From an optimization exercise on the open Yosys and OpenROAD flow, aimed at small area; shortcuts taken in it are not production practice.
RTL that was checked went through simulation tests only; none was proved equivalent to the original.
The series may have gaps, and a smaller design here may also do less where the tests do not look.
Only the layout flow was run in runs 2 and 3; the RTL was not checked for function there.

File: flow/config.mk
export PLATFORM = sky130hd
export DESIGN_NAME = DotProduct
export DESIGN_NICKNAME = DotProduct
export VERILOG_FILES = /design/flow/design.v
export SDC_FILE = /design/flow/constraint.sdc
export NUM_CORES = 4
export LEC_CHECK = 0
export CAP_MARGIN = 20
export CORE_MARGIN = 2
export CORE_UTILIZATION = 40
export PLACE_DENSITY = 0.6
export SLEW_MARGIN = 20
File: flow/constraint.sdc
create_clock -name core_clock -period 6.0 [get_ports {clk}]
set_input_delay 1.2000 -clock core_clock [delete_from_list [all_inputs] [get_ports {clk}]]
set_output_delay 1.2000 -clock core_clock [all_outputs]
set_load 0.01 [all_outputs]
File: flow/design.v
module synBusSatRnd ( inp, outp);
   parameter inp_width = 16;
   parameter out_width = 16;
   parameter infrac = 0;
   parameter outfrac = 0;
   parameter round = 0;
   parameter sat = 0;
   parameter datatype = "SS";
   input [inp_width-1:0] inp; 
   output reg [out_width-1:0] outp;
   parameter signed inputIntWidth = inp_width - infrac;
   parameter signed outputIntWidth = out_width - outfrac;
   parameter doRnd = (round >= 1) && ( infrac > outfrac);
   parameter rounded = doRnd ? 1 : 0;
   parameter doSat = (sat == 1) && ( datatype == "SU" || ( rounded + (datatype == "US" ? 1 : 0) + inputIntWidth) > outputIntWidth  );
   parameter maximumWidth = inputIntWidth + outputIntWidth + infrac + outfrac + 2;
   parameter shiftLeftAmount = outfrac - infrac;
   parameter ShiftOutputWidth = maximumWidth + (shiftLeftAmount < 0 ? shiftLeftAmount : 0);
   wire [maximumWidth - 1 : 0] rndInput;
   wire [maximumWidth - 1 : 0] rndOutput;
   wire [ShiftOutputWidth - 1 : 0] shiftOutput;
   generate
	  begin
		 if ( datatype == "SU" || datatype == "SS" )
		   assign rndInput = $signed(inp);
		 else
		   assign rndInput = $unsigned(inp);
		 if (doRnd )
		   begin
			  if(round == 1 || ((datatype=="US" || datatype=="UU") && round==5))   
				begin
				   if( shiftLeftAmount == -1)
					 assign rndOutput = rndInput + { 1'b1 };
				   else
					 assign rndOutput = rndInput + { 1'b1, { -shiftLeftAmount-1{1'b0} } };
				end
			  else
				if (round==4)  
				  begin
					 assign rndOutput = rndInput + { -shiftLeftAmount{1'b1} };
				  end
				else
				  if (round==3)	 
					begin
					   if ( datatype == "SS" || datatype == "SU")
						 assign rndOutput = rndInput + { -shiftLeftAmount{rndInput[ maximumWidth-1]} };
					   else
						 assign rndOutput = rndInput;
					end
				  else
					if(round==2)  
					  begin
						 if( shiftLeftAmount == -1)		
						   assign rndOutput = (rndInput & {1'b1}  ) == { 1'b1 } ? 
											  rndInput + rndInput[1]: 
											  rndInput + { 1'b1};		     
						 else
						   assign rndOutput = (rndInput & { (-shiftLeftAmount) {1'b1} } ) == { 1'b1, { (-shiftLeftAmount  - 1) {1'b0} } } ? 
											  rndInput + {rndInput[ -shiftLeftAmount ] , { -shiftLeftAmount -1 {1'b0}}}: 
											  rndInput + { 1'b1, { - shiftLeftAmount - 1 {1'b0} } };
 					  end
					else
					  if(round==5)  
						begin
						   if( shiftLeftAmount == -1)					    
							 assign rndOutput =rndInput[maximumWidth-1]?
											   rndInput : 
											   rndInput + { 1'b1}; 
						   else
							 assign rndOutput =rndInput[maximumWidth-1]?
											   rndInput + { -shiftLeftAmount-1{1'b1} }: 
											   rndInput + { 1'b1, { - shiftLeftAmount - 1 {1'b0} } }; 				  
						end
           end
		 else
		   assign rndOutput = rndInput;     
		 if ( shiftLeftAmount < 0 )
		   assign shiftOutput = rndOutput[maximumWidth -1 : - shiftLeftAmount];
		 else
		   assign shiftOutput = rndOutput << shiftLeftAmount;
	  end
   endgenerate
   generate
	  begin
		 always@(shiftOutput)
		   if ( doSat )
			 begin
				if ( datatype == "SS" && ( { ShiftOutputWidth - out_width {shiftOutput[ ShiftOutputWidth- 1]}} != shiftOutput[ShiftOutputWidth - 2 : out_width - 1] ) )
				  begin
					 if ( shiftOutput[ ShiftOutputWidth- 1] == 1)
					   outp = { 1'b1, { out_width - 1 {1'b0} } };
					 else
					   outp = { 1'b0, { out_width - 1 {1'b1}}};
				  end
				else if ( datatype == "SU" && ( { ShiftOutputWidth - out_width {1'b0}} != shiftOutput[ShiftOutputWidth - 1 : out_width] ) )
				  begin
					 if ( shiftOutput[ ShiftOutputWidth- 1] == 1)
					   outp = { out_width {1'b0} };
					 else
					   outp = { out_width {1'b1} };
				  end
				else if ( datatype == "UU" && ( { ShiftOutputWidth - out_width {1'b0}} != shiftOutput[ShiftOutputWidth - 1 : out_width] ) )
				  outp = { out_width {1'b1} };
				else if ( datatype == "US" && ( { ShiftOutputWidth - out_width + 1 {1'b0}} != shiftOutput[ShiftOutputWidth - 1 : out_width - 1] ) )
				  outp = { 1'b0, { out_width - 1 {1'b1}}};
				else
				  outp = shiftOutput[out_width - 1 : 0];
			 end
		   else
			 outp = shiftOutput[out_width - 1 : 0];
	  end
   endgenerate
endmodule  
module singleDelayWithEnableGeneric(clk, grst, rst, en, inp,outp);
   parameter   bitwidth = 16;
   input  clk, grst, rst, en;
   input [bitwidth-1:0] inp;
   output [bitwidth-1:0] outp;
   reg [bitwidth-1:0] 	 outreg;
   always @(posedge clk)
     begin
        if (grst==1)
          outreg <= {bitwidth{1'b0}};
        else if (rst==1)
          outreg <= {bitwidth{1'b0}};
        else if (en)
          outreg <= inp;
     end
   assign outp = outreg;
endmodule  
module synDelayWithEnableGeneric(clk, grst, rst, en, inp,outp);
   parameter   preferRAMImpl = 1;
   parameter   bitwidth = 16;
   parameter   delaylength = 100;
   parameter decompRegs = 2;
   parameter decompThresholdMin = 9;
   parameter ramThreshold = 68;
   parameter forceRAMThreshold = 4000;
   parameter cntWidth = ((delaylength) <= (1<<0) ? 0 : (delaylength) <= (1<<1) ? 1 :
						(delaylength) <= (1<<2) ? 2 : (delaylength) <= (1<<3) ? 3 :
						(delaylength) <= (1<<4) ? 4 : (delaylength) <= (1<<5) ? 5 :
						(delaylength) <= (1<<6) ? 6 : (delaylength) <= (1<<7) ? 7 :
						(delaylength) <= (1<<8) ? 8 : (delaylength) <= (1<<9) ? 9 :
						(delaylength) <= (1<<10) ? 10 : (delaylength) <= (1<<11) ? 11 :
						(delaylength) <= (1<<12) ? 12 : (delaylength) <= (1<<13) ? 13 :
						(delaylength) <= (1<<14) ? 14 : (delaylength) <= (1<<15) ? 15 :
						(delaylength) <= (1<<16) ? 16 : (delaylength) <= (1<<17) ? 17 :
						(delaylength) <= (1<<18) ? 18 : (delaylength) <= (1<<19) ? 19 :
						(delaylength) <= (1<<20) ? 20 : (delaylength) <= (1<<21) ? 21 :
						(delaylength) <= (1<<22) ? 22 : (delaylength) <= (1<<23) ? 23 :
						(delaylength) <= (1<<24) ? 24 : (delaylength) <= (1<<25) ? 25 :
						(delaylength) <= (1<<26) ? 26 : (delaylength) <= (1<<27) ? 27 :
						(delaylength) <= (1<<28) ? 28 : (delaylength) <= (1<<29) ? 29 :
						(delaylength) <= (1<<30) ? 30 : (delaylength) <= (1<<31) ? 31 : 32);
   parameter decompThresholdBW = (64 / bitwidth) + 2*decompRegs;
   parameter delayNRLen = delaylength-2*decompRegs > 0 ? delaylength-2*decompRegs : 0;
   parameter resetType = "synch";
   input  clk, grst, rst, en;
   input [bitwidth-1:0] inp;
   output [bitwidth-1:0] outp;
   reg [bitwidth-1:0] 	 delayline [0:delaylength-1];
   reg [bitwidth-1:0] 	 delayLineClip [0:delayNRLen-1];
   reg [bitwidth-1:0] 	 regsL [0:decompRegs-1];
   reg [bitwidth-1:0] 	 regsR [0:decompRegs-1];
   reg [cntWidth-1:0] 	 cnt;
   reg 					 resetExpired;
   reg 					 cntDone;
   generate
	  begin: GenBlock
		 if ( resetType == "asynch" )
		   begin : asynch_implementation
			  if ((preferRAMImpl == 1 && delaylength > ramThreshold) || (delaylength > forceRAMThreshold && preferRAMImpl != 2 ) )
				begin: implementRAM
				   integer i;
				   always @ (posedge clk)
					 begin
						if (grst==1)
						  begin
							 resetExpired <= 1'b0;
							 cnt <= {cntWidth{1'b0}};
							 for (i=0; i < decompRegs; i=i+1)
							   begin
								  regsL[i] <= {bitwidth{1'b0}};
								  regsR[i] <= {bitwidth{1'b0}};
							   end
						  end
						else if (rst==1)
						  begin
							 resetExpired <= 1'b0;
							 cnt <= {cntWidth{1'b0}};
							 for (i=0; i < decompRegs; i=i+1)
							   begin
								  regsL[i] <= {bitwidth{1'b0}};
								  regsR[i] <= {bitwidth{1'b0}};
							   end
						  end
						else if (en)
						  begin
							 if (cnt == delayNRLen - 1) 
							   begin
								  resetExpired <= 1'b1;
								  cnt <= {cntWidth{1'b0}};
							   end
							 else
							   cnt <= cnt + 1;
							 regsL[0] <= inp;
							 for (i=1; i < decompRegs; i=i+1)
							   begin
								  regsL[i] <= regsL[i-1];
								  regsR[i] <= regsR[i-1];
							   end
							 regsR[0] <= resetExpired ? delayLineClip[cnt] : 0;
						  end
					 end  
				   always @ (posedge clk)
					 begin     
						if(grst==1)
						  begin
							 for (i=0; i < delayNRLen; i=i+1)
							   delayLineClip[i] <= 0;
						  end
						else if (en)
      					  delayLineClip[cnt] <= regsL[decompRegs-1];   
					 end 
				   assign outp = regsR[decompRegs-1];
				end
			  else if(preferRAMImpl == 0 && delaylength >= decompThresholdMin && delaylength >= decompThresholdBW)
				begin : norstshift
				   integer i;
				   always @ (posedge clk)
					 begin
						if(grst==1)
						  begin
							 cnt <= $unsigned(0);
							 cntDone <= 1'b0;
							 for (i=0; i < decompRegs; i=i+1)
							   begin
								  regsL[i] <= {bitwidth{1'b0}};
								  regsR[i] <= {bitwidth{1'b0}};
							   end
						  end
						else if(rst==1)
						  begin
							 cnt <= $unsigned(0);
							 cntDone <= 1'b0;
							 for (i=0; i < decompRegs; i=i+1)
							   begin
								  regsL[i] <= {bitwidth{1'b0}};
								  regsR[i] <= {bitwidth{1'b0}};
							   end
						  end
						else if(en)
						  begin
							 if(cnt == $unsigned(delayNRLen-1))
							   cntDone <= 1'b1;
							 if(!cntDone)
							   cnt <= cnt + 1;
							 regsL[0] <= inp;
							 for (i=1; i < decompRegs; i=i+1)
							   begin
								  regsL[i] <= regsL[i-1];
								  regsR[i] <= regsR[i-1];
							   end
							 regsR[0] <= (cntDone) ? delayLineClip[delayNRLen-1] : {bitwidth{1'b0}};
						  end
					 end  
				   always @ (posedge clk)
					 begin     
						if(grst==1)
						  begin
							 for (i=0; i < delayNRLen; i=i+1)
							   delayLineClip[i] <= 0;
						  end
						else if (en) 
						  begin
							 for (i=1; i < delayNRLen; i=i+1)
							   delayLineClip[i] <= delayLineClip[i-1];
							 delayLineClip[0] <= regsL[decompRegs-1];
						  end
					 end
				   assign outp = regsR[decompRegs-1];
				end  
			  else if(delaylength > 0 || preferRAMImpl == 2)
				begin : RegisterStyle
				   integer i;
				   always @(posedge clk)
					 begin
						if (grst==1)
						  for (i = 0; i < delaylength; i = i + 1)
							delayline[i] <= {bitwidth{1'b0}};
						else if (rst==1)
						  for (i = 0; i < delaylength; i = i + 1)
							delayline[i] <= {bitwidth{1'b0}};
						else if (en)
						  begin
							 for(i = delaylength-1; i>=1; i=i-1)
							   delayline[i] <= delayline[i-1];
							 delayline[0] <= inp;
						  end 
					 end
				   assign outp = delayline[delaylength-1];
				end  
			  else
				begin : nodelay
				   assign outp = inp;
				end
		   end  
		 if ( resetType == "synch" )
		   begin : synch_implementation
			  if ((preferRAMImpl == 1 && delaylength > ramThreshold) || (delaylength > forceRAMThreshold && preferRAMImpl != 2 ) )
				begin: implementRAM
				   integer i;
				   always @ (posedge clk)
					 begin
						if (grst==1 || rst==1)
						  begin
							 resetExpired <= 1'b0;
							 cnt <= {cntWidth{1'b0}};
							 for (i=0; i < decompRegs; i=i+1)
							   begin
								  regsL[i] <= {bitwidth{1'b0}};
								  regsR[i] <= {bitwidth{1'b0}};
							   end
						  end
						else if (en)
						  begin
							 if (cnt == delayNRLen - 1) 
							   begin
								  resetExpired <= 1'b1;
								  cnt <= {cntWidth{1'b0}};
							   end
							 else
							   cnt <= cnt + 1;
							 regsL[0] <= inp;
							 for (i=1; i < decompRegs; i=i+1)
							   begin
								  regsL[i] <= regsL[i-1];
								  regsR[i] <= regsR[i-1];
							   end
							 regsR[0] <= resetExpired ? delayLineClip[cnt] : 0;
						  end
					 end  
				   always @ (posedge clk)
					 begin
						if (grst==1)
						  for (i=0; i < delayNRLen; i=i+1)
							delayLineClip[i] <= 0;
						else if (en)
      					  delayLineClip[cnt] <= regsL[decompRegs-1];             
					 end 
				   assign outp = regsR[decompRegs-1];
				end
			  else if(preferRAMImpl == 0 && delaylength >= decompThresholdMin && delaylength >= decompThresholdBW)
				begin : norstshift
				   integer i;
				   always @ (posedge clk)
					 begin
						if(grst==1 || rst==1)
						  begin
							 cnt <= $unsigned(0);
							 cntDone <= 1'b0;
							 for (i=0; i < decompRegs; i=i+1)
							   begin
								  regsL[i] <= {bitwidth{1'b0}};
								  regsR[i] <= {bitwidth{1'b0}};
							   end
						  end
						else if(en)
						  begin
							 if(cnt == $unsigned(delayNRLen-1))
							   cntDone <= 1'b1;
							 if(!cntDone)
							   cnt <= cnt + 1;
							 regsL[0] <= inp;
							 for (i=1; i < decompRegs; i=i+1)
							   begin
								  regsL[i] <= regsL[i-1];
								  regsR[i] <= regsR[i-1];
							   end
							 regsR[0] <= (cntDone) ? delayLineClip[delayNRLen-1] : {bitwidth{1'b0}};
						  end
					 end  
				   always @ (posedge clk)
					 begin
						if (grst==1)
						  for (i=0; i < delayNRLen; i=i+1)
							delayLineClip[i] <= 0;
						else if (en) 
						  begin
							 for (i=1; i < delayNRLen; i=i+1)
							   delayLineClip[i] <= delayLineClip[i-1];
							 delayLineClip[0] <= regsL[decompRegs-1];
						  end
					 end
				   assign outp = regsR[decompRegs-1];
				end  
			  else if(delaylength > 0 || preferRAMImpl == 2)
				begin : RegisterStyle
				   integer i;
				   always @(posedge clk)
					 begin
						if (grst==1 || rst==1)
						  for (i = 0; i < delaylength; i = i + 1)
							delayline[i] <= {bitwidth{1'b0}};
						else if (en)
						  begin
							 for(i = delaylength-1; i>=1; i=i-1)
							   delayline[i] <= delayline[i-1];
							 delayline[0] <= inp;
						  end 
					 end
				   assign outp = delayline[delaylength-1];
				end  
			  else
				begin : nodelay
				   assign outp = inp;
				end
		   end  
	  end  
   endgenerate
endmodule
module synDelayWithEnable(clk, grst, rst, en, inp,outp);
   parameter  preferRAMImpl = 1;
   parameter  bitwidth = 16;
   parameter  delaylength = 100;
   input  clk, grst, rst, en;
   input [bitwidth-1:0] inp;
   output [bitwidth-1:0] outp;
   generate
      begin: GenBlock
		 if (delaylength == 0)
		   assign outp = inp;
		 else if (delaylength == 1)
		   singleDelayWithEnableGeneric #( .bitwidth(bitwidth)) theDelay ( .clk(clk), .en(en), .grst(grst), .rst(rst), .inp(inp), .outp(outp) );
		 else
		   synDelayWithEnableGeneric #( .bitwidth(bitwidth), .delaylength(delaylength), .preferRAMImpl(preferRAMImpl) ) theDelay ( .clk(clk), .en(en), .grst(grst), .rst(rst), .inp(inp), .outp(outp) );
      end  
   endgenerate
endmodule
module FixedPointMultiplier (
  input clk,
  input GlobalReset,
  input [18:0] WeightPort,  
  input [9:0] PixelPort,  
  output [25:0] Output_syn  
);
wire [25:0] N_1;  
wire [9:0] N_2;  
wire [18:0] N_3;  
wire [0:0] GlobalEnableSignal1;  
wire GlobalResetSel;
  wire GlobalEnable1;
  assign GlobalEnable1 = 1;
  assign GlobalEnableSignal1 = GlobalEnable1;
  assign N_3 = WeightPort;
  assign N_2 = PixelPort;
assign Output_syn = N_1;
  generate
  begin: Multiplier_25b_18f_block
    wire signed [28:0] tmpOut;
    wire signed [9:0] tmpin1;
    wire signed [18:0] tmpin2;
    wire signed [9:0] tmpin1_dly;
    wire signed [18:0] tmpin2_dly;
    wire signed [28:0] med;
    assign med = tmpOut ;
    synDelayWithEnable #( .bitwidth(26), .preferRAMImpl(2), .delaylength(5) ) multOut_block ( .clk(clk), .en(GlobalEnable1), .grst(GlobalResetSel), .rst(1'b0), .inp(med[25:0]), .outp(N_1) );
    assign tmpin1 = $signed(N_2);
    assign tmpin2 = $signed(N_3);
    synDelayWithEnable #( .bitwidth(10), .preferRAMImpl(2), .delaylength(1) ) multInp1_block ( .clk(clk), .en(GlobalEnable1), .grst(GlobalResetSel), .rst(1'b0), .inp(tmpin1), .outp(tmpin1_dly) );
    synDelayWithEnable #( .bitwidth(19), .preferRAMImpl(2), .delaylength(1) ) multInp2_block ( .clk(clk), .en(GlobalEnable1), .grst(GlobalResetSel), .rst(1'b0), .inp(tmpin2), .outp(tmpin2_dly) );
    assign tmpOut = tmpin1_dly * tmpin2_dly;
  end  
  endgenerate
assign GlobalResetSel = GlobalReset;
endmodule
module FixedPointAdder (
  input clk,
  input GlobalReset,
  input [25:0] Port2,  
  input [25:0] Port1,  
  output [25:0] Output_syn  
);
wire [25:0] N_1;  
wire [25:0] N_2;  
wire [25:0] N_3;  
wire [0:0] GlobalEnableSignal1;  
wire GlobalResetSel;
  wire GlobalEnable1;
  assign GlobalEnable1 = 1;
  assign GlobalEnableSignal1 = GlobalEnable1;
  assign N_3 = Port2;
  assign N_2 = Port1;
assign Output_syn = N_1;
  generate
  begin: Adder_26b_18f_block
    wire enab;
    wire [26:0] tmpOut;
    wire signed [26:0] tmp_N_2_0;
    wire signed [26:0] tmp_N_3_1;
    wire [26:0] tmpOutPre;
    assign  enab= GlobalEnable1;
    assign tmp_N_2_0 = ($signed(N_2) << 0);
    assign tmp_N_3_1 = ($signed(N_3) << 0);
    assign  tmpOutPre =   tmp_N_2_0 + tmp_N_3_1;
    synDelayWithEnable #( .bitwidth(27), .preferRAMImpl(2), .delaylength(2) ) delayForLatency_block ( .clk(clk), .en(enab), .grst(GlobalResetSel), .rst(1'b0), .inp(tmpOutPre), .outp(tmpOut) );
    synBusSatRnd #( .inp_width(27), .out_width(26), .infrac(18), .outfrac(18), .round(0), .sat(0), .datatype("SS") )
    sat_tmpOut ( .inp(tmpOut), .outp(N_1) );
  end  
  endgenerate
assign GlobalResetSel = GlobalReset;
endmodule
module DotProduct(
   input clk,
   input GlobalReset,
   input [18:0] A_0,
   input [18:0] A_1,
   input [18:0] A_2,
   input [18:0] A_3,
   input [18:0] A_4,
   input [18:0] A_5,
   input [18:0] A_6,
   input [18:0] A_7,
   input [18:0] A_8,
   input [18:0] A_9,
   input [9:0] B_0,
   input [9:0] B_1,
   input [9:0] B_2,
   input [9:0] B_3,
   input [9:0] B_4,
   input [9:0] B_5,
   input [9:0] B_6,
   input [9:0] B_7,
   input [9:0] B_8,
   input [9:0] B_9,
   output [25:0] value);
   reg[18:0] A;
   reg[9:0] B;
   reg[25:0] intermediateAdds[0:4];
   wire[25:0] FPMAns;
   reg[25:0] addInput [0:1];
   wire[25:0] FPAAns;
   assign value = intermediateAdds[4];
   FixedPointMultiplier FPM1(.clk(clk),
                        .GlobalReset(GlobalReset),
                        .WeightPort(A),
                        .PixelPort(B),
                        .Output_syn(FPMAns));
   FixedPointAdder FPA1(.clk(clk),
                    .GlobalReset(GlobalReset),
                    .Port2(addInput[1]),
                    .Port1(addInput[0]),
                    .Output_syn(FPAAns));
   reg[4:0] switchCounter;
   always@(posedge clk)begin
       if(GlobalReset == 1'b1)begin
           A <= A_0;
           B <= B_0;
           addInput[0] <= 26'b0;
           addInput[1] <= 26'b0;
           switchCounter <= 5'b00000;
           intermediateAdds[0] <= 26'b0;
           intermediateAdds[1] <= 26'b0;
           intermediateAdds[2] <= 26'b0;
           intermediateAdds[3] <= 26'b0;
           intermediateAdds[4] <= 26'b0;
       end else begin
           case(switchCounter)
               0: begin
                   A <= A_0;
                   B <= B_0;
               end
               1: begin
                   A <= A_1;
                   B <= B_1; 
               end
               2: begin
                   A <= A_2;
                   B <= B_2; 
               end
               3: begin
                   A <= A_3;
                   B <= B_3; 
               end
               4: begin
                   A <= A_4;
                   B <= B_4; 
               end
               5: begin
                   A <= A_5;
                   B <= B_5; 
               end
               6: begin
                   A <= A_6;
                   B <= B_6; 
               end
               7: begin
                   A <= A_7;
                   B <= B_7; 
               end
               8: begin
                   A <= A_8;
                   B <= B_8; 
               end
               9: begin
                   A <= A_9;
                   B <= B_9; 
               end
               default: begin
                   A <= A;
                   B <= B;
               end
           endcase
           if(switchCounter <= 5'd16 && switchCounter >= 5'd7 && switchCounter % 2'd2 == 1'd0)begin
              addInput[0] <= FPMAns; 
           end else if(switchCounter <= 5'd16 && switchCounter >= 5'd7 && switchCounter % 2'd2 == 1'd1)begin
              addInput[1] <= FPMAns; 
           end
           if(switchCounter == 5'd18)begin
              addInput[0] <= intermediateAdds[0];
              addInput[1] <= intermediateAdds[1];
           end else if(switchCounter == 5'd20)begin
              addInput[0] <= intermediateAdds[2];
              addInput[1] <= intermediateAdds[3]; 
           end else if(switchCounter == 5'd22)begin
               addInput[0] <= intermediateAdds[0];
               addInput[1] <= intermediateAdds[4];
           end else if(switchCounter == 5'd26)begin
               addInput[0] <= intermediateAdds[1]; 
               addInput[1] <= intermediateAdds[2];
           end else if(switchCounter == 5'd29)begin
               switchCounter <= 5'd0;
           end
           if(switchCounter >= 5'd11 && (switchCounter - 5'd11) % 2'd2 == 1'd0)begin
               intermediateAdds[(switchCounter - 5'd11) % 5'd10 >> 1'd1] <= FPAAns;
           end
           switchCounter <= switchCounter + 1;
       end
   end
endmodule
File: flow/run.sh
#!/bin/bash
# synth_recipe.tcl (not shown) runs the flow's synth.tcl, then flattens the netlist and writes it again
# the make line also repeats each setting of config.mk as NAME=value (left out here)
make -C /OpenROAD-flow-scripts/flow DESIGN_CONFIG=/design/flow/config.mk WORK_HOME=/design/flow/orfs CLKGATE_MAP_FILE= SYNTH_SCRIPT=/design/flow/synth_recipe.tcl finish
**Run 1: drive-strength map**

Drawn at 2 px/µm.
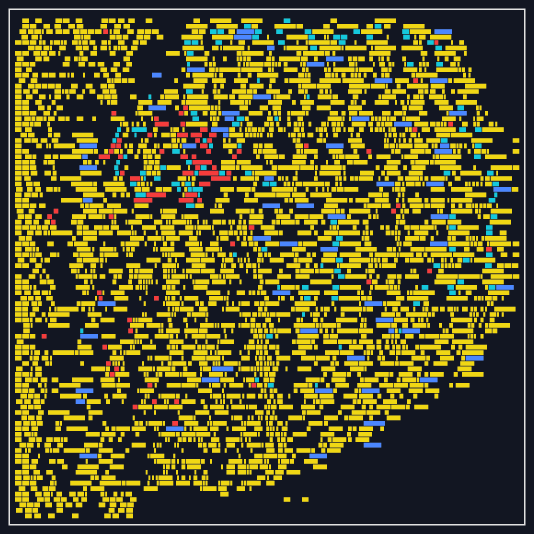
- drive 2: cyan (cells 119; most used nor3_2)
- drive 1 or less: yellow (cells 2628; most used clkdlybuf4s50_1)
- drive 3 to 4: red (cells 75; most used buf_4)
- drive 6 and up: blue (cells 62; most used clkbuf_16)

**Run 1: placement density heat map**

Drawn at 1.5 px/µm. 26 x 26 tiles, from white (low) to dark blue (high), 0 to 100% covered.
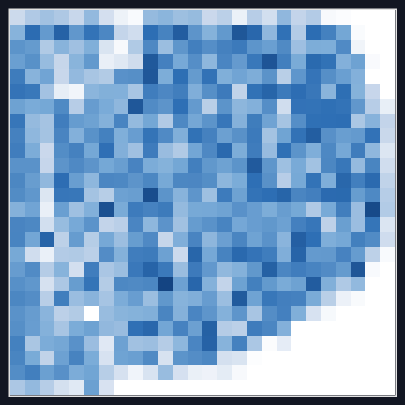
- fullest tile: 92%
- nearly empty tiles: 11%
- emptiest ninth of the die: south-east
- tiles over 75% full: 6.1%
- mean over tiles: 45%

**Run 1: signal routing as the flow saved it**

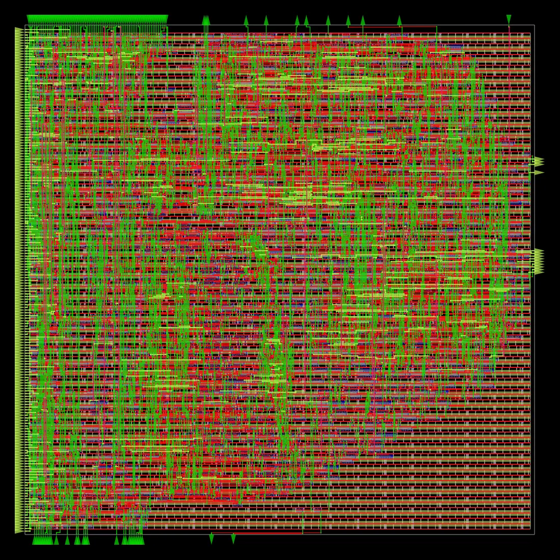
wire per inst: 20.65 µm
met3 WL: 4.515 mm
final WL: 77.09 mm
WL met2: 38.17 mm

==> reports/metrics.yaml, run 1 <==
setup_path:
  arrival_ps: 6030
  reg2reg_setup_slack_ps: 400
  rr_worst_depth: 17
  critPathKind: "flip-flop to flip-flop"
synthesis:
  synth_xor_area_share_pct: 1.603
  ys_seq_elements: 427
  synth_edf_count: 159
  syn-num-nets: 3134
  synth_flop_cell: "dfxtp_1"
  synth_most_common_cell: "dfxtp_1"
  syn_avg_cell_area_um2: 9.843
  yosys.cell_types.count: 92
  yosysTopAreaCell: "dfxtp_1"
  postSynthCellCount: 2601
  synth-compound-area-share_pct: 14.97
  synth_area_um2: 25600
timing:
  relSlewSlack_pct: 27.23
  clock_skew_ps: 18.72
  rsz0062_at_grt: "false"
  setup_viol: 0
  finalSetupTns_ps: 0
  min_period_ps: 5602
  fin_hold_ws_ps: 423.5
run_status:
  outcome: "timing/DRC/antenna clean"
clocking:
  post-cts-setup-buffers: 0
  htreeDepth: 2
  cts.repair.resized: 0
  path_clk_slew_ps: 70
  cts-root-buf: "clkbuf_16"
  clockBufferDepth: 3
detailed_routing:
  num_vias: 20020
  antenna_left: 0
  drt_pre_antenna_iters: 6
  wl_met1_mm: 31.78
place:
  gp_congestion: 0.8852
  dp_worst_setup_slack_ps: 315.7
  dpl.hpwl_mm: 55.42
floorplan:
  dieWidth_um: 257.0
grt:
  grt_first_pass_wirelength_mm: 119.1
  groute.usage.overall_pct: 23.05
  use_met3_pct: 3.645
  grt_use_met2_pct: 40.84
final_layout:
  mostFrequentLayoutCells: "clkdlybuf4s50_1 (316), dfxtp_1 (267), inv_1 (227), nand2_1 (201), nor2b_1 (187)"
  nFillCells: 5783
[run 1: layout make-up]
| class | count | area [µm²] | share of cell area [%] |
|---|---|---|---|
| clock buffers | 64 | 1333 | 4.290 |
| diodes | 3 | 7.507 | 0.02417 |
| flip-flops and latches | 427 | 10140 | 32.64 |
| clock inverters | 26 | 207.7 | 0.6686 |
| inverters | 230 | 863.3 | 2.779 |
| multi-input cells | 1768 | 13870 | 44.65 |
| repair buffers | 369 | 3583 | 11.54 |
| well taps | 846 | 1059 | 3.407 |
[run 1: worst max-delay path: stages, from the launching register on]
cell	delay (ps)
dfxtp_1	470
buf_4	250
nand2_1	90
fa_1	510
fa_1	520
inv_1	50
fa_1	460
fa_1	540
inv_1	50
fa_1	520
inv_1	40
ha_1	270
or3_1	450
nand2b_1	180
o211a_1	240
a2111oi_1	520
o21ba_2	220
nor3_1	40
[run 1: stage by stage]
step / cells / instance area (µm²) / utilization [%]
floorplan: 2601 / 25600 / -
global placement: 3639 / 29500 / 46.69
detailed placement: 3640 / 29520 / 46.71
CTS: 3730 / 31060 / 49.14
global route: 3733 / 31060 / 49.16
finish: 3733 / 31060 / 49.16
==> run 2: a larger rewrite; changed files in full <==
removed: flow/run.sh
==> flow/design.v <==
module DotProduct(
   input clk,
   input GlobalReset,
   input [18:0] A_0,
   input [18:0] A_1,
   input [18:0] A_2,
   input [18:0] A_3,
   input [18:0] A_4,
   input [18:0] A_5,
   input [18:0] A_6,
   input [18:0] A_7,
   input [18:0] A_8,
   input [18:0] A_9,
   input [9:0] B_0,
   input [9:0] B_1,
   input [9:0] B_2,
   input [9:0] B_3,
   input [9:0] B_4,
   input [9:0] B_5,
   input [9:0] B_6,
   input [9:0] B_7,
   input [9:0] B_8,
   input [9:0] B_9,
   output [25:0] value);
   reg  [4:0] ph;
   always @(posedge clk)
      if (GlobalReset) ph <= 5'd0;
      else             ph <= ph + 5'd1;
   reg  [9:0] selr;
   always @(posedge clk)
      if (GlobalReset) selr <= 10'd1;
      else             selr <= {selr[8:0], ph == 5'd31};
   wire [9:0] sel = selr;
   wire active = |selr;
   wire first  = selr[0];
   wire [18:0] a = ({19{sel[0]}} & A_0) | ({19{sel[1]}} & A_1) | ({19{sel[2]}} & A_2)
                 | ({19{sel[3]}} & A_3) | ({19{sel[4]}} & A_4) | ({19{sel[5]}} & A_5)
                 | ({19{sel[6]}} & A_6) | ({19{sel[7]}} & A_7) | ({19{sel[8]}} & A_8)
                 | ({19{sel[9]}} & A_9);
   wire [9:0]  b = ({10{sel[0]}} & B_0) | ({10{sel[1]}} & B_1) | ({10{sel[2]}} & B_2)
                 | ({10{sel[3]}} & B_3) | ({10{sel[4]}} & B_4) | ({10{sel[5]}} & B_5)
                 | ({10{sel[6]}} & B_6) | ({10{sel[7]}} & B_7) | ({10{sel[8]}} & B_8)
                 | ({10{sel[9]}} & B_9);
   reg  [25:0] acc;
   reg  [10:0] cf;
   reg  [25:0] value_r;
   assign value = value_r;
   wire [25:0] accf = first ? 26'd24117248 : acc;
   wire [10:0] cff = cf & {11{~first}};
   wire [19:0] ax = {a[18], a};
   wire [20:0] ax2 = {a[18], a, 1'b0};
   wire [10:0] bx = {b, 1'b0};
   wire one0 = bx[1] ^ bx[0];
   wire two0 = (bx[2] & ~bx[1] & ~bx[0]) | (~bx[2] & bx[1] & bx[0]);
   wire neg0 = bx[2];
   wire [19:0] x0 = ({20{one0}} & ax | {20{two0}} & ax2[19:0]) ^ {20{neg0}};
   wire ns0 = active & ~x0[19];
   wire one1 = bx[3] ^ bx[2];
   wire two1 = (bx[4] & ~bx[3] & ~bx[2]) | (~bx[4] & bx[3] & bx[2]);
   wire neg1 = bx[4];
   wire [19:0] x1 = ({20{one1}} & ax | {20{two1}} & ax2[19:0]) ^ {20{neg1}};
   wire ns1 = active & ~x1[19];
   wire one2 = bx[5] ^ bx[4];
   wire two2 = (bx[6] & ~bx[5] & ~bx[4]) | (~bx[6] & bx[5] & bx[4]);
   wire neg2 = bx[6];
   wire [19:0] x2 = ({20{one2}} & ax | {20{two2}} & ax2[19:0]) ^ {20{neg2}};
   wire ns2 = active & ~x2[19];
   wire one3 = bx[7] ^ bx[6];
   wire two3 = (bx[8] & ~bx[7] & ~bx[6]) | (~bx[8] & bx[7] & bx[6]);
   wire neg3 = bx[8];
   wire [19:0] x3 = ({20{one3}} & ax | {20{two3}} & ax2[19:0]) ^ {20{neg3}};
   wire ns3 = active & ~x3[19];
   wire one4 = bx[9] ^ bx[8];
   wire two4 = (bx[10] & ~bx[9] & ~bx[8]) | (~bx[10] & bx[9] & bx[8]);
   wire neg4 = bx[10];
   wire [19:0] x4 = ({20{one4}} & ax | {20{two4}} & ax2[19:0]) ^ {20{neg4}};
   wire ns4 = active & ~x4[19];
  wire fs_0_0, fc_0_0;
  assign fs_0_0 = accf[0] ^ neg0 ^ x0[0];
  assign fc_0_0 = (accf[0] & neg0) | (accf[0] & x0[0]) | (neg0 & x0[0]);
  wire fs_1_1, fc_1_1;
  assign fs_1_1 = accf[1] ^ x0[1] ^ fc_0_0;
  assign fc_1_1 = (accf[1] & x0[1]) | (accf[1] & fc_0_0) | (x0[1] & fc_0_0);
  wire fs_2_2, fc_2_2;
  assign fs_2_2 = accf[2] ^ neg1 ^ x0[2];
  assign fc_2_2 = (accf[2] & neg1) | (accf[2] & x0[2]) | (neg1 & x0[2]);
  wire fs_2_3, fc_2_3;
  assign fs_2_3 = x1[0] ^ fs_2_2 ^ fc_1_1;
  assign fc_2_3 = (x1[0] & fs_2_2) | (x1[0] & fc_1_1) | (fs_2_2 & fc_1_1);
  wire fs_3_4, fc_3_4;
  assign fs_3_4 = accf[3] ^ x0[3] ^ x1[1];
  assign fc_3_4 = (accf[3] & x0[3]) | (accf[3] & x1[1]) | (x0[3] & x1[1]);
  wire fs_3_5, fc_3_5;
  assign fs_3_5 = fc_2_2 ^ fs_3_4 ^ fc_2_3;
  assign fc_3_5 = (fc_2_2 & fs_3_4) | (fc_2_2 & fc_2_3) | (fs_3_4 & fc_2_3);
  wire fs_4_6, fc_4_6;
  assign fs_4_6 = accf[4] ^ neg2 ^ x0[4];
  assign fc_4_6 = (accf[4] & neg2) | (accf[4] & x0[4]) | (neg2 & x0[4]);
  wire fs_4_7, fc_4_7;
  assign fs_4_7 = x1[2] ^ x2[0] ^ fc_3_4;
  assign fc_4_7 = (x1[2] & x2[0]) | (x1[2] & fc_3_4) | (x2[0] & fc_3_4);
  wire fs_4_8, fc_4_8;
  assign fs_4_8 = fs_4_6 ^ fs_4_7 ^ fc_3_5;
  assign fc_4_8 = (fs_4_6 & fs_4_7) | (fs_4_6 & fc_3_5) | (fs_4_7 & fc_3_5);
  wire fs_5_9, fc_5_9;
  assign fs_5_9 = accf[5] ^ cff[0] ^ x0[5];
  assign fc_5_9 = (accf[5] & cff[0]) | (accf[5] & x0[5]) | (cff[0] & x0[5]);
  wire fs_5_10, fc_5_10;
  assign fs_5_10 = x1[3] ^ x2[1] ^ fc_4_6;
  assign fc_5_10 = (x1[3] & x2[1]) | (x1[3] & fc_4_6) | (x2[1] & fc_4_6);
  wire fs_5_11, fc_5_11;
  assign fs_5_11 = fs_5_9 ^ fc_4_7 ^ fs_5_10;
  assign fc_5_11 = (fs_5_9 & fc_4_7) | (fs_5_9 & fs_5_10) | (fc_4_7 & fs_5_10);
  wire fs_6_12, fc_6_12;
  assign fs_6_12 = accf[6] ^ neg3 ^ x0[6];
  assign fc_6_12 = (accf[6] & neg3) | (accf[6] & x0[6]) | (neg3 & x0[6]);
  wire fs_6_13, fc_6_13;
  assign fs_6_13 = x1[4] ^ x2[2] ^ x3[0];
  assign fc_6_13 = (x1[4] & x2[2]) | (x1[4] & x3[0]) | (x2[2] & x3[0]);
  wire fs_6_14, fc_6_14;
  assign fs_6_14 = fc_5_9 ^ fs_6_12 ^ fs_6_13;
  assign fc_6_14 = (fc_5_9 & fs_6_12) | (fc_5_9 & fs_6_13) | (fs_6_12 & fs_6_13);
  wire fs_6_15, fc_6_15;
  assign fs_6_15 = fc_5_10 ^ fs_6_14 ^ fc_5_11;
  assign fc_6_15 = (fc_5_10 & fs_6_14) | (fc_5_10 & fc_5_11) | (fs_6_14 & fc_5_11);
  wire fs_7_16, fc_7_16;
  assign fs_7_16 = accf[7] ^ x0[7] ^ x1[5];
  assign fc_7_16 = (accf[7] & x0[7]) | (accf[7] & x1[5]) | (x0[7] & x1[5]);
  wire fs_7_17, fc_7_17;
  assign fs_7_17 = x2[3] ^ x3[1] ^ fc_6_12;
  assign fc_7_17 = (x2[3] & x3[1]) | (x2[3] & fc_6_12) | (x3[1] & fc_6_12);
  wire fs_7_18, fc_7_18;
  assign fs_7_18 = fc_6_13 ^ fs_7_16 ^ fc_6_14;
  assign fc_7_18 = (fc_6_13 & fs_7_16) | (fc_6_13 & fc_6_14) | (fs_7_16 & fc_6_14);
  wire fs_7_19, fc_7_19;
  assign fs_7_19 = fs_7_17 ^ fs_7_18 ^ fc_6_15;
  assign fc_7_19 = (fs_7_17 & fs_7_18) | (fs_7_17 & fc_6_15) | (fs_7_18 & fc_6_15);
  wire fs_8_20, fc_8_20;
  assign fs_8_20 = accf[8] ^ cff[1] ^ neg4;
  assign fc_8_20 = (accf[8] & cff[1]) | (accf[8] & neg4) | (cff[1] & neg4);
  wire fs_8_21, fc_8_21;
  assign fs_8_21 = x0[8] ^ x1[6] ^ x2[4];
  assign fc_8_21 = (x0[8] & x1[6]) | (x0[8] & x2[4]) | (x1[6] & x2[4]);
  wire fs_8_22, fc_8_22;
  assign fs_8_22 = x3[2] ^ x4[0] ^ fs_8_20;
  assign fc_8_22 = (x3[2] & x4[0]) | (x3[2] & fs_8_20) | (x4[0] & fs_8_20);
  wire fs_8_23, fc_8_23;
  assign fs_8_23 = fc_7_16 ^ fs_8_21 ^ fs_8_22;
  assign fc_8_23 = (fc_7_16 & fs_8_21) | (fc_7_16 & fs_8_22) | (fs_8_21 & fs_8_22);
  wire fs_8_24, fc_8_24;
  assign fs_8_24 = fc_7_17 ^ fs_8_23 ^ fc_7_18;
  assign fc_8_24 = (fc_7_17 & fs_8_23) | (fc_7_17 & fc_7_18) | (fs_8_23 & fc_7_18);
  wire fs_9_25, fc_9_25;
  assign fs_9_25 = accf[9] ^ fc_8_20 ^ x0[9];
  assign fc_9_25 = (accf[9] & fc_8_20) | (accf[9] & x0[9]) | (fc_8_20 & x0[9]);
  wire fs_9_26, fc_9_26;
  assign fs_9_26 = x1[7] ^ x2[5] ^ x3[3];
  assign fc_9_26 = (x1[7] & x2[5]) | (x1[7] & x3[3]) | (x2[5] & x3[3]);
  wire fs_9_27, fc_9_27;
  assign fs_9_27 = x4[1] ^ fc_8_21 ^ fc_8_22;
  assign fc_9_27 = (x4[1] & fc_8_21) | (x4[1] & fc_8_22) | (fc_8_21 & fc_8_22);
  wire fs_9_28, fc_9_28;
  assign fs_9_28 = fs_9_25 ^ fs_9_26 ^ fc_8_23;
  assign fc_9_28 = (fs_9_25 & fs_9_26) | (fs_9_25 & fc_8_23) | (fs_9_26 & fc_8_23);
  wire fs_9_29, fc_9_29;
  assign fs_9_29 = fs_9_27 ^ fs_9_28 ^ fc_8_24;
  assign fc_9_29 = (fs_9_27 & fs_9_28) | (fs_9_27 & fc_8_24) | (fs_9_28 & fc_8_24);
  wire fs_10_30, fc_10_30;
  assign fs_10_30 = accf[10] ^ cff[2] ^ x0[10];
  assign fc_10_30 = (accf[10] & cff[2]) | (accf[10] & x0[10]) | (cff[2] & x0[10]);
  wire fs_10_31, fc_10_31;
  assign fs_10_31 = x1[8] ^ x2[6] ^ x3[4];
  assign fc_10_31 = (x1[8] & x2[6]) | (x1[8] & x3[4]) | (x2[6] & x3[4]);
  wire fs_10_32, fc_10_32;
  assign fs_10_32 = x4[2] ^ fc_9_25 ^ fc_9_26;
  assign fc_10_32 = (x4[2] & fc_9_25) | (x4[2] & fc_9_26) | (fc_9_25 & fc_9_26);
  wire fs_10_33, fc_10_33;
  assign fs_10_33 = fs_10_30 ^ fs_10_31 ^ fc_9_27;
  assign fc_10_33 = (fs_10_30 & fs_10_31) | (fs_10_30 & fc_9_27) | (fs_10_31 & fc_9_27);
  wire fs_10_34, fc_10_34;
  assign fs_10_34 = fs_10_32 ^ fs_10_33 ^ fc_9_28;
  assign fc_10_34 = (fs_10_32 & fs_10_33) | (fs_10_32 & fc_9_28) | (fs_10_33 & fc_9_28);
  wire fs_11_35, fc_11_35;
  assign fs_11_35 = accf[11] ^ x0[11] ^ x1[9];
  assign fc_11_35 = (accf[11] & x0[11]) | (accf[11] & x1[9]) | (x0[11] & x1[9]);
  wire fs_11_36, fc_11_36;
  assign fs_11_36 = x2[7] ^ x3[5] ^ x4[3];
  assign fc_11_36 = (x2[7] & x3[5]) | (x2[7] & x4[3]) | (x3[5] & x4[3]);
  wire fs_11_37, fc_11_37;
  assign fs_11_37 = fc_10_30 ^ fc_10_31 ^ fs_11_35;
  assign fc_11_37 = (fc_10_30 & fc_10_31) | (fc_10_30 & fs_11_35) | (fc_10_31 & fs_11_35);
  wire fs_11_38, fc_11_38;
  assign fs_11_38 = fs_11_36 ^ fc_10_32 ^ fs_11_37;
  assign fc_11_38 = (fs_11_36 & fc_10_32) | (fs_11_36 & fs_11_37) | (fc_10_32 & fs_11_37);
  wire fs_11_39, fc_11_39;
  assign fs_11_39 = fc_10_33 ^ fs_11_38 ^ fc_10_34;
  assign fc_11_39 = (fc_10_33 & fs_11_38) | (fc_10_33 & fc_10_34) | (fs_11_38 & fc_10_34);
  wire fs_12_40, fc_12_40;
  assign fs_12_40 = accf[12] ^ cff[3] ^ x0[12];
  assign fc_12_40 = (accf[12] & cff[3]) | (accf[12] & x0[12]) | (cff[3] & x0[12]);
  wire fs_12_41, fc_12_41;
  assign fs_12_41 = x1[10] ^ x2[8] ^ x3[6];
  assign fc_12_41 = (x1[10] & x2[8]) | (x1[10] & x3[6]) | (x2[8] & x3[6]);
  wire fs_12_42, fc_12_42;
  assign fs_12_42 = x4[4] ^ fc_11_35 ^ fc_11_36;
  assign fc_12_42 = (x4[4] & fc_11_35) | (x4[4] & fc_11_36) | (fc_11_35 & fc_11_36);
  wire fs_12_43, fc_12_43;
  assign fs_12_43 = fs_12_40 ^ fs_12_41 ^ fc_11_37;
  assign fc_12_43 = (fs_12_40 & fs_12_41) | (fs_12_40 & fc_11_37) | (fs_12_41 & fc_11_37);
  wire fs_12_44, fc_12_44;
  assign fs_12_44 = fs_12_42 ^ fc_11_38 ^ fs_12_43;
  assign fc_12_44 = (fs_12_42 & fc_11_38) | (fs_12_42 & fs_12_43) | (fc_11_38 & fs_12_43);
  wire fs_13_45, fc_13_45;
  assign fs_13_45 = accf[13] ^ x0[13] ^ x1[11];
  assign fc_13_45 = (accf[13] & x0[13]) | (accf[13] & x1[11]) | (x0[13] & x1[11]);
  wire fs_13_46, fc_13_46;
  assign fs_13_46 = x2[9] ^ x3[7] ^ x4[5];
  assign fc_13_46 = (x2[9] & x3[7]) | (x2[9] & x4[5]) | (x3[7] & x4[5]);
  wire fs_13_47, fc_13_47;
  assign fs_13_47 = fc_12_40 ^ fc_12_41 ^ fs_13_45;
  assign fc_13_47 = (fc_12_40 & fc_12_41) | (fc_12_40 & fs_13_45) | (fc_12_41 & fs_13_45);
  wire fs_13_48, fc_13_48;
  assign fs_13_48 = fs_13_46 ^ fc_12_42 ^ fs_13_47;
  assign fc_13_48 = (fs_13_46 & fc_12_42) | (fs_13_46 & fs_13_47) | (fc_12_42 & fs_13_47);
  wire fs_13_49, fc_13_49;
  assign fs_13_49 = fc_12_43 ^ fs_13_48 ^ fc_12_44;
  assign fc_13_49 = (fc_12_43 & fs_13_48) | (fc_12_43 & fc_12_44) | (fs_13_48 & fc_12_44);
  wire fs_14_50, fc_14_50;
  assign fs_14_50 = accf[14] ^ cff[4] ^ x0[14];
  assign fc_14_50 = (accf[14] & cff[4]) | (accf[14] & x0[14]) | (cff[4] & x0[14]);
  wire fs_14_51, fc_14_51;
  assign fs_14_51 = x1[12] ^ x2[10] ^ x3[8];
  assign fc_14_51 = (x1[12] & x2[10]) | (x1[12] & x3[8]) | (x2[10] & x3[8]);
  wire fs_14_52, fc_14_52;
  assign fs_14_52 = x4[6] ^ fc_13_45 ^ fc_13_46;
  assign fc_14_52 = (x4[6] & fc_13_45) | (x4[6] & fc_13_46) | (fc_13_45 & fc_13_46);
  wire fs_14_53, fc_14_53;
  assign fs_14_53 = fs_14_50 ^ fs_14_51 ^ fc_13_47;
  assign fc_14_53 = (fs_14_50 & fs_14_51) | (fs_14_50 & fc_13_47) | (fs_14_51 & fc_13_47);
  wire fs_14_54, fc_14_54;
  assign fs_14_54 = fs_14_52 ^ fc_13_48 ^ fs_14_53;
  assign fc_14_54 = (fs_14_52 & fc_13_48) | (fs_14_52 & fs_14_53) | (fc_13_48 & fs_14_53);
  wire fs_15_55, fc_15_55;
  assign fs_15_55 = accf[15] ^ x0[15] ^ x1[13];
  assign fc_15_55 = (accf[15] & x0[15]) | (accf[15] & x1[13]) | (x0[15] & x1[13]);
  wire fs_15_56, fc_15_56;
  assign fs_15_56 = x2[11] ^ x3[9] ^ x4[7];
  assign fc_15_56 = (x2[11] & x3[9]) | (x2[11] & x4[7]) | (x3[9] & x4[7]);
  wire fs_15_57, fc_15_57;
  assign fs_15_57 = fc_14_50 ^ fc_14_51 ^ fs_15_55;
  assign fc_15_57 = (fc_14_50 & fc_14_51) | (fc_14_50 & fs_15_55) | (fc_14_51 & fs_15_55);
  wire fs_15_58, fc_15_58;
  assign fs_15_58 = fs_15_56 ^ fc_14_52 ^ fs_15_57;
  assign fc_15_58 = (fs_15_56 & fc_14_52) | (fs_15_56 & fs_15_57) | (fc_14_52 & fs_15_57);
  wire fs_15_59, fc_15_59;
  assign fs_15_59 = fc_14_53 ^ fs_15_58 ^ fc_14_54;
  assign fc_15_59 = (fc_14_53 & fs_15_58) | (fc_14_53 & fc_14_54) | (fs_15_58 & fc_14_54);
  wire fs_16_60, fc_16_60;
  assign fs_16_60 = accf[16] ^ cff[5] ^ x0[16];
  assign fc_16_60 = (accf[16] & cff[5]) | (accf[16] & x0[16]) | (cff[5] & x0[16]);
  wire fs_16_61, fc_16_61;
  assign fs_16_61 = x1[14] ^ x2[12] ^ x3[10];
  assign fc_16_61 = (x1[14] & x2[12]) | (x1[14] & x3[10]) | (x2[12] & x3[10]);
  wire fs_16_62, fc_16_62;
  assign fs_16_62 = x4[8] ^ fc_15_55 ^ fc_15_56;
  assign fc_16_62 = (x4[8] & fc_15_55) | (x4[8] & fc_15_56) | (fc_15_55 & fc_15_56);
  wire fs_16_63, fc_16_63;
  assign fs_16_63 = fs_16_60 ^ fs_16_61 ^ fc_15_57;
  assign fc_16_63 = (fs_16_60 & fs_16_61) | (fs_16_60 & fc_15_57) | (fs_16_61 & fc_15_57);
  wire fs_16_64, fc_16_64;
  assign fs_16_64 = fs_16_62 ^ fc_15_58 ^ fs_16_63;
  assign fc_16_64 = (fs_16_62 & fc_15_58) | (fs_16_62 & fs_16_63) | (fc_15_58 & fs_16_63);
  wire fs_17_65, fc_17_65;
  assign fs_17_65 = accf[17] ^ x0[17] ^ x1[15];
  assign fc_17_65 = (accf[17] & x0[17]) | (accf[17] & x1[15]) | (x0[17] & x1[15]);
  wire fs_17_66, fc_17_66;
  assign fs_17_66 = x2[13] ^ x3[11] ^ x4[9];
  assign fc_17_66 = (x2[13] & x3[11]) | (x2[13] & x4[9]) | (x3[11] & x4[9]);
  wire fs_17_67, fc_17_67;
  assign fs_17_67 = fc_16_60 ^ fc_16_61 ^ fs_17_65;
  assign fc_17_67 = (fc_16_60 & fc_16_61) | (fc_16_60 & fs_17_65) | (fc_16_61 & fs_17_65);
  wire fs_17_68, fc_17_68;
  assign fs_17_68 = fs_17_66 ^ fc_16_62 ^ fs_17_67;
  assign fc_17_68 = (fs_17_66 & fc_16_62) | (fs_17_66 & fs_17_67) | (fc_16_62 & fs_17_67);
  wire fs_17_69, fc_17_69;
  assign fs_17_69 = fc_16_63 ^ fs_17_68 ^ fc_16_64;
  assign fc_17_69 = (fc_16_63 & fs_17_68) | (fc_16_63 & fc_16_64) | (fs_17_68 & fc_16_64);
  wire fs_18_70, fc_18_70;
  assign fs_18_70 = accf[18] ^ cff[6] ^ x0[18];
  assign fc_18_70 = (accf[18] & cff[6]) | (accf[18] & x0[18]) | (cff[6] & x0[18]);
  wire fs_18_71, fc_18_71;
  assign fs_18_71 = x1[16] ^ x2[14] ^ x3[12];
  assign fc_18_71 = (x1[16] & x2[14]) | (x1[16] & x3[12]) | (x2[14] & x3[12]);
  wire fs_18_72, fc_18_72;
  assign fs_18_72 = x4[10] ^ fc_17_65 ^ fc_17_66;
  assign fc_18_72 = (x4[10] & fc_17_65) | (x4[10] & fc_17_66) | (fc_17_65 & fc_17_66);
  wire fs_18_73, fc_18_73;
  assign fs_18_73 = fs_18_70 ^ fs_18_71 ^ fc_17_67;
  assign fc_18_73 = (fs_18_70 & fs_18_71) | (fs_18_70 & fc_17_67) | (fs_18_71 & fc_17_67);
  wire fs_18_74, fc_18_74;
  assign fs_18_74 = fs_18_72 ^ fc_17_68 ^ fs_18_73;
  assign fc_18_74 = (fs_18_72 & fc_17_68) | (fs_18_72 & fs_18_73) | (fc_17_68 & fs_18_73);
  wire fs_19_75, fc_19_75;
  assign fs_19_75 = accf[19] ^ ns0 ^ x1[17];
  assign fc_19_75 = (accf[19] & ns0) | (accf[19] & x1[17]) | (ns0 & x1[17]);
  wire fs_19_76, fc_19_76;
  assign fs_19_76 = x2[15] ^ x3[13] ^ x4[11];
  assign fc_19_76 = (x2[15] & x3[13]) | (x2[15] & x4[11]) | (x3[13] & x4[11]);
  wire fs_19_77, fc_19_77;
  assign fs_19_77 = fc_18_70 ^ fc_18_71 ^ fs_19_75;
  assign fc_19_77 = (fc_18_70 & fc_18_71) | (fc_18_70 & fs_19_75) | (fc_18_71 & fs_19_75);
  wire fs_19_78, fc_19_78;
  assign fs_19_78 = fs_19_76 ^ fc_18_72 ^ fs_19_77;
  assign fc_19_78 = (fs_19_76 & fc_18_72) | (fs_19_76 & fs_19_77) | (fc_18_72 & fs_19_77);
  wire fs_19_79, fc_19_79;
  assign fs_19_79 = fc_18_73 ^ fs_19_78 ^ fc_18_74;
  assign fc_19_79 = (fc_18_73 & fs_19_78) | (fc_18_73 & fc_18_74) | (fs_19_78 & fc_18_74);
  wire fs_20_80, fc_20_80;
  assign fs_20_80 = accf[20] ^ cff[7] ^ x1[18];
  assign fc_20_80 = (accf[20] & cff[7]) | (accf[20] & x1[18]) | (cff[7] & x1[18]);
  wire fs_20_81, fc_20_81;
  assign fs_20_81 = x2[16] ^ x3[14] ^ x4[12];
  assign fc_20_81 = (x2[16] & x3[14]) | (x2[16] & x4[12]) | (x3[14] & x4[12]);
  wire fs_20_82, fc_20_82;
  assign fs_20_82 = fc_19_75 ^ fc_19_76 ^ fs_20_80;
  assign fc_20_82 = (fc_19_75 & fc_19_76) | (fc_19_75 & fs_20_80) | (fc_19_76 & fs_20_80);
  wire fs_20_83, fc_20_83;
  assign fs_20_83 = fs_20_81 ^ fc_19_77 ^ fs_20_82;
  assign fc_20_83 = (fs_20_81 & fc_19_77) | (fs_20_81 & fs_20_82) | (fc_19_77 & fs_20_82);
  wire hs_20_0, hc_20_0;
  assign hs_20_0 = fc_19_78 ^ fs_20_83;
  assign hc_20_0 = fc_19_78 & fs_20_83;
  wire fs_21_84, fc_21_84;
  assign fs_21_84 = accf[21] ^ ns1 ^ x2[17];
  assign fc_21_84 = (accf[21] & ns1) | (accf[21] & x2[17]) | (ns1 & x2[17]);
  wire fs_21_85, fc_21_85;
  assign fs_21_85 = x3[15] ^ x4[13] ^ fc_20_80;
  assign fc_21_85 = (x3[15] & x4[13]) | (x3[15] & fc_20_80) | (x4[13] & fc_20_80);
  wire fs_21_86, fc_21_86;
  assign fs_21_86 = fc_20_81 ^ fs_21_84 ^ fc_20_82;
  assign fc_21_86 = (fc_20_81 & fs_21_84) | (fc_20_81 & fc_20_82) | (fs_21_84 & fc_20_82);
  wire fs_21_87, fc_21_87;
  assign fs_21_87 = fs_21_85 ^ fc_20_83 ^ fs_21_86;
  assign fc_21_87 = (fs_21_85 & fc_20_83) | (fs_21_85 & fs_21_86) | (fc_20_83 & fs_21_86);
  wire hs_21_1, hc_21_1;
  assign hs_21_1 = hc_20_0 ^ fs_21_87;
  assign hc_21_1 = hc_20_0 & fs_21_87;
  wire fs_22_88, fc_22_88;
  assign fs_22_88 = accf[22] ^ cff[8] ^ x2[18];
  assign fc_22_88 = (accf[22] & cff[8]) | (accf[22] & x2[18]) | (cff[8] & x2[18]);
  wire fs_22_89, fc_22_89;
  assign fs_22_89 = x3[16] ^ x4[14] ^ fc_21_84;
  assign fc_22_89 = (x3[16] & x4[14]) | (x3[16] & fc_21_84) | (x4[14] & fc_21_84);
  wire fs_22_90, fc_22_90;
  assign fs_22_90 = fs_22_88 ^ fc_21_85 ^ fs_22_89;
  assign fc_22_90 = (fs_22_88 & fc_21_85) | (fs_22_88 & fs_22_89) | (fc_21_85 & fs_22_89);
  wire fs_22_91, fc_22_91;
  assign fs_22_91 = fc_21_86 ^ fs_22_90 ^ fc_21_87;
  assign fc_22_91 = (fc_21_86 & fs_22_90) | (fc_21_86 & fc_21_87) | (fs_22_90 & fc_21_87);
  wire fs_23_92, fc_23_92;
  assign fs_23_92 = accf[23] ^ cff[9] ^ ns2;
  assign fc_23_92 = (accf[23] & cff[9]) | (accf[23] & ns2) | (cff[9] & ns2);
  wire fs_23_93, fc_23_93;
  assign fs_23_93 = x3[17] ^ x4[15] ^ fc_22_88;
  assign fc_23_93 = (x3[17] & x4[15]) | (x3[17] & fc_22_88) | (x4[15] & fc_22_88);
  wire fs_23_94, fc_23_94;
  assign fs_23_94 = fs_23_92 ^ fc_22_89 ^ fs_23_93;
  assign fc_23_94 = (fs_23_92 & fc_22_89) | (fs_23_92 & fs_23_93) | (fc_22_89 & fs_23_93);
  wire hs_23_2, hc_23_2;
  assign hs_23_2 = fc_22_90 ^ fs_23_94;
  assign hc_23_2 = fc_22_90 & fs_23_94;
  wire fs_24_95, fc_24_95;
  assign fs_24_95 = accf[24] ^ x3[18] ^ x4[16];
  assign fc_24_95 = (accf[24] & x3[18]) | (accf[24] & x4[16]) | (x3[18] & x4[16]);
  wire fs_24_96, fc_24_96;
  assign fs_24_96 = fc_23_92 ^ fs_24_95 ^ fc_23_93;
  assign fc_24_96 = (fc_23_92 & fs_24_95) | (fc_23_92 & fc_23_93) | (fs_24_95 & fc_23_93);
  wire fs_24_97, fc_24_97;
  assign fs_24_97 = fs_24_96 ^ fc_23_94 ^ hc_23_2;
  assign fc_24_97 = (fs_24_96 & fc_23_94) | (fs_24_96 & hc_23_2) | (fc_23_94 & hc_23_2);
  wire xs_25_3;
  assign xs_25_3 = accf[25] ^ cff[10];
  wire xs_25_4;
  assign xs_25_4 = xs_25_3 ^ ns3;
  wire xs_25_5;
  assign xs_25_5 = x4[17] ^ xs_25_4;
  wire xs_25_6;
  assign xs_25_6 = xs_25_5 ^ fc_24_95;
  wire xs_25_7;
  assign xs_25_7 = xs_25_6 ^ fc_24_96;
   wire [25:0] sum = {xs_25_7, fs_24_97, hs_23_2, fs_22_91, hs_21_1, hs_20_0, fs_19_79, fs_18_74, fs_17_69, fs_16_64, fs_15_59, fs_14_54, fs_13_49, fs_12_44, fs_11_39, fs_10_34, fs_9_29, fs_8_24, fs_7_19, fs_6_15, fs_5_11, fs_4_8, fs_3_5, fs_2_3, fs_1_1, fs_0_0};
   wire [10:0] cnext = {fc_24_97, fc_22_91, hc_21_1, fc_19_79, fc_17_69, fc_15_59, fc_13_49, fc_11_39, fc_9_29, fc_7_19, fc_4_8};
   always @(posedge clk) begin
      acc <= sum;
      cf <= cnext;
      if (ph == 5'd29) value_r <= acc;
   end
endmodule
==> flow/flow/run.sh <==
#!/bin/bash
# Standard ORFS flow (standard.sh) with these changes:
#  - synthesis maps logic with ABC's area mapper (flow/abc.script) instead of
#    ORFS's delay-oriented script; everything else in synthesis is unchanged
#    (synth_recipe.tcl and ORFS's synth.tcl, with only the abc call edited);
#  - Yosys synth runs without its own early abc pass (SYNTH_ARGS=-noabc), so
#    the full adders written in the RTL reach extract_fa unchanged;
#  - timing-driven global placement does not keep the resizer changes it
#    makes while placing (GPL_KEEP_OVERFLOW=0);
#  - the port buffers are made from the smallest buffer cell.
# ORFS writes each step's own log under orfs/logs/; make's output goes to
# make_finish.log.
set -euo pipefail
HERE=$PWD
sed "s#^  log_cmd abc {\*}\$abc_args\$#  log_cmd abc {*}[lreplace \$abc_args 1 1 $HERE/flow/abc.script]#" \
  "$FLOW_HOME/scripts/synth.tcl" > synth_custom.tcl
grep -q "flow/abc.script" synth_custom.tcl
sed "s#\$::env(SCRIPTS_DIR)/synth.tcl#$HERE/synth_custom.tcl#" synth_recipe.tcl > synth_recipe_custom.tcl
grep -q "synth_custom.tcl" synth_recipe_custom.tcl
bash standard.sh SYNTH_SCRIPT=$HERE/synth_recipe_custom.tcl \
  SYNTH_ARGS=-noabc GPL_KEEP_OVERFLOW=0 BUFFER_PORTS_ARGS="-buffer_cell sky130_fd_sc_hd__buf_1" ${FLOW_EXTRA:-} finish > make_finish.log 2>&1
==> flow/flow/abc.script <==
strash; &get -n; &st; &dch; &nf -R 1000; &put; topo; stime -c
==> flow/standard.sh <==
#!/bin/bash
# synth_recipe.tcl (not shown) runs the flow's synth.tcl, then flattens the netlist and writes it again
# the make line also repeats each setting of config.mk as NAME=value (left out here)
make -C /OpenROAD-flow-scripts/flow DESIGN_CONFIG=/design/flow/config.mk WORK_HOME=/design/flow/orfs CLKGATE_MAP_FILE= SYNTH_SCRIPT=/design/flow/synth_recipe.tcl "${@:-finish}"
==> flow/config.mk <==
export PLATFORM = sky130hd
export DESIGN_NAME = DotProduct
export DESIGN_NICKNAME = DotProduct
export VERILOG_FILES = /design/flow/design.v
export SDC_FILE = /design/flow/constraint.sdc
export NUM_CORES = 4
export LEC_CHECK = 0
export CAP_MARGIN = 5
export CORE_MARGIN = 2
export CORE_UTILIZATION = 40
export CTS_BUF_LIST = sky130_fd_sc_hd__clkbuf_4 sky130_fd_sc_hd__clkbuf_8
export PLACE_DENSITY = 0.6
export SLEW_MARGIN = 5
**Run 2: signal routing as the flow saved it**

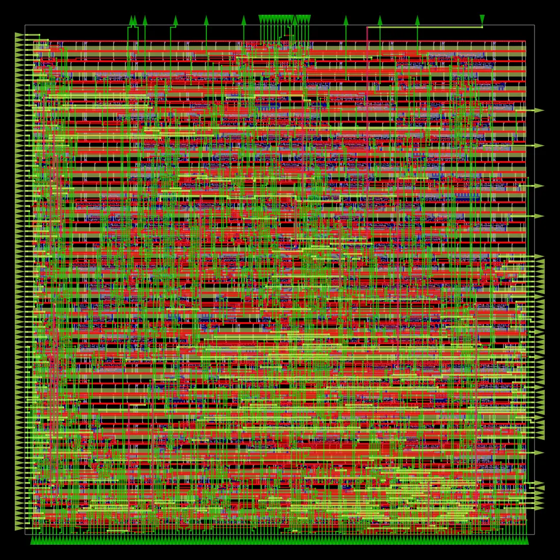
final WL: 28.70 mm
WL met2: 12.85 mm
Total GRT Usage: 31.25%
DRT met1 WL: 11.88 mm
met3 WL: 3.436 mm

**Run 2: gate families picked out**

Drawn at 3 px/µm.
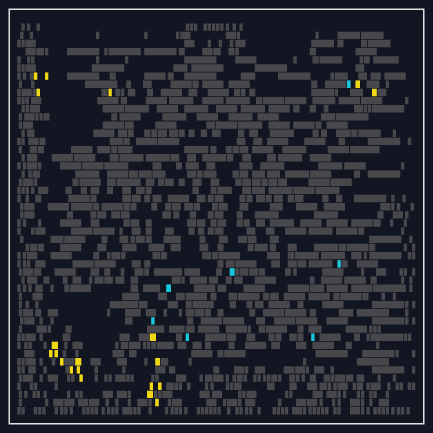
- NAND gates: yellow (cells 20)
- inverters: cyan (cells 7)

**Run 2: placed standard cells**

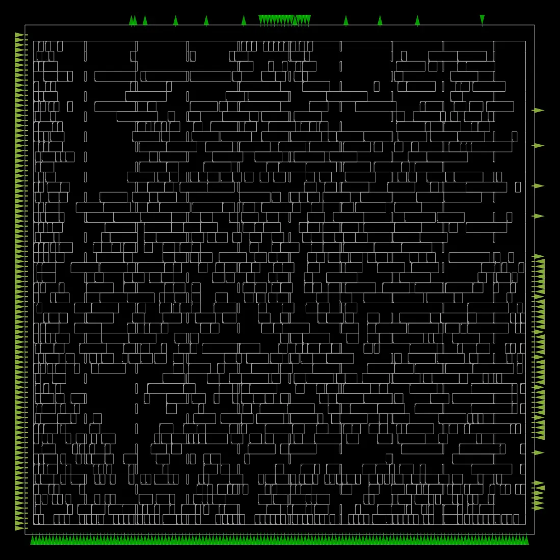
core area: 17360 µm²
Seq area share: 19.99%

**Run 2: register map, names as in the netlist**

Drawn at 3 px/µm. Other sequential cells in the stronger grey, the rest of the logic in the fainter grey.
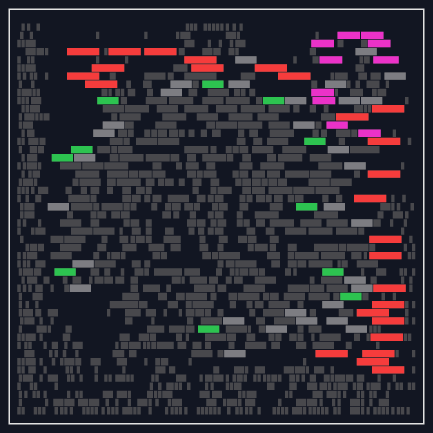
- selr: magenta (sequential cells 10; where north-east)
- value_r: red (sequential cells 26; where spread over the die)
- cf: green (sequential cells 11)

==> run 2 against run 1 <==
Via count fell by 64%; wire length fell by 63%; still clean; register-to-register slack worse by 80 ps; critical path depth down 5; first-iteration DRC count decreased by 36%.
==> reports/metrics.yaml, run 2 <==
synthesis:
  syn-num-nets: 1019  # -67%
  ys_seq_elements: 78  # -82%
  postSynthCellCount: 622  # -76%
  syn_avg_cell_area_um2: 11.49  # +17%
  synth_edf_count: 26  # -84%
  yosys.cell_types.count: 27  # -71%
  synth_flop_cell: "dfxtp_1"
  synth_area_um2: 7144  # -72%
floorplan:
  dieWidth_um: 137.6  # -46%
place:
  dpl.hpwl_mm: 21.47  # -61%
  dp_worst_setup_slack_ps: -654.7  # -970.4 ps
  dp.cells: 1169  # -68%
  place_area_um2: 8955  # -70%
final_layout:
  finalInstanceArea_um2: 9180  # -70%
  final_util_pct: 52.89  # +3.7 points
  mostFrequentLayoutCells: "buf_1 (317), xnor2_1 (100), a222oi_1 (81), o22ai_1 (78), fa_1 (67)"
  nFillCells: 1645  # -72%
  num_antenna_cells: 0  # -3
  fin_cells: 1186  # -68%
grt:
  busiest_layer: "met2"
  grt_use_met2_pct: 47.60  # +6.8 points
setup_path:
  cpLargestDelayFamily: "adder cells"
  arrival_ps: 6100  # +70 ps
  critPathBufInv: 1  # -3
  setup.worst_path.start_class: "input port"
  crit_chain: "buf_1 > a222oi_1 > a21boi_0 > and3_1 > nand2_2 > o22ai_1 > xnor2_1 > fa_1 > fa_1 > fa_1 > fa_1 > fa_1"
  cp_common_cell: "fa_1"
  critPathKind: "input port to flip-flop"
  crit_slowest_cell: "and3_1"
timing:
  fin_hold_ws_ps: 428.3  # +4.762 ps
  min_period_ps: 5773  # +171.0 ps
  setup_viol: 0  # unchanged
  rsz0062_at_grt: "false"
  clock_skew_ps: 17.83  # -0.8904 ps
  relSlewSlack_pct: 13.89  # -13 points
clocking:
  clockBufferDepth: 2  # -1
  cts.repair.resized: 5  # +5
  htreeDepth: 3  # +1
  path_clk_slew_ps: 90  # +20 ps
  cts-root-buf: "clkbuf_8"
  post-cts-setup-buffers: 0  # unchanged
detailed_routing:
  wl_per_cell_um: 24.20  # +17%
  antenna_left: 0  # unchanged
  num_vias: 7168  # -64%
  drt_pre_antenna_iters: 10  # +4
run_status:
  outcome: "timing/DRC/antenna clean"
run 2: changes by cell type after synthesis, moves of 79 or more:
cell,delta
a21oi_1,-173
a222oi_1,+79
and2_1,-94
clkbuf_1,-119
dfxtp_1,-216
edfxtp_1,-133
ha_1,-85
inv_1,-227
nand2_1,-187
nor2_1,-145
nor2b_1,-147
o22ai_1,+79
run 2: layout make-up:
type	instances	area, µm²	area share (%)
Clock buffer	10	131.4	1.431
Clock inverter	6	62.56	0.6815
Inverter	7	28.78	0.3135
Multi-Input combinational cell	537	5555	60.52
Sequential cell	78	1836	19.99
Tap cell	225	281.5	3.067
Timing Repair Buffer	323	1285	14.00
run 2: cells by family after synthesis:
kind of cell               share of synthesized area, %
buffers and inverters                            0.3678
AOI/OAI and AO/OA                                 23.57
muxes                                            0.2802
xor gates and xnor gates                          13.12
adders and majority gates                         28.69
DFF                                               25.50
and+or+nand+nor                                   8.476
run 2: worst paths after layout:
kind / to / from / depth (start not counted) / slack (ps)
min reg2reg: value_r[13] / acc[13] / 0 / 430
max reg2reg: acc[9] / selr[3] / 13 / 320
min: value_r[13] / acc[13] / 0 / 430
max: acc[9] / B_2[0] / 12 / 230
==> run 3, diff against run 2 <==
--- a/flow/design.v
+++ b/flow/design.v
@@ -28,9 +28,9 @@
       else             ph <= ph + 5'd1;
-   reg  [9:0] selr;
-   always @(posedge clk)
-      if (GlobalReset) selr <= 10'd1;
-      else             selr <= {selr[8:0], ph == 5'd31};
-   wire [9:0] sel = selr;
-   wire active = |selr;
-   wire first  = selr[0];
+   wire [9:0] sel;
+   genvar gi;
+   generate for (gi = 0; gi < 10; gi = gi + 1) begin : g_sel
+      assign sel[gi] = (ph == gi);
+   end endgenerate
+   wire active = (ph < 5'd10);
+   wire first  = (ph == 5'd0);
    wire [18:0] a = ({19{sel[0]}} & A_0) | ({19{sel[1]}} & A_1) | ({19{sel[2]}} & A_2)
@@ -47,4 +47,6 @@
    assign value = value_r;
-   wire [25:0] accf = first ? 26'd24117248 : acc;
-   wire [10:0] cff = cf & {11{~first}};
+   wire activem = active;
+   wire firstm  = first;
+   wire [25:0] accf = firstm ? 26'd24117248 : acc;
+   wire [10:0] cff = cf & {11{~firstm}};
    wire [19:0] ax = {a[18], a};
@@ -56,3 +58,3 @@
    wire [19:0] x0 = ({20{one0}} & ax | {20{two0}} & ax2[19:0]) ^ {20{neg0}};
-   wire ns0 = active & ~x0[19];
+   wire ns0 = activem & ~x0[19];
    wire one1 = bx[3] ^ bx[2];
@@ -61,3 +63,3 @@
    wire [19:0] x1 = ({20{one1}} & ax | {20{two1}} & ax2[19:0]) ^ {20{neg1}};
-   wire ns1 = active & ~x1[19];
+   wire ns1 = activem & ~x1[19];
    wire one2 = bx[5] ^ bx[4];
@@ -66,3 +68,3 @@
    wire [19:0] x2 = ({20{one2}} & ax | {20{two2}} & ax2[19:0]) ^ {20{neg2}};
-   wire ns2 = active & ~x2[19];
+   wire ns2 = activem & ~x2[19];
    wire one3 = bx[7] ^ bx[6];
@@ -71,3 +73,3 @@
    wire [19:0] x3 = ({20{one3}} & ax | {20{two3}} & ax2[19:0]) ^ {20{neg3}};
-   wire ns3 = active & ~x3[19];
+   wire ns3 = activem & ~x3[19];
    wire one4 = bx[9] ^ bx[8];
@@ -76,3 +78,3 @@
    wire [19:0] x4 = ({20{one4}} & ax | {20{two4}} & ax2[19:0]) ^ {20{neg4}};
-   wire ns4 = active & ~x4[19];
+   wire ns4 = activem & ~x4[19];
   wire fs_0_0, fc_0_0;
@@ -132,7 +134,7 @@
   wire fs_7_18, fc_7_18;
-  assign fs_7_18 = fc_6_13 ^ fs_7_16 ^ fc_6_14;
-  assign fc_7_18 = (fc_6_13 & fs_7_16) | (fc_6_13 & fc_6_14) | (fs_7_16 & fc_6_14);
+  assign fs_7_18 = fc_6_13 ^ fs_7_16 ^ fs_7_17;
+  assign fc_7_18 = (fc_6_13 & fs_7_16) | (fc_6_13 & fs_7_17) | (fs_7_16 & fs_7_17);
   wire fs_7_19, fc_7_19;
-  assign fs_7_19 = fs_7_17 ^ fs_7_18 ^ fc_6_15;
-  assign fc_7_19 = (fs_7_17 & fs_7_18) | (fs_7_17 & fc_6_15) | (fs_7_18 & fc_6_15);
+  assign fs_7_19 = fc_6_14 ^ fs_7_18 ^ fc_6_15;
+  assign fc_7_19 = (fc_6_14 & fs_7_18) | (fc_6_14 & fc_6_15) | (fs_7_18 & fc_6_15);
   wire fs_8_20, fc_8_20;
@@ -180,4 +182,4 @@
   wire fs_10_34, fc_10_34;
-  assign fs_10_34 = fs_10_32 ^ fs_10_33 ^ fc_9_28;
-  assign fc_10_34 = (fs_10_32 & fs_10_33) | (fs_10_32 & fc_9_28) | (fs_10_33 & fc_9_28);
+  assign fs_10_34 = fs_10_32 ^ fc_9_28 ^ fs_10_33;
+  assign fc_10_34 = (fs_10_32 & fc_9_28) | (fs_10_32 & fs_10_33) | (fc_9_28 & fs_10_33);
   wire fs_11_35, fc_11_35;
@@ -207,7 +209,7 @@
   wire fs_12_43, fc_12_43;
-  assign fs_12_43 = fs_12_40 ^ fs_12_41 ^ fc_11_37;
-  assign fc_12_43 = (fs_12_40 & fs_12_41) | (fs_12_40 & fc_11_37) | (fs_12_41 & fc_11_37);
+  assign fs_12_43 = fs_12_40 ^ fs_12_41 ^ fs_12_42;
+  assign fc_12_43 = (fs_12_40 & fs_12_41) | (fs_12_40 & fs_12_42) | (fs_12_41 & fs_12_42);
   wire fs_12_44, fc_12_44;
-  assign fs_12_44 = fs_12_42 ^ fc_11_38 ^ fs_12_43;
-  assign fc_12_44 = (fs_12_42 & fc_11_38) | (fs_12_42 & fs_12_43) | (fc_11_38 & fs_12_43);
+  assign fs_12_44 = fc_11_37 ^ fs_12_43 ^ fc_11_38;
+  assign fc_12_44 = (fc_11_37 & fs_12_43) | (fc_11_37 & fc_11_38) | (fs_12_43 & fc_11_38);
   wire fs_13_45, fc_13_45;
@@ -237,7 +239,7 @@
   wire fs_14_53, fc_14_53;
-  assign fs_14_53 = fs_14_50 ^ fs_14_51 ^ fc_13_47;
-  assign fc_14_53 = (fs_14_50 & fs_14_51) | (fs_14_50 & fc_13_47) | (fs_14_51 & fc_13_47);
+  assign fs_14_53 = fs_14_50 ^ fs_14_51 ^ fs_14_52;
+  assign fc_14_53 = (fs_14_50 & fs_14_51) | (fs_14_50 & fs_14_52) | (fs_14_51 & fs_14_52);
   wire fs_14_54, fc_14_54;
-  assign fs_14_54 = fs_14_52 ^ fc_13_48 ^ fs_14_53;
-  assign fc_14_54 = (fs_14_52 & fc_13_48) | (fs_14_52 & fs_14_53) | (fc_13_48 & fs_14_53);
+  assign fs_14_54 = fc_13_47 ^ fs_14_53 ^ fc_13_48;
+  assign fc_14_54 = (fc_13_47 & fs_14_53) | (fc_13_47 & fc_13_48) | (fs_14_53 & fc_13_48);
   wire fs_15_55, fc_15_55;
@@ -267,7 +269,7 @@
   wire fs_16_63, fc_16_63;
-  assign fs_16_63 = fs_16_60 ^ fs_16_61 ^ fc_15_57;
-  assign fc_16_63 = (fs_16_60 & fs_16_61) | (fs_16_60 & fc_15_57) | (fs_16_61 & fc_15_57);
+  assign fs_16_63 = fs_16_60 ^ fs_16_61 ^ fs_16_62;
+  assign fc_16_63 = (fs_16_60 & fs_16_61) | (fs_16_60 & fs_16_62) | (fs_16_61 & fs_16_62);
   wire fs_16_64, fc_16_64;
-  assign fs_16_64 = fs_16_62 ^ fc_15_58 ^ fs_16_63;
-  assign fc_16_64 = (fs_16_62 & fc_15_58) | (fs_16_62 & fs_16_63) | (fc_15_58 & fs_16_63);
+  assign fs_16_64 = fc_15_57 ^ fs_16_63 ^ fc_15_58;
+  assign fc_16_64 = (fc_15_57 & fs_16_63) | (fc_15_57 & fc_15_58) | (fs_16_63 & fc_15_58);
   wire fs_17_65, fc_17_65;
@@ -297,7 +299,7 @@
   wire fs_18_73, fc_18_73;
-  assign fs_18_73 = fs_18_70 ^ fs_18_71 ^ fc_17_67;
-  assign fc_18_73 = (fs_18_70 & fs_18_71) | (fs_18_70 & fc_17_67) | (fs_18_71 & fc_17_67);
+  assign fs_18_73 = fs_18_70 ^ fs_18_71 ^ fs_18_72;
+  assign fc_18_73 = (fs_18_70 & fs_18_71) | (fs_18_70 & fs_18_72) | (fs_18_71 & fs_18_72);
   wire fs_18_74, fc_18_74;
-  assign fs_18_74 = fs_18_72 ^ fc_17_68 ^ fs_18_73;
-  assign fc_18_74 = (fs_18_72 & fc_17_68) | (fs_18_72 & fs_18_73) | (fc_17_68 & fs_18_73);
+  assign fs_18_74 = fc_17_67 ^ fs_18_73 ^ fc_17_68;
+  assign fc_18_74 = (fc_17_67 & fs_18_73) | (fc_17_67 & fc_17_68) | (fs_18_73 & fc_17_68);
   wire fs_19_75, fc_19_75;
@@ -339,7 +341,7 @@
   wire fs_21_86, fc_21_86;
-  assign fs_21_86 = fc_20_81 ^ fs_21_84 ^ fc_20_82;
-  assign fc_21_86 = (fc_20_81 & fs_21_84) | (fc_20_81 & fc_20_82) | (fs_21_84 & fc_20_82);
+  assign fs_21_86 = fc_20_81 ^ fs_21_84 ^ fs_21_85;
+  assign fc_21_86 = (fc_20_81 & fs_21_84) | (fc_20_81 & fs_21_85) | (fs_21_84 & fs_21_85);
   wire fs_21_87, fc_21_87;
-  assign fs_21_87 = fs_21_85 ^ fc_20_83 ^ fs_21_86;
-  assign fc_21_87 = (fs_21_85 & fc_20_83) | (fs_21_85 & fs_21_86) | (fc_20_83 & fs_21_86);
+  assign fs_21_87 = fc_20_82 ^ fs_21_86 ^ fc_20_83;
+  assign fc_21_87 = (fc_20_82 & fs_21_86) | (fc_20_82 & fc_20_83) | (fs_21_86 & fc_20_83);
   wire hs_21_1, hc_21_1;
@@ -378,4 +380,4 @@
   wire fs_24_97, fc_24_97;
-  assign fs_24_97 = fs_24_96 ^ fc_23_94 ^ hc_23_2;
-  assign fc_24_97 = (fs_24_96 & fc_23_94) | (fs_24_96 & hc_23_2) | (fc_23_94 & hc_23_2);
+  assign fs_24_97 = fc_23_94 ^ fs_24_96 ^ hc_23_2;
+  assign fc_24_97 = (fc_23_94 & fs_24_96) | (fc_23_94 & hc_23_2) | (fs_24_96 & hc_23_2);
   wire xs_25_3;
--- a/flow/flow/run.sh
+++ b/flow/flow/run.sh
@@ -9,2 +9,6 @@
 #    makes while placing (GPL_KEEP_OVERFLOW=0);
+#  - after global routing, cells on paths with positive slack are downsized
+#    (RECOVER_POWER=100);
+#  - clock tree synthesis adds no dummy loads (CTS_ARGS: ORFS's own
+#    arguments plus -dont_use_dummy_load);
 #  - the port buffers are made from the smallest buffer cell.
@@ -20,2 +24,4 @@
 bash standard.sh SYNTH_SCRIPT=$HERE/synth_recipe_custom.tcl \
-  SYNTH_ARGS=-noabc GPL_KEEP_OVERFLOW=0 BUFFER_PORTS_ARGS="-buffer_cell sky130_fd_sc_hd__buf_1" ${FLOW_EXTRA:-} finish > make_finish.log 2>&1
+  SYNTH_ARGS=-noabc GPL_KEEP_OVERFLOW=0 RECOVER_POWER=100 \
+  CTS_ARGS="-sink_clustering_enable -repair_clock_nets -buf_list {sky130_fd_sc_hd__clkbuf_4 sky130_fd_sc_hd__clkbuf_8} -dont_use_dummy_load" \
+  BUFFER_PORTS_ARGS="-buffer_cell sky130_fd_sc_hd__buf_1" ${FLOW_EXTRA:-} finish > make_finish.log 2>&1
**Run 3: gate families picked out**

Drawn at 3 px/µm.
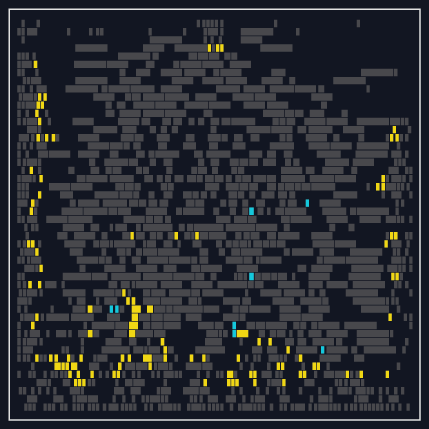
- inverters: cyan (cells 8)
- NAND gates: yellow (cells 102)

**Run 3: register map, names as in the netlist**

Drawn at 3 px/µm. Other sequential cells in the stronger grey, the rest of the logic in the fainter grey.
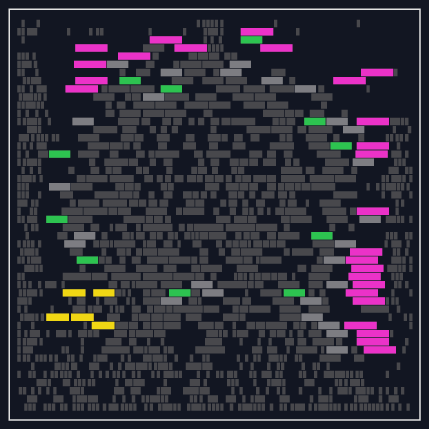
- ph: yellow (sequential cells 5; where south-west)
- value_r: magenta (sequential cells 26; where spread over the die)
- cf: green (sequential cells 11)
- not coloured: 26

**Run 3: placed standard cells**

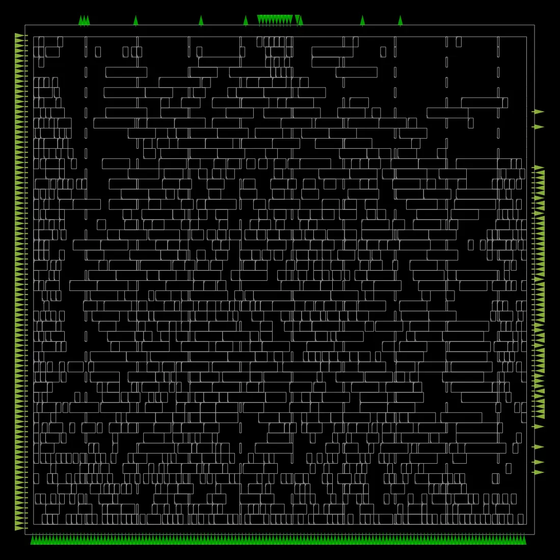
FILL cells: 1620
core area: 17240 µm²
post-layout util: 55.05%

**Run 3: placement density heat map**

Drawn at 3 px/µm. 14 x 14 tiles, from white (low) to dark blue (high), 0 to 100% covered.
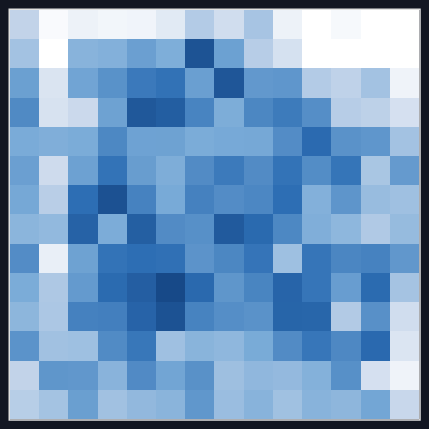
- tiles over 75% full: 11%
- densest ninth of the die: centre
- fullest tile: 90%
- mean over tiles: 50%

==> run 3 against run 2 <==
Maximum frequency shrank 0.90%; critical path type is now flip-flop to flip-flop; global-route usage grew 0.84 points; now fails the layout checks on capacitance limit, slew limit; critical endpoint is now acc[19]; die area shrank 1.8%; clock skew shrank 1.8 ps; final area grew 3.4%; largest cell class unchanged; cell count grew 5.9%; hold slack lost 5.3 ps; sequential cell count shrank 10.
==> reports/metrics.yaml, run 3 <==
setup_path:
  setup.worst_path.start_class: "flip-flop"
  crit_chain: "ha_1 > nand2b_1 > nor3_4 > buf_8 > a222oi_1 > nand2_1 > nor2_4 > buf_4 > xnor2_2 > buf_6 > o22ai_1 > xnor2_1 > fa_1 > fa_1 > fa_1 > fa_2 > fa_1"
  cp_common_cell: "fa_1"
  cpLargestDelayFamily: "adder cells"
  crit_slowest_cell: "nor3_4"
timing:
  min_period_ps: 5825  # +52.59 ps
  clock_skew_ps: 16.05  # -1.778 ps
  fin_hold_ws_ps: 423.0  # -5.287 ps
  setup_viol: 0  # unchanged
  finalMaxSlewViolations: 27
  relSlewSlack_pct: -69.84  # -84 points
synthesis:
  synth-compound-area-share_pct: 21.08  # -2.5 points
  ys_seq_elements: 68  # -13%
  synth_flop_cell: "dfxtp_1"
  syn-num-nets: 1071  # +5.1%
  synth_top_family_by_area: "adder cells"
  synth_xor_area_share_pct: 13.48  # +0.37 points
  synthSimpleGateAreaFrac_pct: 12.02  # +3.5 points
  postSynthCellCount: 672  # +8.0%
  synth_mux_area_share_pct: 0.3032  # +0.023 points
  synth_area_um2: 7015  # -1.8%
  synth_adder_area_share_pct: 29.57  # +0.88 points
  syn_avg_cell_area_um2: 10.44  # -9.1%
detailed_routing:
  wl_per_cell_um: 23.25  # -3.9%
  drt_pre_antenna_iters: 9  # -1
  antenna_left: 0  # unchanged
  num_vias: 7563  # +5.5%
  wl_met3_mm: 3.000  # -13%
place:
  dp_worst_setup_slack_ps: -817.1  # -162.5 ps
  dp.cells: 1228  # +5.0%
  place_area_um2: 9115  # +1.8%
run:
  drv_cap: 1
run_status:
  outcome: "failed layout checks"
  so_faults: "capacitance limit, slew limit"
final_layout:
  finalInstanceArea_um2: 9488  # +3.4%
  fin_cells: 1256  # +5.9%
  mostFrequentLayoutCells: "buf_1 (316), xnor2_1 (100), nand2_1 (90), a222oi_1 (81), o22ai_1 (75)"
  multiInputGateArea_um2: 5849  # +5.3%
  num_antenna_cells: 0  # unchanged
clocking:
  clockBufferDepth: 2  # unchanged
  path_clk_slew_ps: 80  # about the same
grt:
  groute.usage.overall_pct: 32.09  # +0.84 points
## run 3: changes by cell type in the layout (fill, tap and decap cells not counted), sizes merged, moves of 2 or more
cell,delta
and3,-24
nor3,+2
nor4,-2
dfxtp,-10
nand2,+77
nand2b,+6
nor2,+41
a21boi,-25
clkinv,-3
ha,+2
buf,+19
nor2b,-8
## run 3: final cells by class
type | count | area share [%]
Clock buffer | 9 | 1.306
Inverter | 8 | 0.3429
Multi-Input combinational cell | 603 | 61.65
Sequential cell | 68 | 17.14
Tap cell | 225 | 2.967
Timing Repair Buffer | 343 | 16.59
## run 3: repair_timing
| action | 4_1_cts | 5_1_grt |
|---|---|---|
| hold endpoints to repair | 0 | 0 |
| resized for setup | 6 | 13 |
| pin swaps | 9 | 1 |
| gates cloned | 7 | 0 |
| setup buffers | 8 | 4 |
| hold buffers | 0 | 0 |
| endpoints found under the setup margin | 31 | 19 |
## run 3: worst paths after layout
kind	from	end	slack, ps	cells past startpoint
max	ph[0]	acc[19]	170	17
max reg2reg	ph[0]	acc[19]	170	17
min	acc[10]	value_r[10]	420	0
min reg2reg	acc[10]	value_r[10]	420	0
==> run 4: too many edits to list; what changed since run 3 <==
flow/design.v: 400 -> 396 lines; modules unchanged: 0
  DotProduct: edited, 400 -> 396 lines
==> flow/run.sh (new file) <==
#!/bin/bash
# synth_recipe.tcl (not shown) runs the flow's synth.tcl, then flattens the netlist and writes it again
# the make line also repeats each setting of config.mk as NAME=value (left out here)
make -C /OpenROAD-flow-scripts/flow DESIGN_CONFIG=/design/flow/config.mk WORK_HOME=/design/flow/orfs CLKGATE_MAP_FILE= SYNTH_SCRIPT=/design/flow/synth_recipe.tcl finish
==> flow/config.mk (replaced) <==
export PLATFORM = sky130hd
export DESIGN_NAME = DotProduct
export DESIGN_NICKNAME = DotProduct
export VERILOG_FILES = /design/flow/design.v
export SDC_FILE = /design/flow/constraint.sdc
export NUM_CORES = 4
export LEC_CHECK = 0
export CAP_MARGIN = 20
export CORE_MARGIN = 2
export CORE_UTILIZATION = 40
export PLACE_DENSITY = 0.6
export SLEW_MARGIN = 20
removed: flow/flow/run.sh
removed: flow/flow/abc.script
removed: flow/standard.sh
**Run 4: drive-strength map**

Drawn at 3 px/µm.
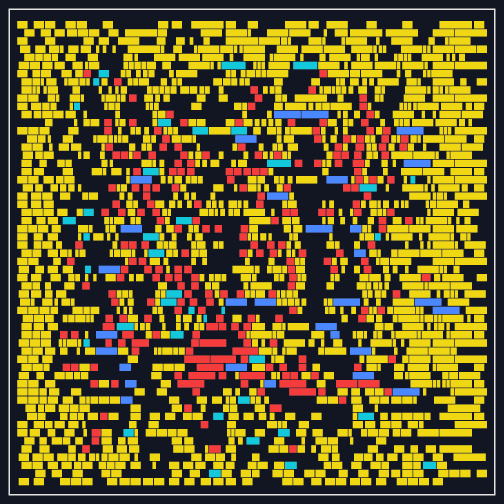
- drive 6 and up: blue (cells 30; most used buf_12)
- drive 3 to 4: red (cells 234; most used buf_4)
- drive 2: cyan (cells 38; most used a221oi_2)
- drive 1 or less: yellow (cells 1339; most used clkdlybuf4s50_1)

**Run 4: placed standard cells**

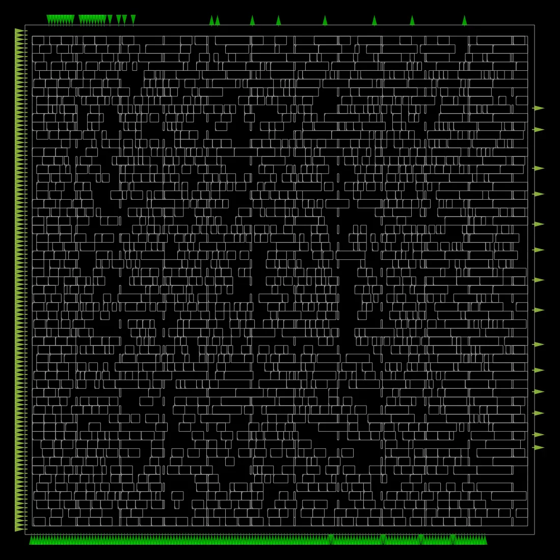
Seq area share: 10.25%
Tap Cells: 324

**Run 4: gate families picked out**

Drawn at 2 px/µm.
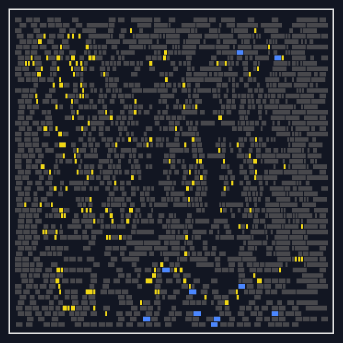
- multiplexers: blue (cells 10)
- NAND gates: yellow (cells 168; where spread over the die)

**Run 4: placement density heat map**

Drawn at 2 px/µm. 16 x 16 tiles, from white (low) to dark blue (high), 0 to 100% covered.
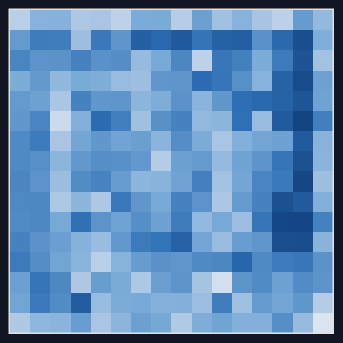
- fullest tile: 92%
- mean over tiles: 56%
- tiles over 75% full: 12%

==> run 4 against run 3 <==
Now clean on timing, DRC and antenna; final area up 59%; global-route usage grew 4.8 points; clock-buffer cell count rose by 1; critical path depth rose by 4; wire length up 66%; critical path type is now input port to flip-flop; clock skew fell by 8.5 ps; register-to-register slack gained 30 ps; synthesized cell count increased by 82%; cell count increased by 57%; maximum frequency about the same; die area increased by 40%.
==> reports/metrics.yaml, run 4 <==
run_status:
  outcome: "timing/DRC/antenna clean"
final_layout:
  multiInputGateArea_um2: 7335  # +25%
  final_util_pct: 61.85  # +6.8 points
  mostFrequentLayoutCells: "clkdlybuf4s50_1 (317), buf_4 (208), nand2_1 (117), inv_1 (102), o21ai_0 (101)"
  finalInstanceArea_um2: 15040  # +59%
  fin_cells: 1968  # +57%
synthesis:
  synth_top_family_by_area: "compound AO/OA/AOI/OAI gates"
  synth-compound-area-share_pct: 33.09  # +12 points
  synth_flop_cell: "dfxtp_1"
  syn-num-nets: 1619  # +51%
  syn_avg_cell_area_um2: 8.100  # -22%
  ys_seq_elements: 64  # -5.9%
  synth_adder_area_share_pct: 20.73  # -8.8 points
  synth_xor_area_share_pct: 1.492  # -12 points
  postSynthCellCount: 1222  # +82%
  synth_area_um2: 9898  # +41%
  synthSimpleGateAreaFrac_pct: 16.27  # +4.2 points
detailed_routing:
  antenna_left: 0  # unchanged
  wl_per_cell_um: 24.61  # +5.9%
  drt_pre_antenna_iters: 9  # unchanged
  num_vias: 11790  # +56%
floorplan:
  coreArea_um2: 24320  # +41%
timing:
  finalMaxSlewViolations: 0  # -100%
  rsz0062_at_grt: "false"
  setup_viol: 0  # unchanged
  fin_hold_ws_ps: 428.0  # +4.995 ps
  relSlewSlack_pct: 43.00  # +110 points
  clock_skew_ps: 7.564  # -8.487 ps
setup_path:
  setup.worst_path.start_class: "input port"
  r2r-end: "cf[2]"
  cp_common_cell: "xnor2_1"
  crit_slowest_cell: "fa_1"
  worstReg2RegStart: "ph[0]"
  crit_chain: "clkdlybuf4s50_1 > a222oi_1 > nand3_2 > nor2_4 > buf_12 > nor2_4 > nand2_1 > a31oi_1 > a221o_1 > fa_2 > fa_1 > inv_1 > fa_1 > ha_1 > inv_1 > fa_1 > xor2_1 > xnor2_1 > xnor2_1 > xnor2_1 > xnor2_1"
  rr_worst_depth: 21  # +4
  reg2reg_setup_slack_ps: 200  # +30 ps
clocking:
  post-cts-setup-buffers: 0  # -8
  path_clk_slew_ps: 60  # -20 ps
  cts.repair.resized: 0  # -6
  clockBufferDepth: 2  # unchanged
  ctsHoldBuffers: 0  # unchanged
grt:
  overflow: 0
  groute.usage.overall_pct: 36.85  # +4.8 points
run:
  drv_cap: 0  # -1
place:
  dp_worst_setup_slack_ps: -297.5  # +519.6 ps
  dp.cells: 1948  # +59%
  place_area_um2: 14660  # +61%
-- run 4: cell count changes in the layout (fill, tap and decap cells not counted), moves of 31 or more --
cell and delta:
a222oi_1 -52, clkdlybuf4s50_1 +317, xnor2_1 -88, buf_4 +198, o22ai_1 -31, inv_1 +102, buf_1 -316, o21ai_0 +101
a21oi_1 +69, a22oi_1 +73
-- run 4: worst max path at each step --
stage | cells after the start | to | start | slack (ps)
6_report | 21 | acc[25] | B_8[4] | 170
3_3_place_gp | 21 | cf[4] | B_8[1] | -280
3_5_place_dp | 20 | cf[4] | B_8[1] | -300
2_1_floorplan | 20 | cf[4] | B_8[1] | 510
4_1_cts | 25 | cf[4] | ph[0] | 10
5_1_grt | 19 | cf[4] | B_9[9] | 3
-- run 4: cell type report --
class	count	share of cell area, %
clock buffers	10	1.522
well taps	324	2.695
clock inverters	6	0.2995
multi-input cells	911	48.76
inverters	105	2.637
diodes	3	0.04991
flip-flops and latches	64	10.25
repair buffers	545	33.79
-- run 4: metal layers --
layer	routed length, µm	part of all wire (%)	up-vias	track usage [%]
met5	0	0	-	0
met4	1169	2.4	0	9.497
met3	5511	11	70	9.142
met2	21820	45	739	58.06
met1	19920	41	5647	50.72
li1	-	-	5329	-
--- run 5: outline of the changes from run 4 ---
flow/design.v: 396 -> 397 lines; modules unchanged: 0
  DotProduct: edited, 396 -> 397 lines
==> flow/flow/run.sh (new file) <==
#!/bin/bash
# Standard ORFS flow (standard.sh), with the port buffers made from the
# smallest buffer cell instead of ORFS's default choice. ORFS writes each
# step's own log under orfs/logs/; make's output goes to make_finish.log.
set -euo pipefail
bash standard.sh BUFFER_PORTS_ARGS="-buffer_cell sky130_fd_sc_hd__buf_1" finish > make_finish.log 2>&1
==> flow/standard.sh (new file) <==
#!/bin/bash
# synth_recipe.tcl (not shown) runs the flow's synth.tcl, then flattens the netlist and writes it again
# the make line also repeats each setting of config.mk as NAME=value (left out here)
make -C /OpenROAD-flow-scripts/flow DESIGN_CONFIG=/design/flow/config.mk WORK_HOME=/design/flow/orfs CLKGATE_MAP_FILE= SYNTH_SCRIPT=/design/flow/synth_recipe.tcl "${@:-finish}"
removed: flow/run.sh
**Run 5: drive-strength map**

Drawn at 3 px/µm.
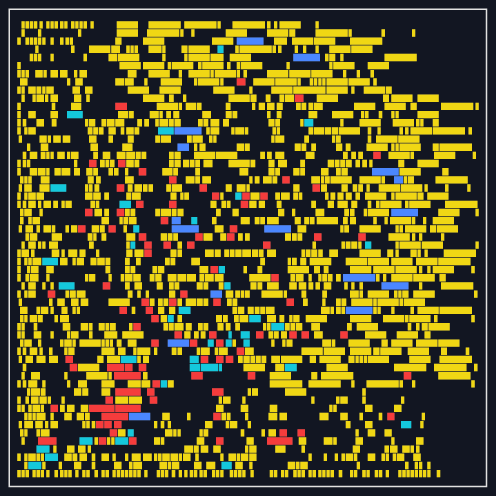
- drive 2: cyan (cells 39; most used nand2_2)
- drive 6 and up: blue (cells 16; most used clkbuf_16)
- drive 3 to 4: red (cells 92; most used buf_4)
- drive 1 or less: yellow (cells 1271; most used buf_1)

**Run 5: register map, names as in the netlist**

Drawn at 2 px/µm. Other sequential cells in the stronger grey, the rest of the logic in the fainter grey.
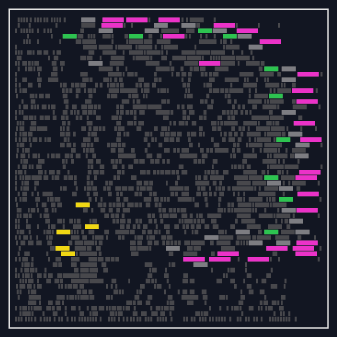
- cf: green (sequential cells 10)
- ph: yellow (sequential cells 5)
- value_r: magenta (sequential cells 26)
- not coloured: 26

**Run 5: placement density heat map**

Drawn at 2 px/µm. 16 x 16 tiles, from white (low) to dark blue (high), 0 to 100% covered.
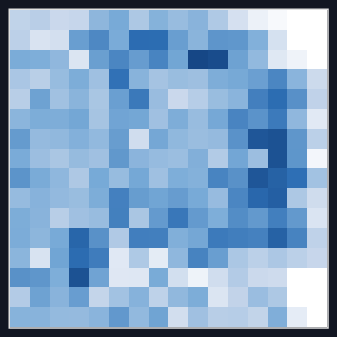
- fullest tile: 91%
- tiles over 75% full: 6.2%
- mean over tiles: 44%
- densest ninth of the die: east
- nearly empty tiles: 3.9%

**Run 5: placed standard cells**

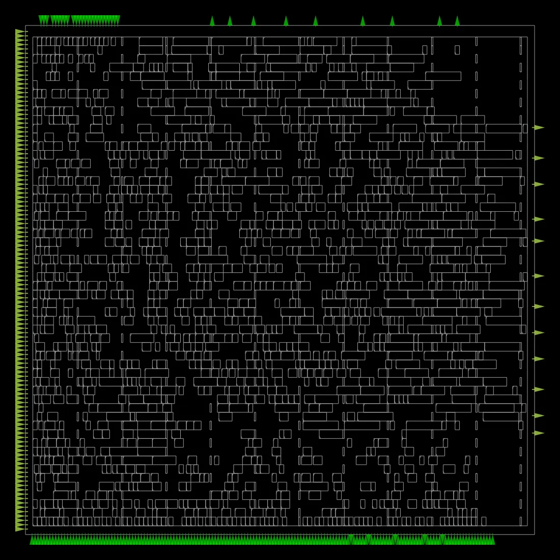
Tap Cells: 319
FILL cells: 2394
sequential cells: 67
core area: 23470 µm²

==> run 5 against run 4 <==
Still clean; critical path depth decreased by 1; non-clock buffer count decreased by 148; hold slack got worse by 7.3 ps; die area decreased by 3.3%; cell count decreased by 12%; maximum frequency increased by 1.8%; critical path type is now flip-flop to flip-flop; highest routed layer is now met5.
==> reports/metrics.yaml, run 5 <==
run_status:
  outcome: "timing/DRC/antenna clean"
place:
  dp_worst_setup_slack_ps: 316.9  # +614.4 ps
  place_area_um2: 11080  # -24%
  dp.cells: 1721  # -12%
synthesis:
  syn_avg_cell_area_um2: 8.463  # +4.5%
  syn-num-nets: 1526  # -5.7%
  synth_flop_cell: "dfxtp_1"
grt:
  use_met3_pct: 9.418  # +0.28 points
  grtUsageMet1_pct: 46.39  # -4.3 points
  overflow: 0  # unchanged
  grt_use_met2_pct: 51.66  # -6.4 points
  groute.usage.overall_pct: 34.22  # -2.6 points
  busiest_layer: "met2"
setup_path:
  worstReg2RegStart: "ph[2]"
  reg2reg_setup_slack_ps: 270  # +70 ps
  crit_path_end: "cf[3]"
detailed_routing:
  wl_met1_mm: 17.54  # -12%
  antenna_left: 0  # unchanged
  met2WireLength_mm: 18.74  # -14%
  num_vias: 10760  # -8.7%
  wl_met3_mm: 4.921  # -11%
timing:
  relSlewSlack_pct: 30.62  # -12 points
  finalMaxSlewViolations: 0  # unchanged
  clock_skew_ps: 12.58  # +5.014 ps
  fin_hold_ws_ps: 420.7  # -7.290 ps
  rsz0062_at_grt: "false"
final_layout:
  clock_cell_area_share_pct: 2.710  # +0.89 points
  multiInputGateArea_um2: 6909  # -5.8%
  largest_class: "multi-input combinational cells"
  fin_cells: 1740  # -12%
  multi_input_gates: 839  # -7.9%
  finalInstanceArea_um2: 11410  # -24%
  buf_share_pct: 15.84  # -18 points
run:
  drv_cap: 0  # unchanged
clocking:
  ctsHoldBuffers: 0  # unchanged
  path_clk_slew_ps: 70  # about the same
  clockBufferDepth: 2  # unchanged
## run 5: changes by cell type in the layout (fill, tap and decap cells not counted), moves of 21 or more
cell / delta
o21ai_0: -49
a222oi_1: -29
buf_4: -130
buf_1: +317
o21ai_1: +22
a22oi_1: +63
nand2_1: -62
clkdlybuf4s50_1: -317
o22ai_1: +21
## run 5: cell families (layout without fill, tap and decap cells)
family / after synthesis / count (layout) / synth area share [%]
simple gates: 226 / 226 / 13.96
mux: 2 / 2 / 0.2094
xor+xnor: 16 / 16 / 1.544
compound gates: 489 / 489 / 34.72
buf+inv: 224 / 512 / 11.45
fa+ha+maj: 106 / 106 / 21.37
flops: 67 / 67 / 16.75
other cells: 0 / 3 / 0
## run 5: worst max-delay path: stages, from the launching register on
cell and delay (ps):
dfxtp_1 600, buf_4 240, and4bb_1 420, buf_4 350
a22oi_1 160, and4_1 280, buf_6 200, nand2_2 250
o22ai_1 140, o21ai_1 130, o221ai_1 240, fa_1 600
inv_1 60, fa_1 530, inv_1 60, fa_1 440
inv_1 90, fa_1 170, inv_1 60, fa_1 430
and2_1 150
==> run 6, diff against run 5 <==
==> flow/run.sh (new file) <==
#!/bin/bash
# synth_recipe.tcl (not shown) runs the flow's synth.tcl, then flattens the netlist and writes it again
# the make line also repeats each setting of config.mk as NAME=value (left out here)
make -C /OpenROAD-flow-scripts/flow DESIGN_CONFIG=/design/flow/config.mk WORK_HOME=/design/flow/orfs CLKGATE_MAP_FILE= SYNTH_SCRIPT=/design/flow/synth_recipe.tcl finish
removed: flow/flow/run.sh
removed: flow/standard.sh
**Run 6: signal routing as the flow saved it**

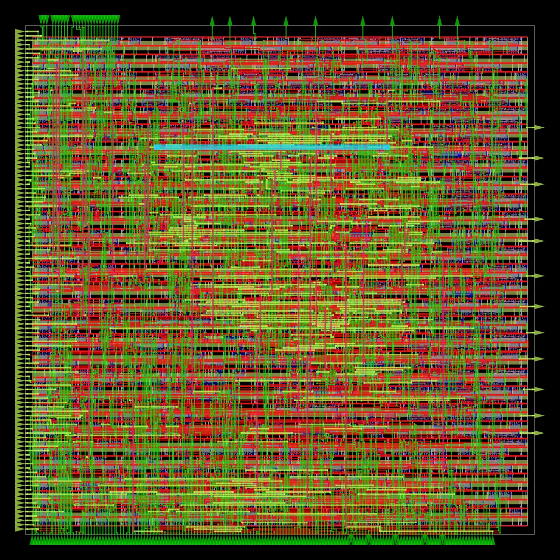
final WL: 44.06 mm
DRT met1 WL: 18.08 mm
met3 WL: 4.551 mm
Total GRT Usage: 35.20%

**Run 6: drive-strength map**

Drawn at 3 px/µm.
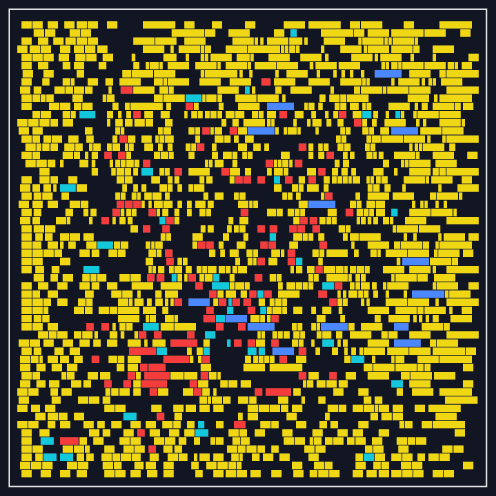
- drive 6 and up: blue (cells 14; most used clkbuf_16)
- drive 2: cyan (cells 41; most used nand2_2)
- drive 3 to 4: red (cells 112; most used buf_4)
- drive 1 or less: yellow (cells 1271; most used clkdlybuf4s50_1)

**Run 6: placement density heat map**

Drawn at 2 px/µm. 16 x 16 tiles, from white (low) to dark blue (high), 0 to 100% covered.
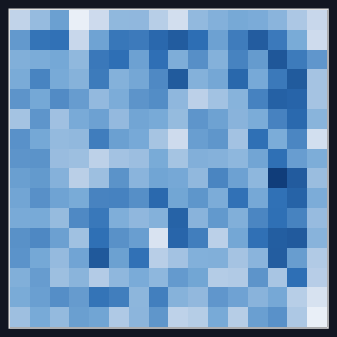
- tiles over 75% full: 8.2%
- fullest tile: 95%
- mean over tiles: 52%

**Run 6: gate families picked out**

Drawn at 2 px/µm.
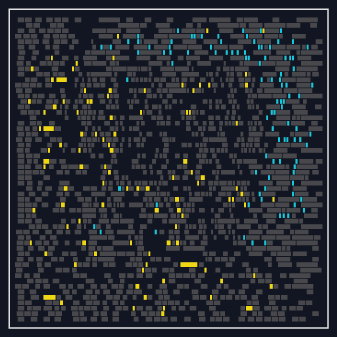
- inverters: cyan (cells 99)
- NAND gates: yellow (cells 100)

==> run 6 against run 5 <==
Via count shrank 1.2%; first-iteration DRC count shrank 2.3%; sequential cell count is the same; critical path type unchanged.
==> reports/metrics.yaml, run 6 <==
run_status:
  outcome: "timing/DRC/antenna clean"
grt:
  use_met3_pct: 9.744  # +0.33 points
  grt_use_met2_pct: 55.00  # +3.3 points
  grt_max_degree: 30
  overflow: 0  # unchanged
  busiest_layer: "met2"
setup_path:
  worstReg2RegStart: "ph[3]"
  crit_path_end: "cf[8]"
  r2r-end: "cf[8]"
  slowest_delay_ps: 690  # +90 ps
  crit_chain: "buf_4 > nor4b_4 > buf_4 > a221oi_1 > and4_1 > inv_2 > o21ai_0 > o21ai_1 > a22oi_1 > o21ai_1 > fa_1 > inv_1 > fa_1 > fa_1 > inv_1 > fa_1 > ha_1 > fa_1 > and2_1"
  cp_common_cell: "fa_1"
  reg2reg_setup_slack_ps: 290  # about the same
detailed_routing:
  met2WireLength_mm: 19.96  # +6.5%
  num_vias: 10630  # -1.2%
  antenna_left: 0  # unchanged
synthesis:
  synthSimpleGateAreaFrac_pct: 13.96  # unchanged
  synth_mux_area_share_pct: 0.2093  # unchanged
  synth_top_family_by_area: "compound AO/OA/AOI/OAI gates"
  synth_top_area_share_pct: 20.10
  synth_adder_area_share_pct: 21.37  # unchanged
  syn-num-nets: 1526  # unchanged
  synth_flop_cell: "dfxtp_1"
  synth_common_cells: "a22oi_1 (136), fa_1 (96), inv_1 (96)"
  synth_xor_area_share_pct: 1.544  # unchanged
  synth-compound-area-share_pct: 34.72  # unchanged
  syn_avg_cell_area_um2: 8.463  # unchanged
timing:
  finalMaxSlewViolations: 0  # unchanged
  clock_skew_ps: 9.114  # -3.464 ps
  setup_viol: 0
  rsz0062_at_grt: "false"
  fin_hold_ws_ps: 416.4  # -4.345 ps
final_layout:
  nFillCells: 2164  # -9.6%
  finalInstanceArea_um2: 13550  # +19%
  multiInputGateArea_um2: 6909  # unchanged
  fin_cells: 1761  # +1.2%
clocking:
  cts_buffers: 9
  clockBufferDepth: 2  # unchanged
  ctsHoldBuffers: 0  # unchanged
place:
  place_area_um2: 13230  # +19%
  dp_worst_setup_slack_ps: 63.77  # -253.1 ps
  dp.cells: 1741  # +1.2%
floorplan:
  dieWidth_um: 158.6
  rows: 56
  coreArea_um2: 23470  # unchanged
  io_pins: 318
run:
  drv_cap: 0  # unchanged
-- run 6: changes by cell type in the layout (fill, tap and decap cells not counted), moves of 2 or more --
cell	change
clkinv_2	+2
clkdlybuf4s50_1	+317
inv_6	-2
buf_4	+20
buf_1	-317
-- run 6: final cells by class --
type,instances,area share [%]
Sequential cell,67,11.82
Inverter,99,2.753
Clock buffer,10,1.764
Tap cell,319,2.947
Timing Repair Buffer,417,29.15
Clock inverter,6,0.4803
Antenna cell,4,0.07390
Multi-Input combinational cell,839,51.01
-- run 6: worst min path at each step --
stage / start / to / slack, ps / cells after the start
3_5_place_dp: acc[9] / value_r[9] / 400 / 0
5_1_grt: acc[9] / value_r[9] / 430 / 0
4_1_cts: acc[9] / value_r[9] / 420 / 0
2_1_floorplan: acc[10] / value_r[10] / 400 / 0
6_report: acc[9] / value_r[9] / 420 / 0
3_3_place_gp: acc[9] / value_r[9] / 410 / 0
-- run 6: critical path, delay by kind of cell (launching register included) --
family / cells / cell delay [ps]
AO/OA/AOI/OAI: 5 / 750
adder cells (fa/ha/maj): 6 / 2150
buffers and inverters: 5 / 1160
flip-flops: 1 / 450
AND/OR/NAND/NOR: 3 / 1070
==> run 7, diff against run 6 <==
==> flow/flow/run.sh (new file) <==
#!/bin/bash
# Standard ORFS flow (standard.sh) with two changes:
#  - synthesis maps logic with ABC's area mapper (flow/abc.script) instead of
#    ORFS's delay-oriented script; everything else in synthesis is unchanged
#    (synth_recipe.tcl and ORFS's synth.tcl, with only the abc call edited);
#  - the port buffers are made from the smallest buffer cell.
# ORFS writes each step's own log under orfs/logs/; make's output goes to
# make_finish.log.
set -euo pipefail
HERE=$PWD
sed "s#^  log_cmd abc {\*}\$abc_args\$#  log_cmd abc {*}[lreplace \$abc_args 1 1 $HERE/flow/abc.script]#" \
  "$FLOW_HOME/scripts/synth.tcl" > synth_custom.tcl
grep -q "flow/abc.script" synth_custom.tcl
sed "s#\$::env(SCRIPTS_DIR)/synth.tcl#$HERE/synth_custom.tcl#" synth_recipe.tcl > synth_recipe_custom.tcl
grep -q "synth_custom.tcl" synth_recipe_custom.tcl
bash standard.sh SYNTH_SCRIPT=$HERE/synth_recipe_custom.tcl \
  BUFFER_PORTS_ARGS="-buffer_cell sky130_fd_sc_hd__buf_1" ${FLOW_EXTRA:-} finish > make_finish.log 2>&1
==> flow/flow/abc.script (new file) <==
strash; &get -n; &st; &dch; &nf -R 1000; &put; topo; stime -c
==> flow/standard.sh (new file) <==
#!/bin/bash
# synth_recipe.tcl (not shown) runs the flow's synth.tcl, then flattens the netlist and writes it again
# the make line also repeats each setting of config.mk as NAME=value (left out here)
make -C /OpenROAD-flow-scripts/flow DESIGN_CONFIG=/design/flow/config.mk WORK_HOME=/design/flow/orfs CLKGATE_MAP_FILE= SYNTH_SCRIPT=/design/flow/synth_recipe.tcl "${@:-finish}"
removed: flow/run.sh
**Run 7: placed standard cells**

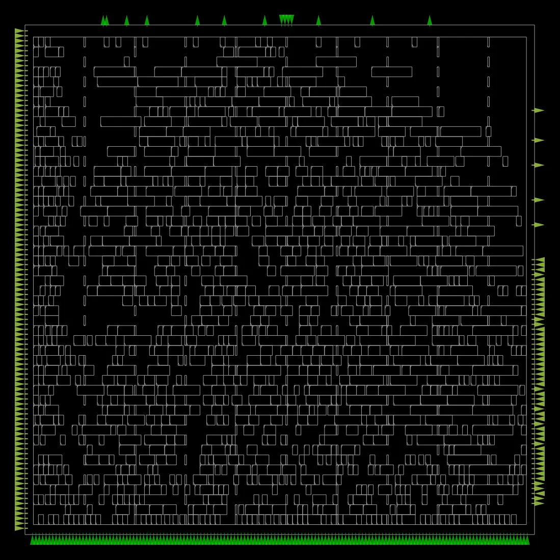
Seq area share: 16.32%
Cell Rows: 49
FILL cells: 1747
core area: 17960 µm²

**Run 7: signal routing as the flow saved it**

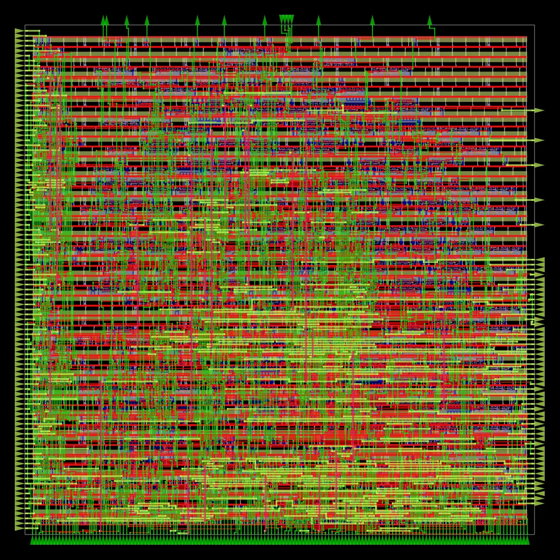
WL met2: 13.51 mm
final WL: 30.64 mm

**Run 7: register map, names as in the netlist**

Drawn at 3 px/µm. Other sequential cells in the stronger grey, the rest of the logic in the fainter grey.
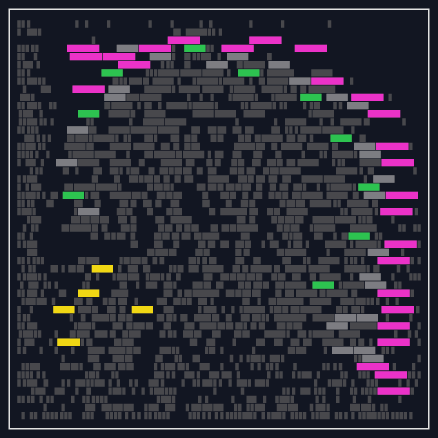
- value_r: magenta (sequential cells 26; where spread over the die)
- cf: green (sequential cells 10)
- ph: yellow (sequential cells 5; where south-west)
- not coloured: 26

**Run 7: drive-strength map**

Drawn at 3 px/µm.
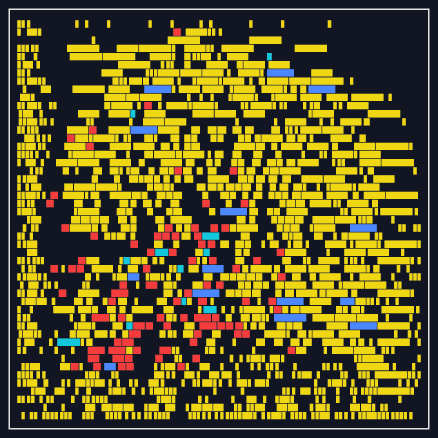
- drive 2: cyan (cells 11; most used clkinv_2)
- drive 3 to 4: red (cells 85; most used buf_4)
- drive 1 or less: yellow (cells 1062; most used buf_1)
- drive 6 and up: blue (cells 14; most used clkbuf_16)

==> run 7 against run 6 <==
Clock skew decreased by 3.6 ps; first-iteration DRC count decreased by 11%; cell count fell by 20%; critical path depth is 5 higher; worst setup slack improved by 17 ps; synthesized area down 23%; critical endpoint unchanged.
==> reports/metrics.yaml, run 7 <==
setup_path:
  critPathBufInv: 5  # unchanged
  cp_common_cell: "fa_1"
  worstReg2RegStart: "ph[1]"
  cpLargestDelayFamily: "adder cells"
final_layout:
  fin_cells: 1402  # -20%
  finalInstanceArea_um2: 9823  # -27%
place:
  place_area_um2: 9503  # -28%
  dp_worst_setup_slack_ps: 47.13  # -16.65 ps
timing:
  clock_skew_ps: 5.473  # -3.642 ps
  finalMaxSlewViolations: 0  # unchanged
  fin_hold_ws_ps: 425.7  # +9.302 ps
grt:
  use_met3_pct: 9.670  # -0.074 points
  busiest_layer: "met2"
  groute.usage.overall_pct: 31.34  # -3.9 points
  grt_use_met2_pct: 48.27  # -6.7 points
  grt_max_degree: 30  # unchanged
synthesis:
  syn-num-nets: 1161  # -24%
  synth_top_area_share_pct: 26.25  # +6.2 points
  syn_avg_cell_area_um2: 9.571  # +13%
  synth_flop_cell: "dfxtp_1"
  synth_common_cells: "clkinv_1 (99), nand2_1 (97), fa_1 (96)"
floorplan:
  io_pins: 318  # unchanged
run:
  drv_cap: 0  # unchanged
run_status:
  outcome: "timing/DRC/antenna clean"
detailed_routing:
  num_vias: 8193  # -23%
clocking:
  clockBufferDepth: 2  # unchanged
  cts_buffers: 9  # unchanged
  ctsHoldBuffers: 0  # unchanged
[run 7: cells by family after synthesis]
group | synth area share [%]
AOI/OAI and AO/OA | 20.51
xor gates and xnor gates | 13.04
adders and majority gates | 27.75
buffers and inverters | 5.075
DFF | 21.87
and+or+nand+nor | 11.76
[run 7: per-layer routing]
layer	vias up	part of all wire, %	wire, µm
li1	3618	-	-
met1	3937	40	12210
met2	589	44	13510
met3	49	14	4175
met4	0	2.5	754
met5	-	0	0
[run 7: final cells by class]
cell class	instances	share of cell area, %
antenna	1	0.02547
clock buffer	11	2.471
clock inverter	5	0.5350
inverter	99	3.796
multi-input combinational	599	55.97
sequential	67	16.32
tap	229	2.917
timing repair buffer	391	17.97
[run 7: worst paths after layout]
check / slack [ps] / depth (start not counted) / to
max: 310 / 24 / cf[8]
min: 430 / 0 / value_r[12]
max reg2reg: 310 / 24 / cf[8]
min reg2reg: 430 / 0 / value_r[12]
==> run 8, diff against run 7 <==
==> flow/flow/abc.script (replaced) <==
strash; dch; amap; topo; stime -c
**Run 8: placed standard cells**

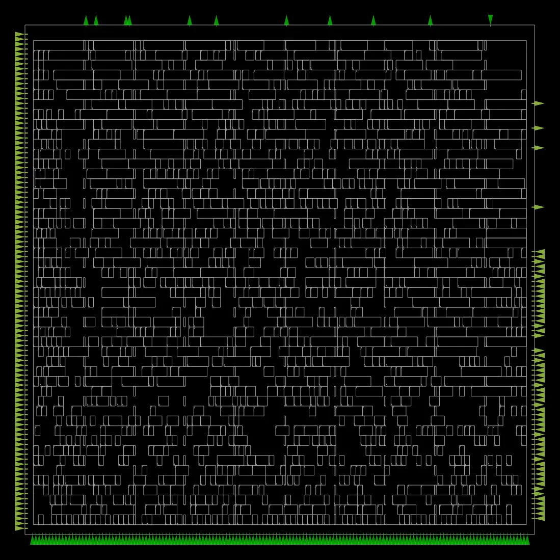
core area: 18090 µm²
FILL cells: 1746
post-layout util: 56.44%
Seq area share: 15.69%

**Run 8: drive-strength map**

Drawn at 3 px/µm.
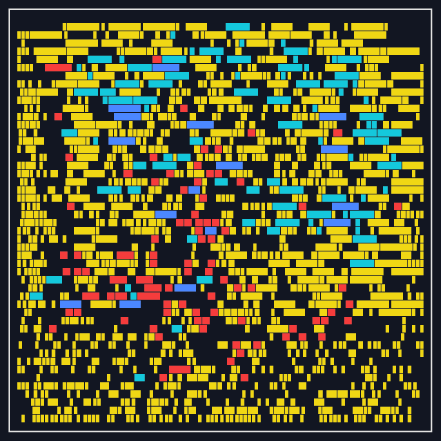
- drive 3 to 4: red (cells 90; most used buf_4)
- drive 2: cyan (cells 88; most used fa_2)
- drive 1 or less: yellow (cells 1125; most used buf_1)
- drive 6 and up: blue (cells 16; most used clkbuf_16)

**Run 8: placement density heat map**

Drawn at 3 px/µm. 14 x 14 tiles, from white (low) to dark blue (high), 0 to 100% covered.
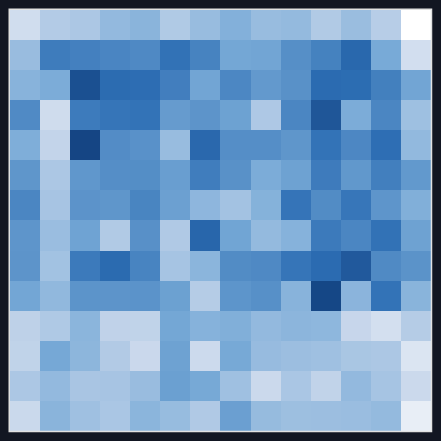
- fullest tile: 92%
- mean over tiles: 50%
- densest ninth of the die: east
- tiles over 75% full: 7.1%
- nearly empty tiles: 0.50%

**Run 8: signal routing as the flow saved it**

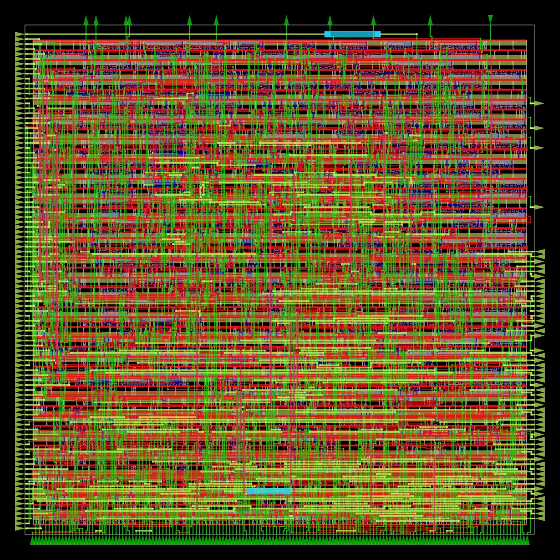
wire per inst: 22.53 µm
WL met2: 14.97 mm
DRT met1 WL: 14.33 mm

==> run 8 against run 7 <==
Critical path depth shrank 3; clock-buffer cell count shrank 2; highest routed layer is now met5; register-to-register slack gained 110 ps; maximum frequency grew 2.0%; hold slack lost 6.5 ps; critical endpoint is now acc[22]; largest cell class unchanged; first-iteration DRC count shrank 20%; synthesized cell count grew 18%.
==> reports/metrics.yaml, run 8 <==
run_status:
  outcome: "timing/DRC/antenna clean"
clocking:
  clockBufferDepth: 2  # unchanged
  cts_buffers: 9  # unchanged
  ctsHoldBuffers: 0  # unchanged
synthesis:
  synth_common_cells: "nand2_1 (136), clkinv_1 (127), fa_1 (96)"
  synth_flop_cell: "dfxtp_1"
  syn_avg_cell_area_um2: 8.204  # -14%
  synth_top_area_share_pct: 25.88  # -0.36 points
  synth_area_leaders: "fa_1 (26%), dfxtp_1 (11%), edfxtp_1 (11%)"
  syn-num-nets: 1301  # +12%
  yosysTopAreaCell: "fa_1"
setup_path:
  rr_worst_depth: 21  # -13%
  slowest_delay_ps: 560
  r2r-end: "acc[22]"
  critPathBufInv: 7  # +2
  cp.depth: 21  # -13%
  reg2reg_setup_slack_ps: 420  # +110 ps
  cpLargestDelayFamily: "adder cells"
  worstReg2RegStart: "ph[0]"
  crit_path_end: "acc[22]"
place:
  dp_worst_setup_slack_ps: 127.5  # +80.35 ps
  dpl.hpwl_mm: 28.35
  place_area_um2: 9853  # +3.7%
final_layout:
  fin_cells: 1549  # +10%
grt:
  grt_max_degree: 33  # +10%
  grt_use_met2_pct: 54.41  # +6.1 points
  busiest_layer: "met2"
  grt_pass1_vias: 8884
  use_met3_pct: 15.56  # +5.9 points
  groute.usage.overall_pct: 35.99  # +4.7 points
floorplan:
  io_pins: 318  # unchanged
  rows: 49  # unchanged
  dieWidth_um: 140.2
detailed_routing:
  wl_met3_mm: 4.767  # +14%
  num_vias: 8924  # +8.9%
  totalWireLength_mm: 34.89  # +14%
  routed.top_layer: "met5"
timing:
  tightestPinTransition_ps: 746.6
  finalMaxSlewViolations: 0  # unchanged
  fin_hold_ws_ps: 419.1  # -6.539 ps
run:
  drv_cap: 0  # unchanged
-- run 8: changes by cell type after synthesis, moves of 33 or more --
cell / change
a21oi_1: +51
a222oi_1: -33
nand2_1: +39
nor2_1: +53
o21ai_0: +48
xnor2_1: -88
-- run 8: cells by family (layout without fill, tap and decap cells) --
group	Yosys count	count (layout)	share of synthesized area, %
simple gates	302	302	17.22
compound gates	304	304	27.44
buf+inv	127	541	6.421
flops	67	67	21.57
fa+ha+maj	104	104	27.23
xor+xnor	1	1	0.1180
other cells	0	1	0
-- run 8: final cells by class --
| type | instances | area share (%) |
|---|---|---|
| antenna | 1 | 0.02452 |
| inverter | 127 | 5.112 |
| clock inverter | 7 | 0.7600 |
| timing repair buffer | 398 | 18.14 |
| tap | 229 | 2.807 |
| clock buffer | 9 | 2.206 |
| sequential | 67 | 15.69 |
| multi-input combinational | 711 | 55.26 |
-- run 8: how the worst min path moves through the flow --
stage | from | end | slack (ps) | depth (start not counted)
floorplan | acc[10] | value_r[10] | 400 | 0
detailed placement | acc[11] | value_r[11] | 410 | 0
global route | acc[4] | value_r[4] | 430 | 0
finish | acc[11] | value_r[11] | 420 | 0
global placement | acc[11] | value_r[11] | 400 | 0
CTS | acc[11] | value_r[11] | 420 | 0

## Gallery

Register map, names as in the netlist.
Plate I
Drawn at 2 px/µm. Other sequential cells in the stronger grey, the rest of the logic in the fainter grey.
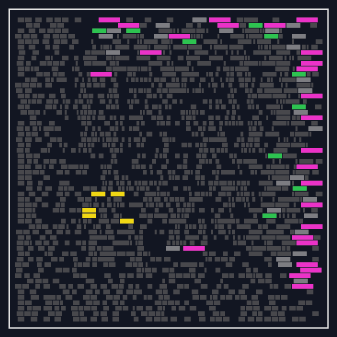
Plate II
Drawn at 2 px/µm. Other sequential cells in the stronger grey, the rest of the logic in the fainter grey.
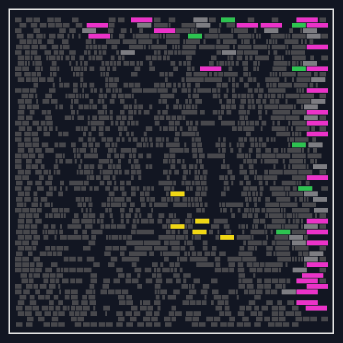
Plate III
Drawn at 1.5 px/µm. Other sequential cells in the stronger grey, the rest of the logic in the fainter grey.
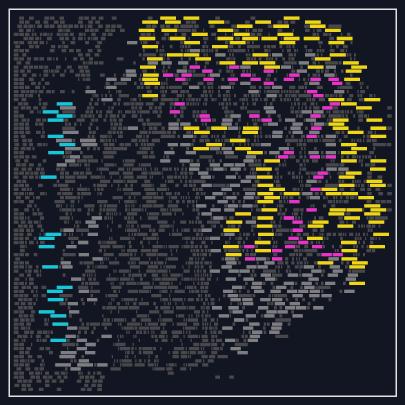
Plate IV
Drawn at 3 px/µm. Other sequential cells in the stronger grey, the rest of the logic in the fainter grey.
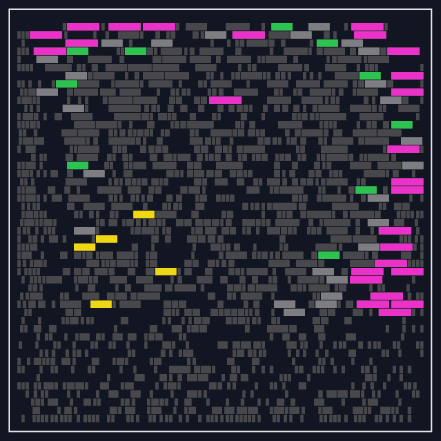
- run 1 = Plate III
- run 6 = Plate I
- run 4 = Plate II
- run 8 = Plate IV
- smallest die: Plate IV


==> notes/layouts.md <==
Pictures saved along the way, in no particular order.

Gate families picked out.
image #1
Drawn at 2 px/µm.
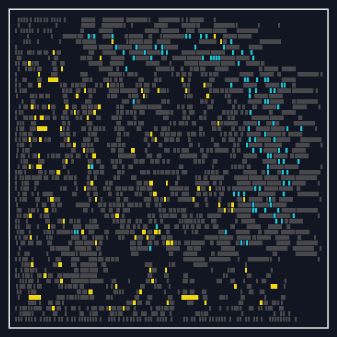
image #2
Drawn at 3 px/µm.
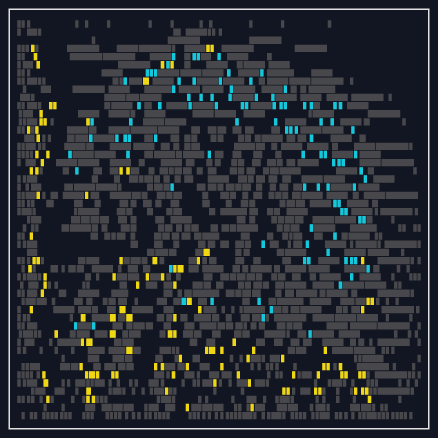
image #3
Drawn at 3 px/µm.
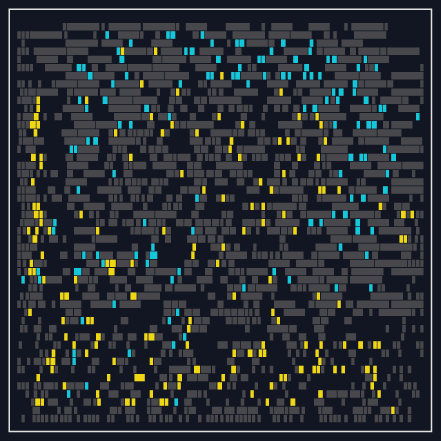
image #4
Drawn at 1.5 px/µm.
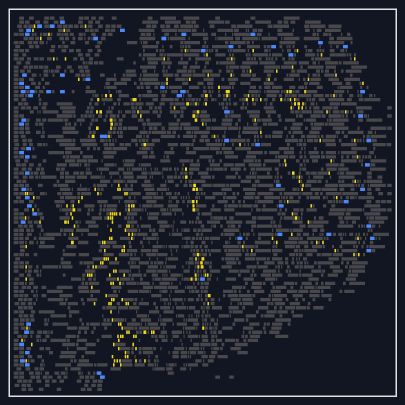
The one with the most cells is image #4.
| picture | from |
|---|---|
| image #3 | run 8 |
| image #1 | run 5 |
| image #2 | run 7 |
| image #4 | run 1 |

[static timing again, ports no longer ideal]
The flow's constraints put no driver on any port. The routed layouts listed below were extracted and timed again, unchanged, in two steps. Step 1 (the two cells are an assumption about what drives the block):
set clk [get_ports {clk}]
set_driving_cell -lib_cell sky130_fd_sc_hd__clkbuf_16 $clk
set_driving_cell -lib_cell sky130_fd_sc_hd__buf_2 [delete_from_list [all_inputs] $clk]
Step 2 times the ports against the registers' clock, not the clock port: input delays grow and output delays shrink by t, the midpoint of the rising clock arrivals with the driver on. Three values: ideal ports, drivers, drivers and shift; two values: the first two.
| run | shift t [ns] | setup WS [ns] | worst setup path after step 2 | worst register clock-pin slew, ns | cell pins on the clock port's net |
|---|---|---|---|---|---|
| run 1 | 0.653 | 0.398 / 0.398 / 0.398 | register to register | 0.07 / 0.07 | 1 |
| run 2 | 0.413 | 0.227 / 0.238 / -0.175 | input to register | 0.09 / 0.09 | 1 |
| run 3 | 0.398 | 0.175 / 0.175 / 0.175 | register to register | 0.08 / 0.08 | 1 |
| run 4 | 0.383 | 0.169 / 0.190 / -0.193 | input to register | 0.06 / 0.06 | 1 |
| run 5 | 0.398 | 0.274 / 0.274 / 0.274 | register to register | 0.07 / 0.07 | 1 |
| run 6 | 0.399 | 0.289 / 0.289 / -0.015 | input to register | 0.06 / 0.06 | 1 |
| run 7 | 0.374 | 0.305 / 0.305 / 0.111 | input to register | 0.06 / 0.06 | 1 |
| run 8 | 0.384 | 0.420 / 0.420 / 0.274 | input to register | 0.08 / 0.08 | 1 |
Met with ideal ports but missed after step 2: setup timing in run 2, run 4 and run 6. The setup slack of run 2, which loses most, moves by +0.011 ns with the drivers and by -0.402 ns with both steps.
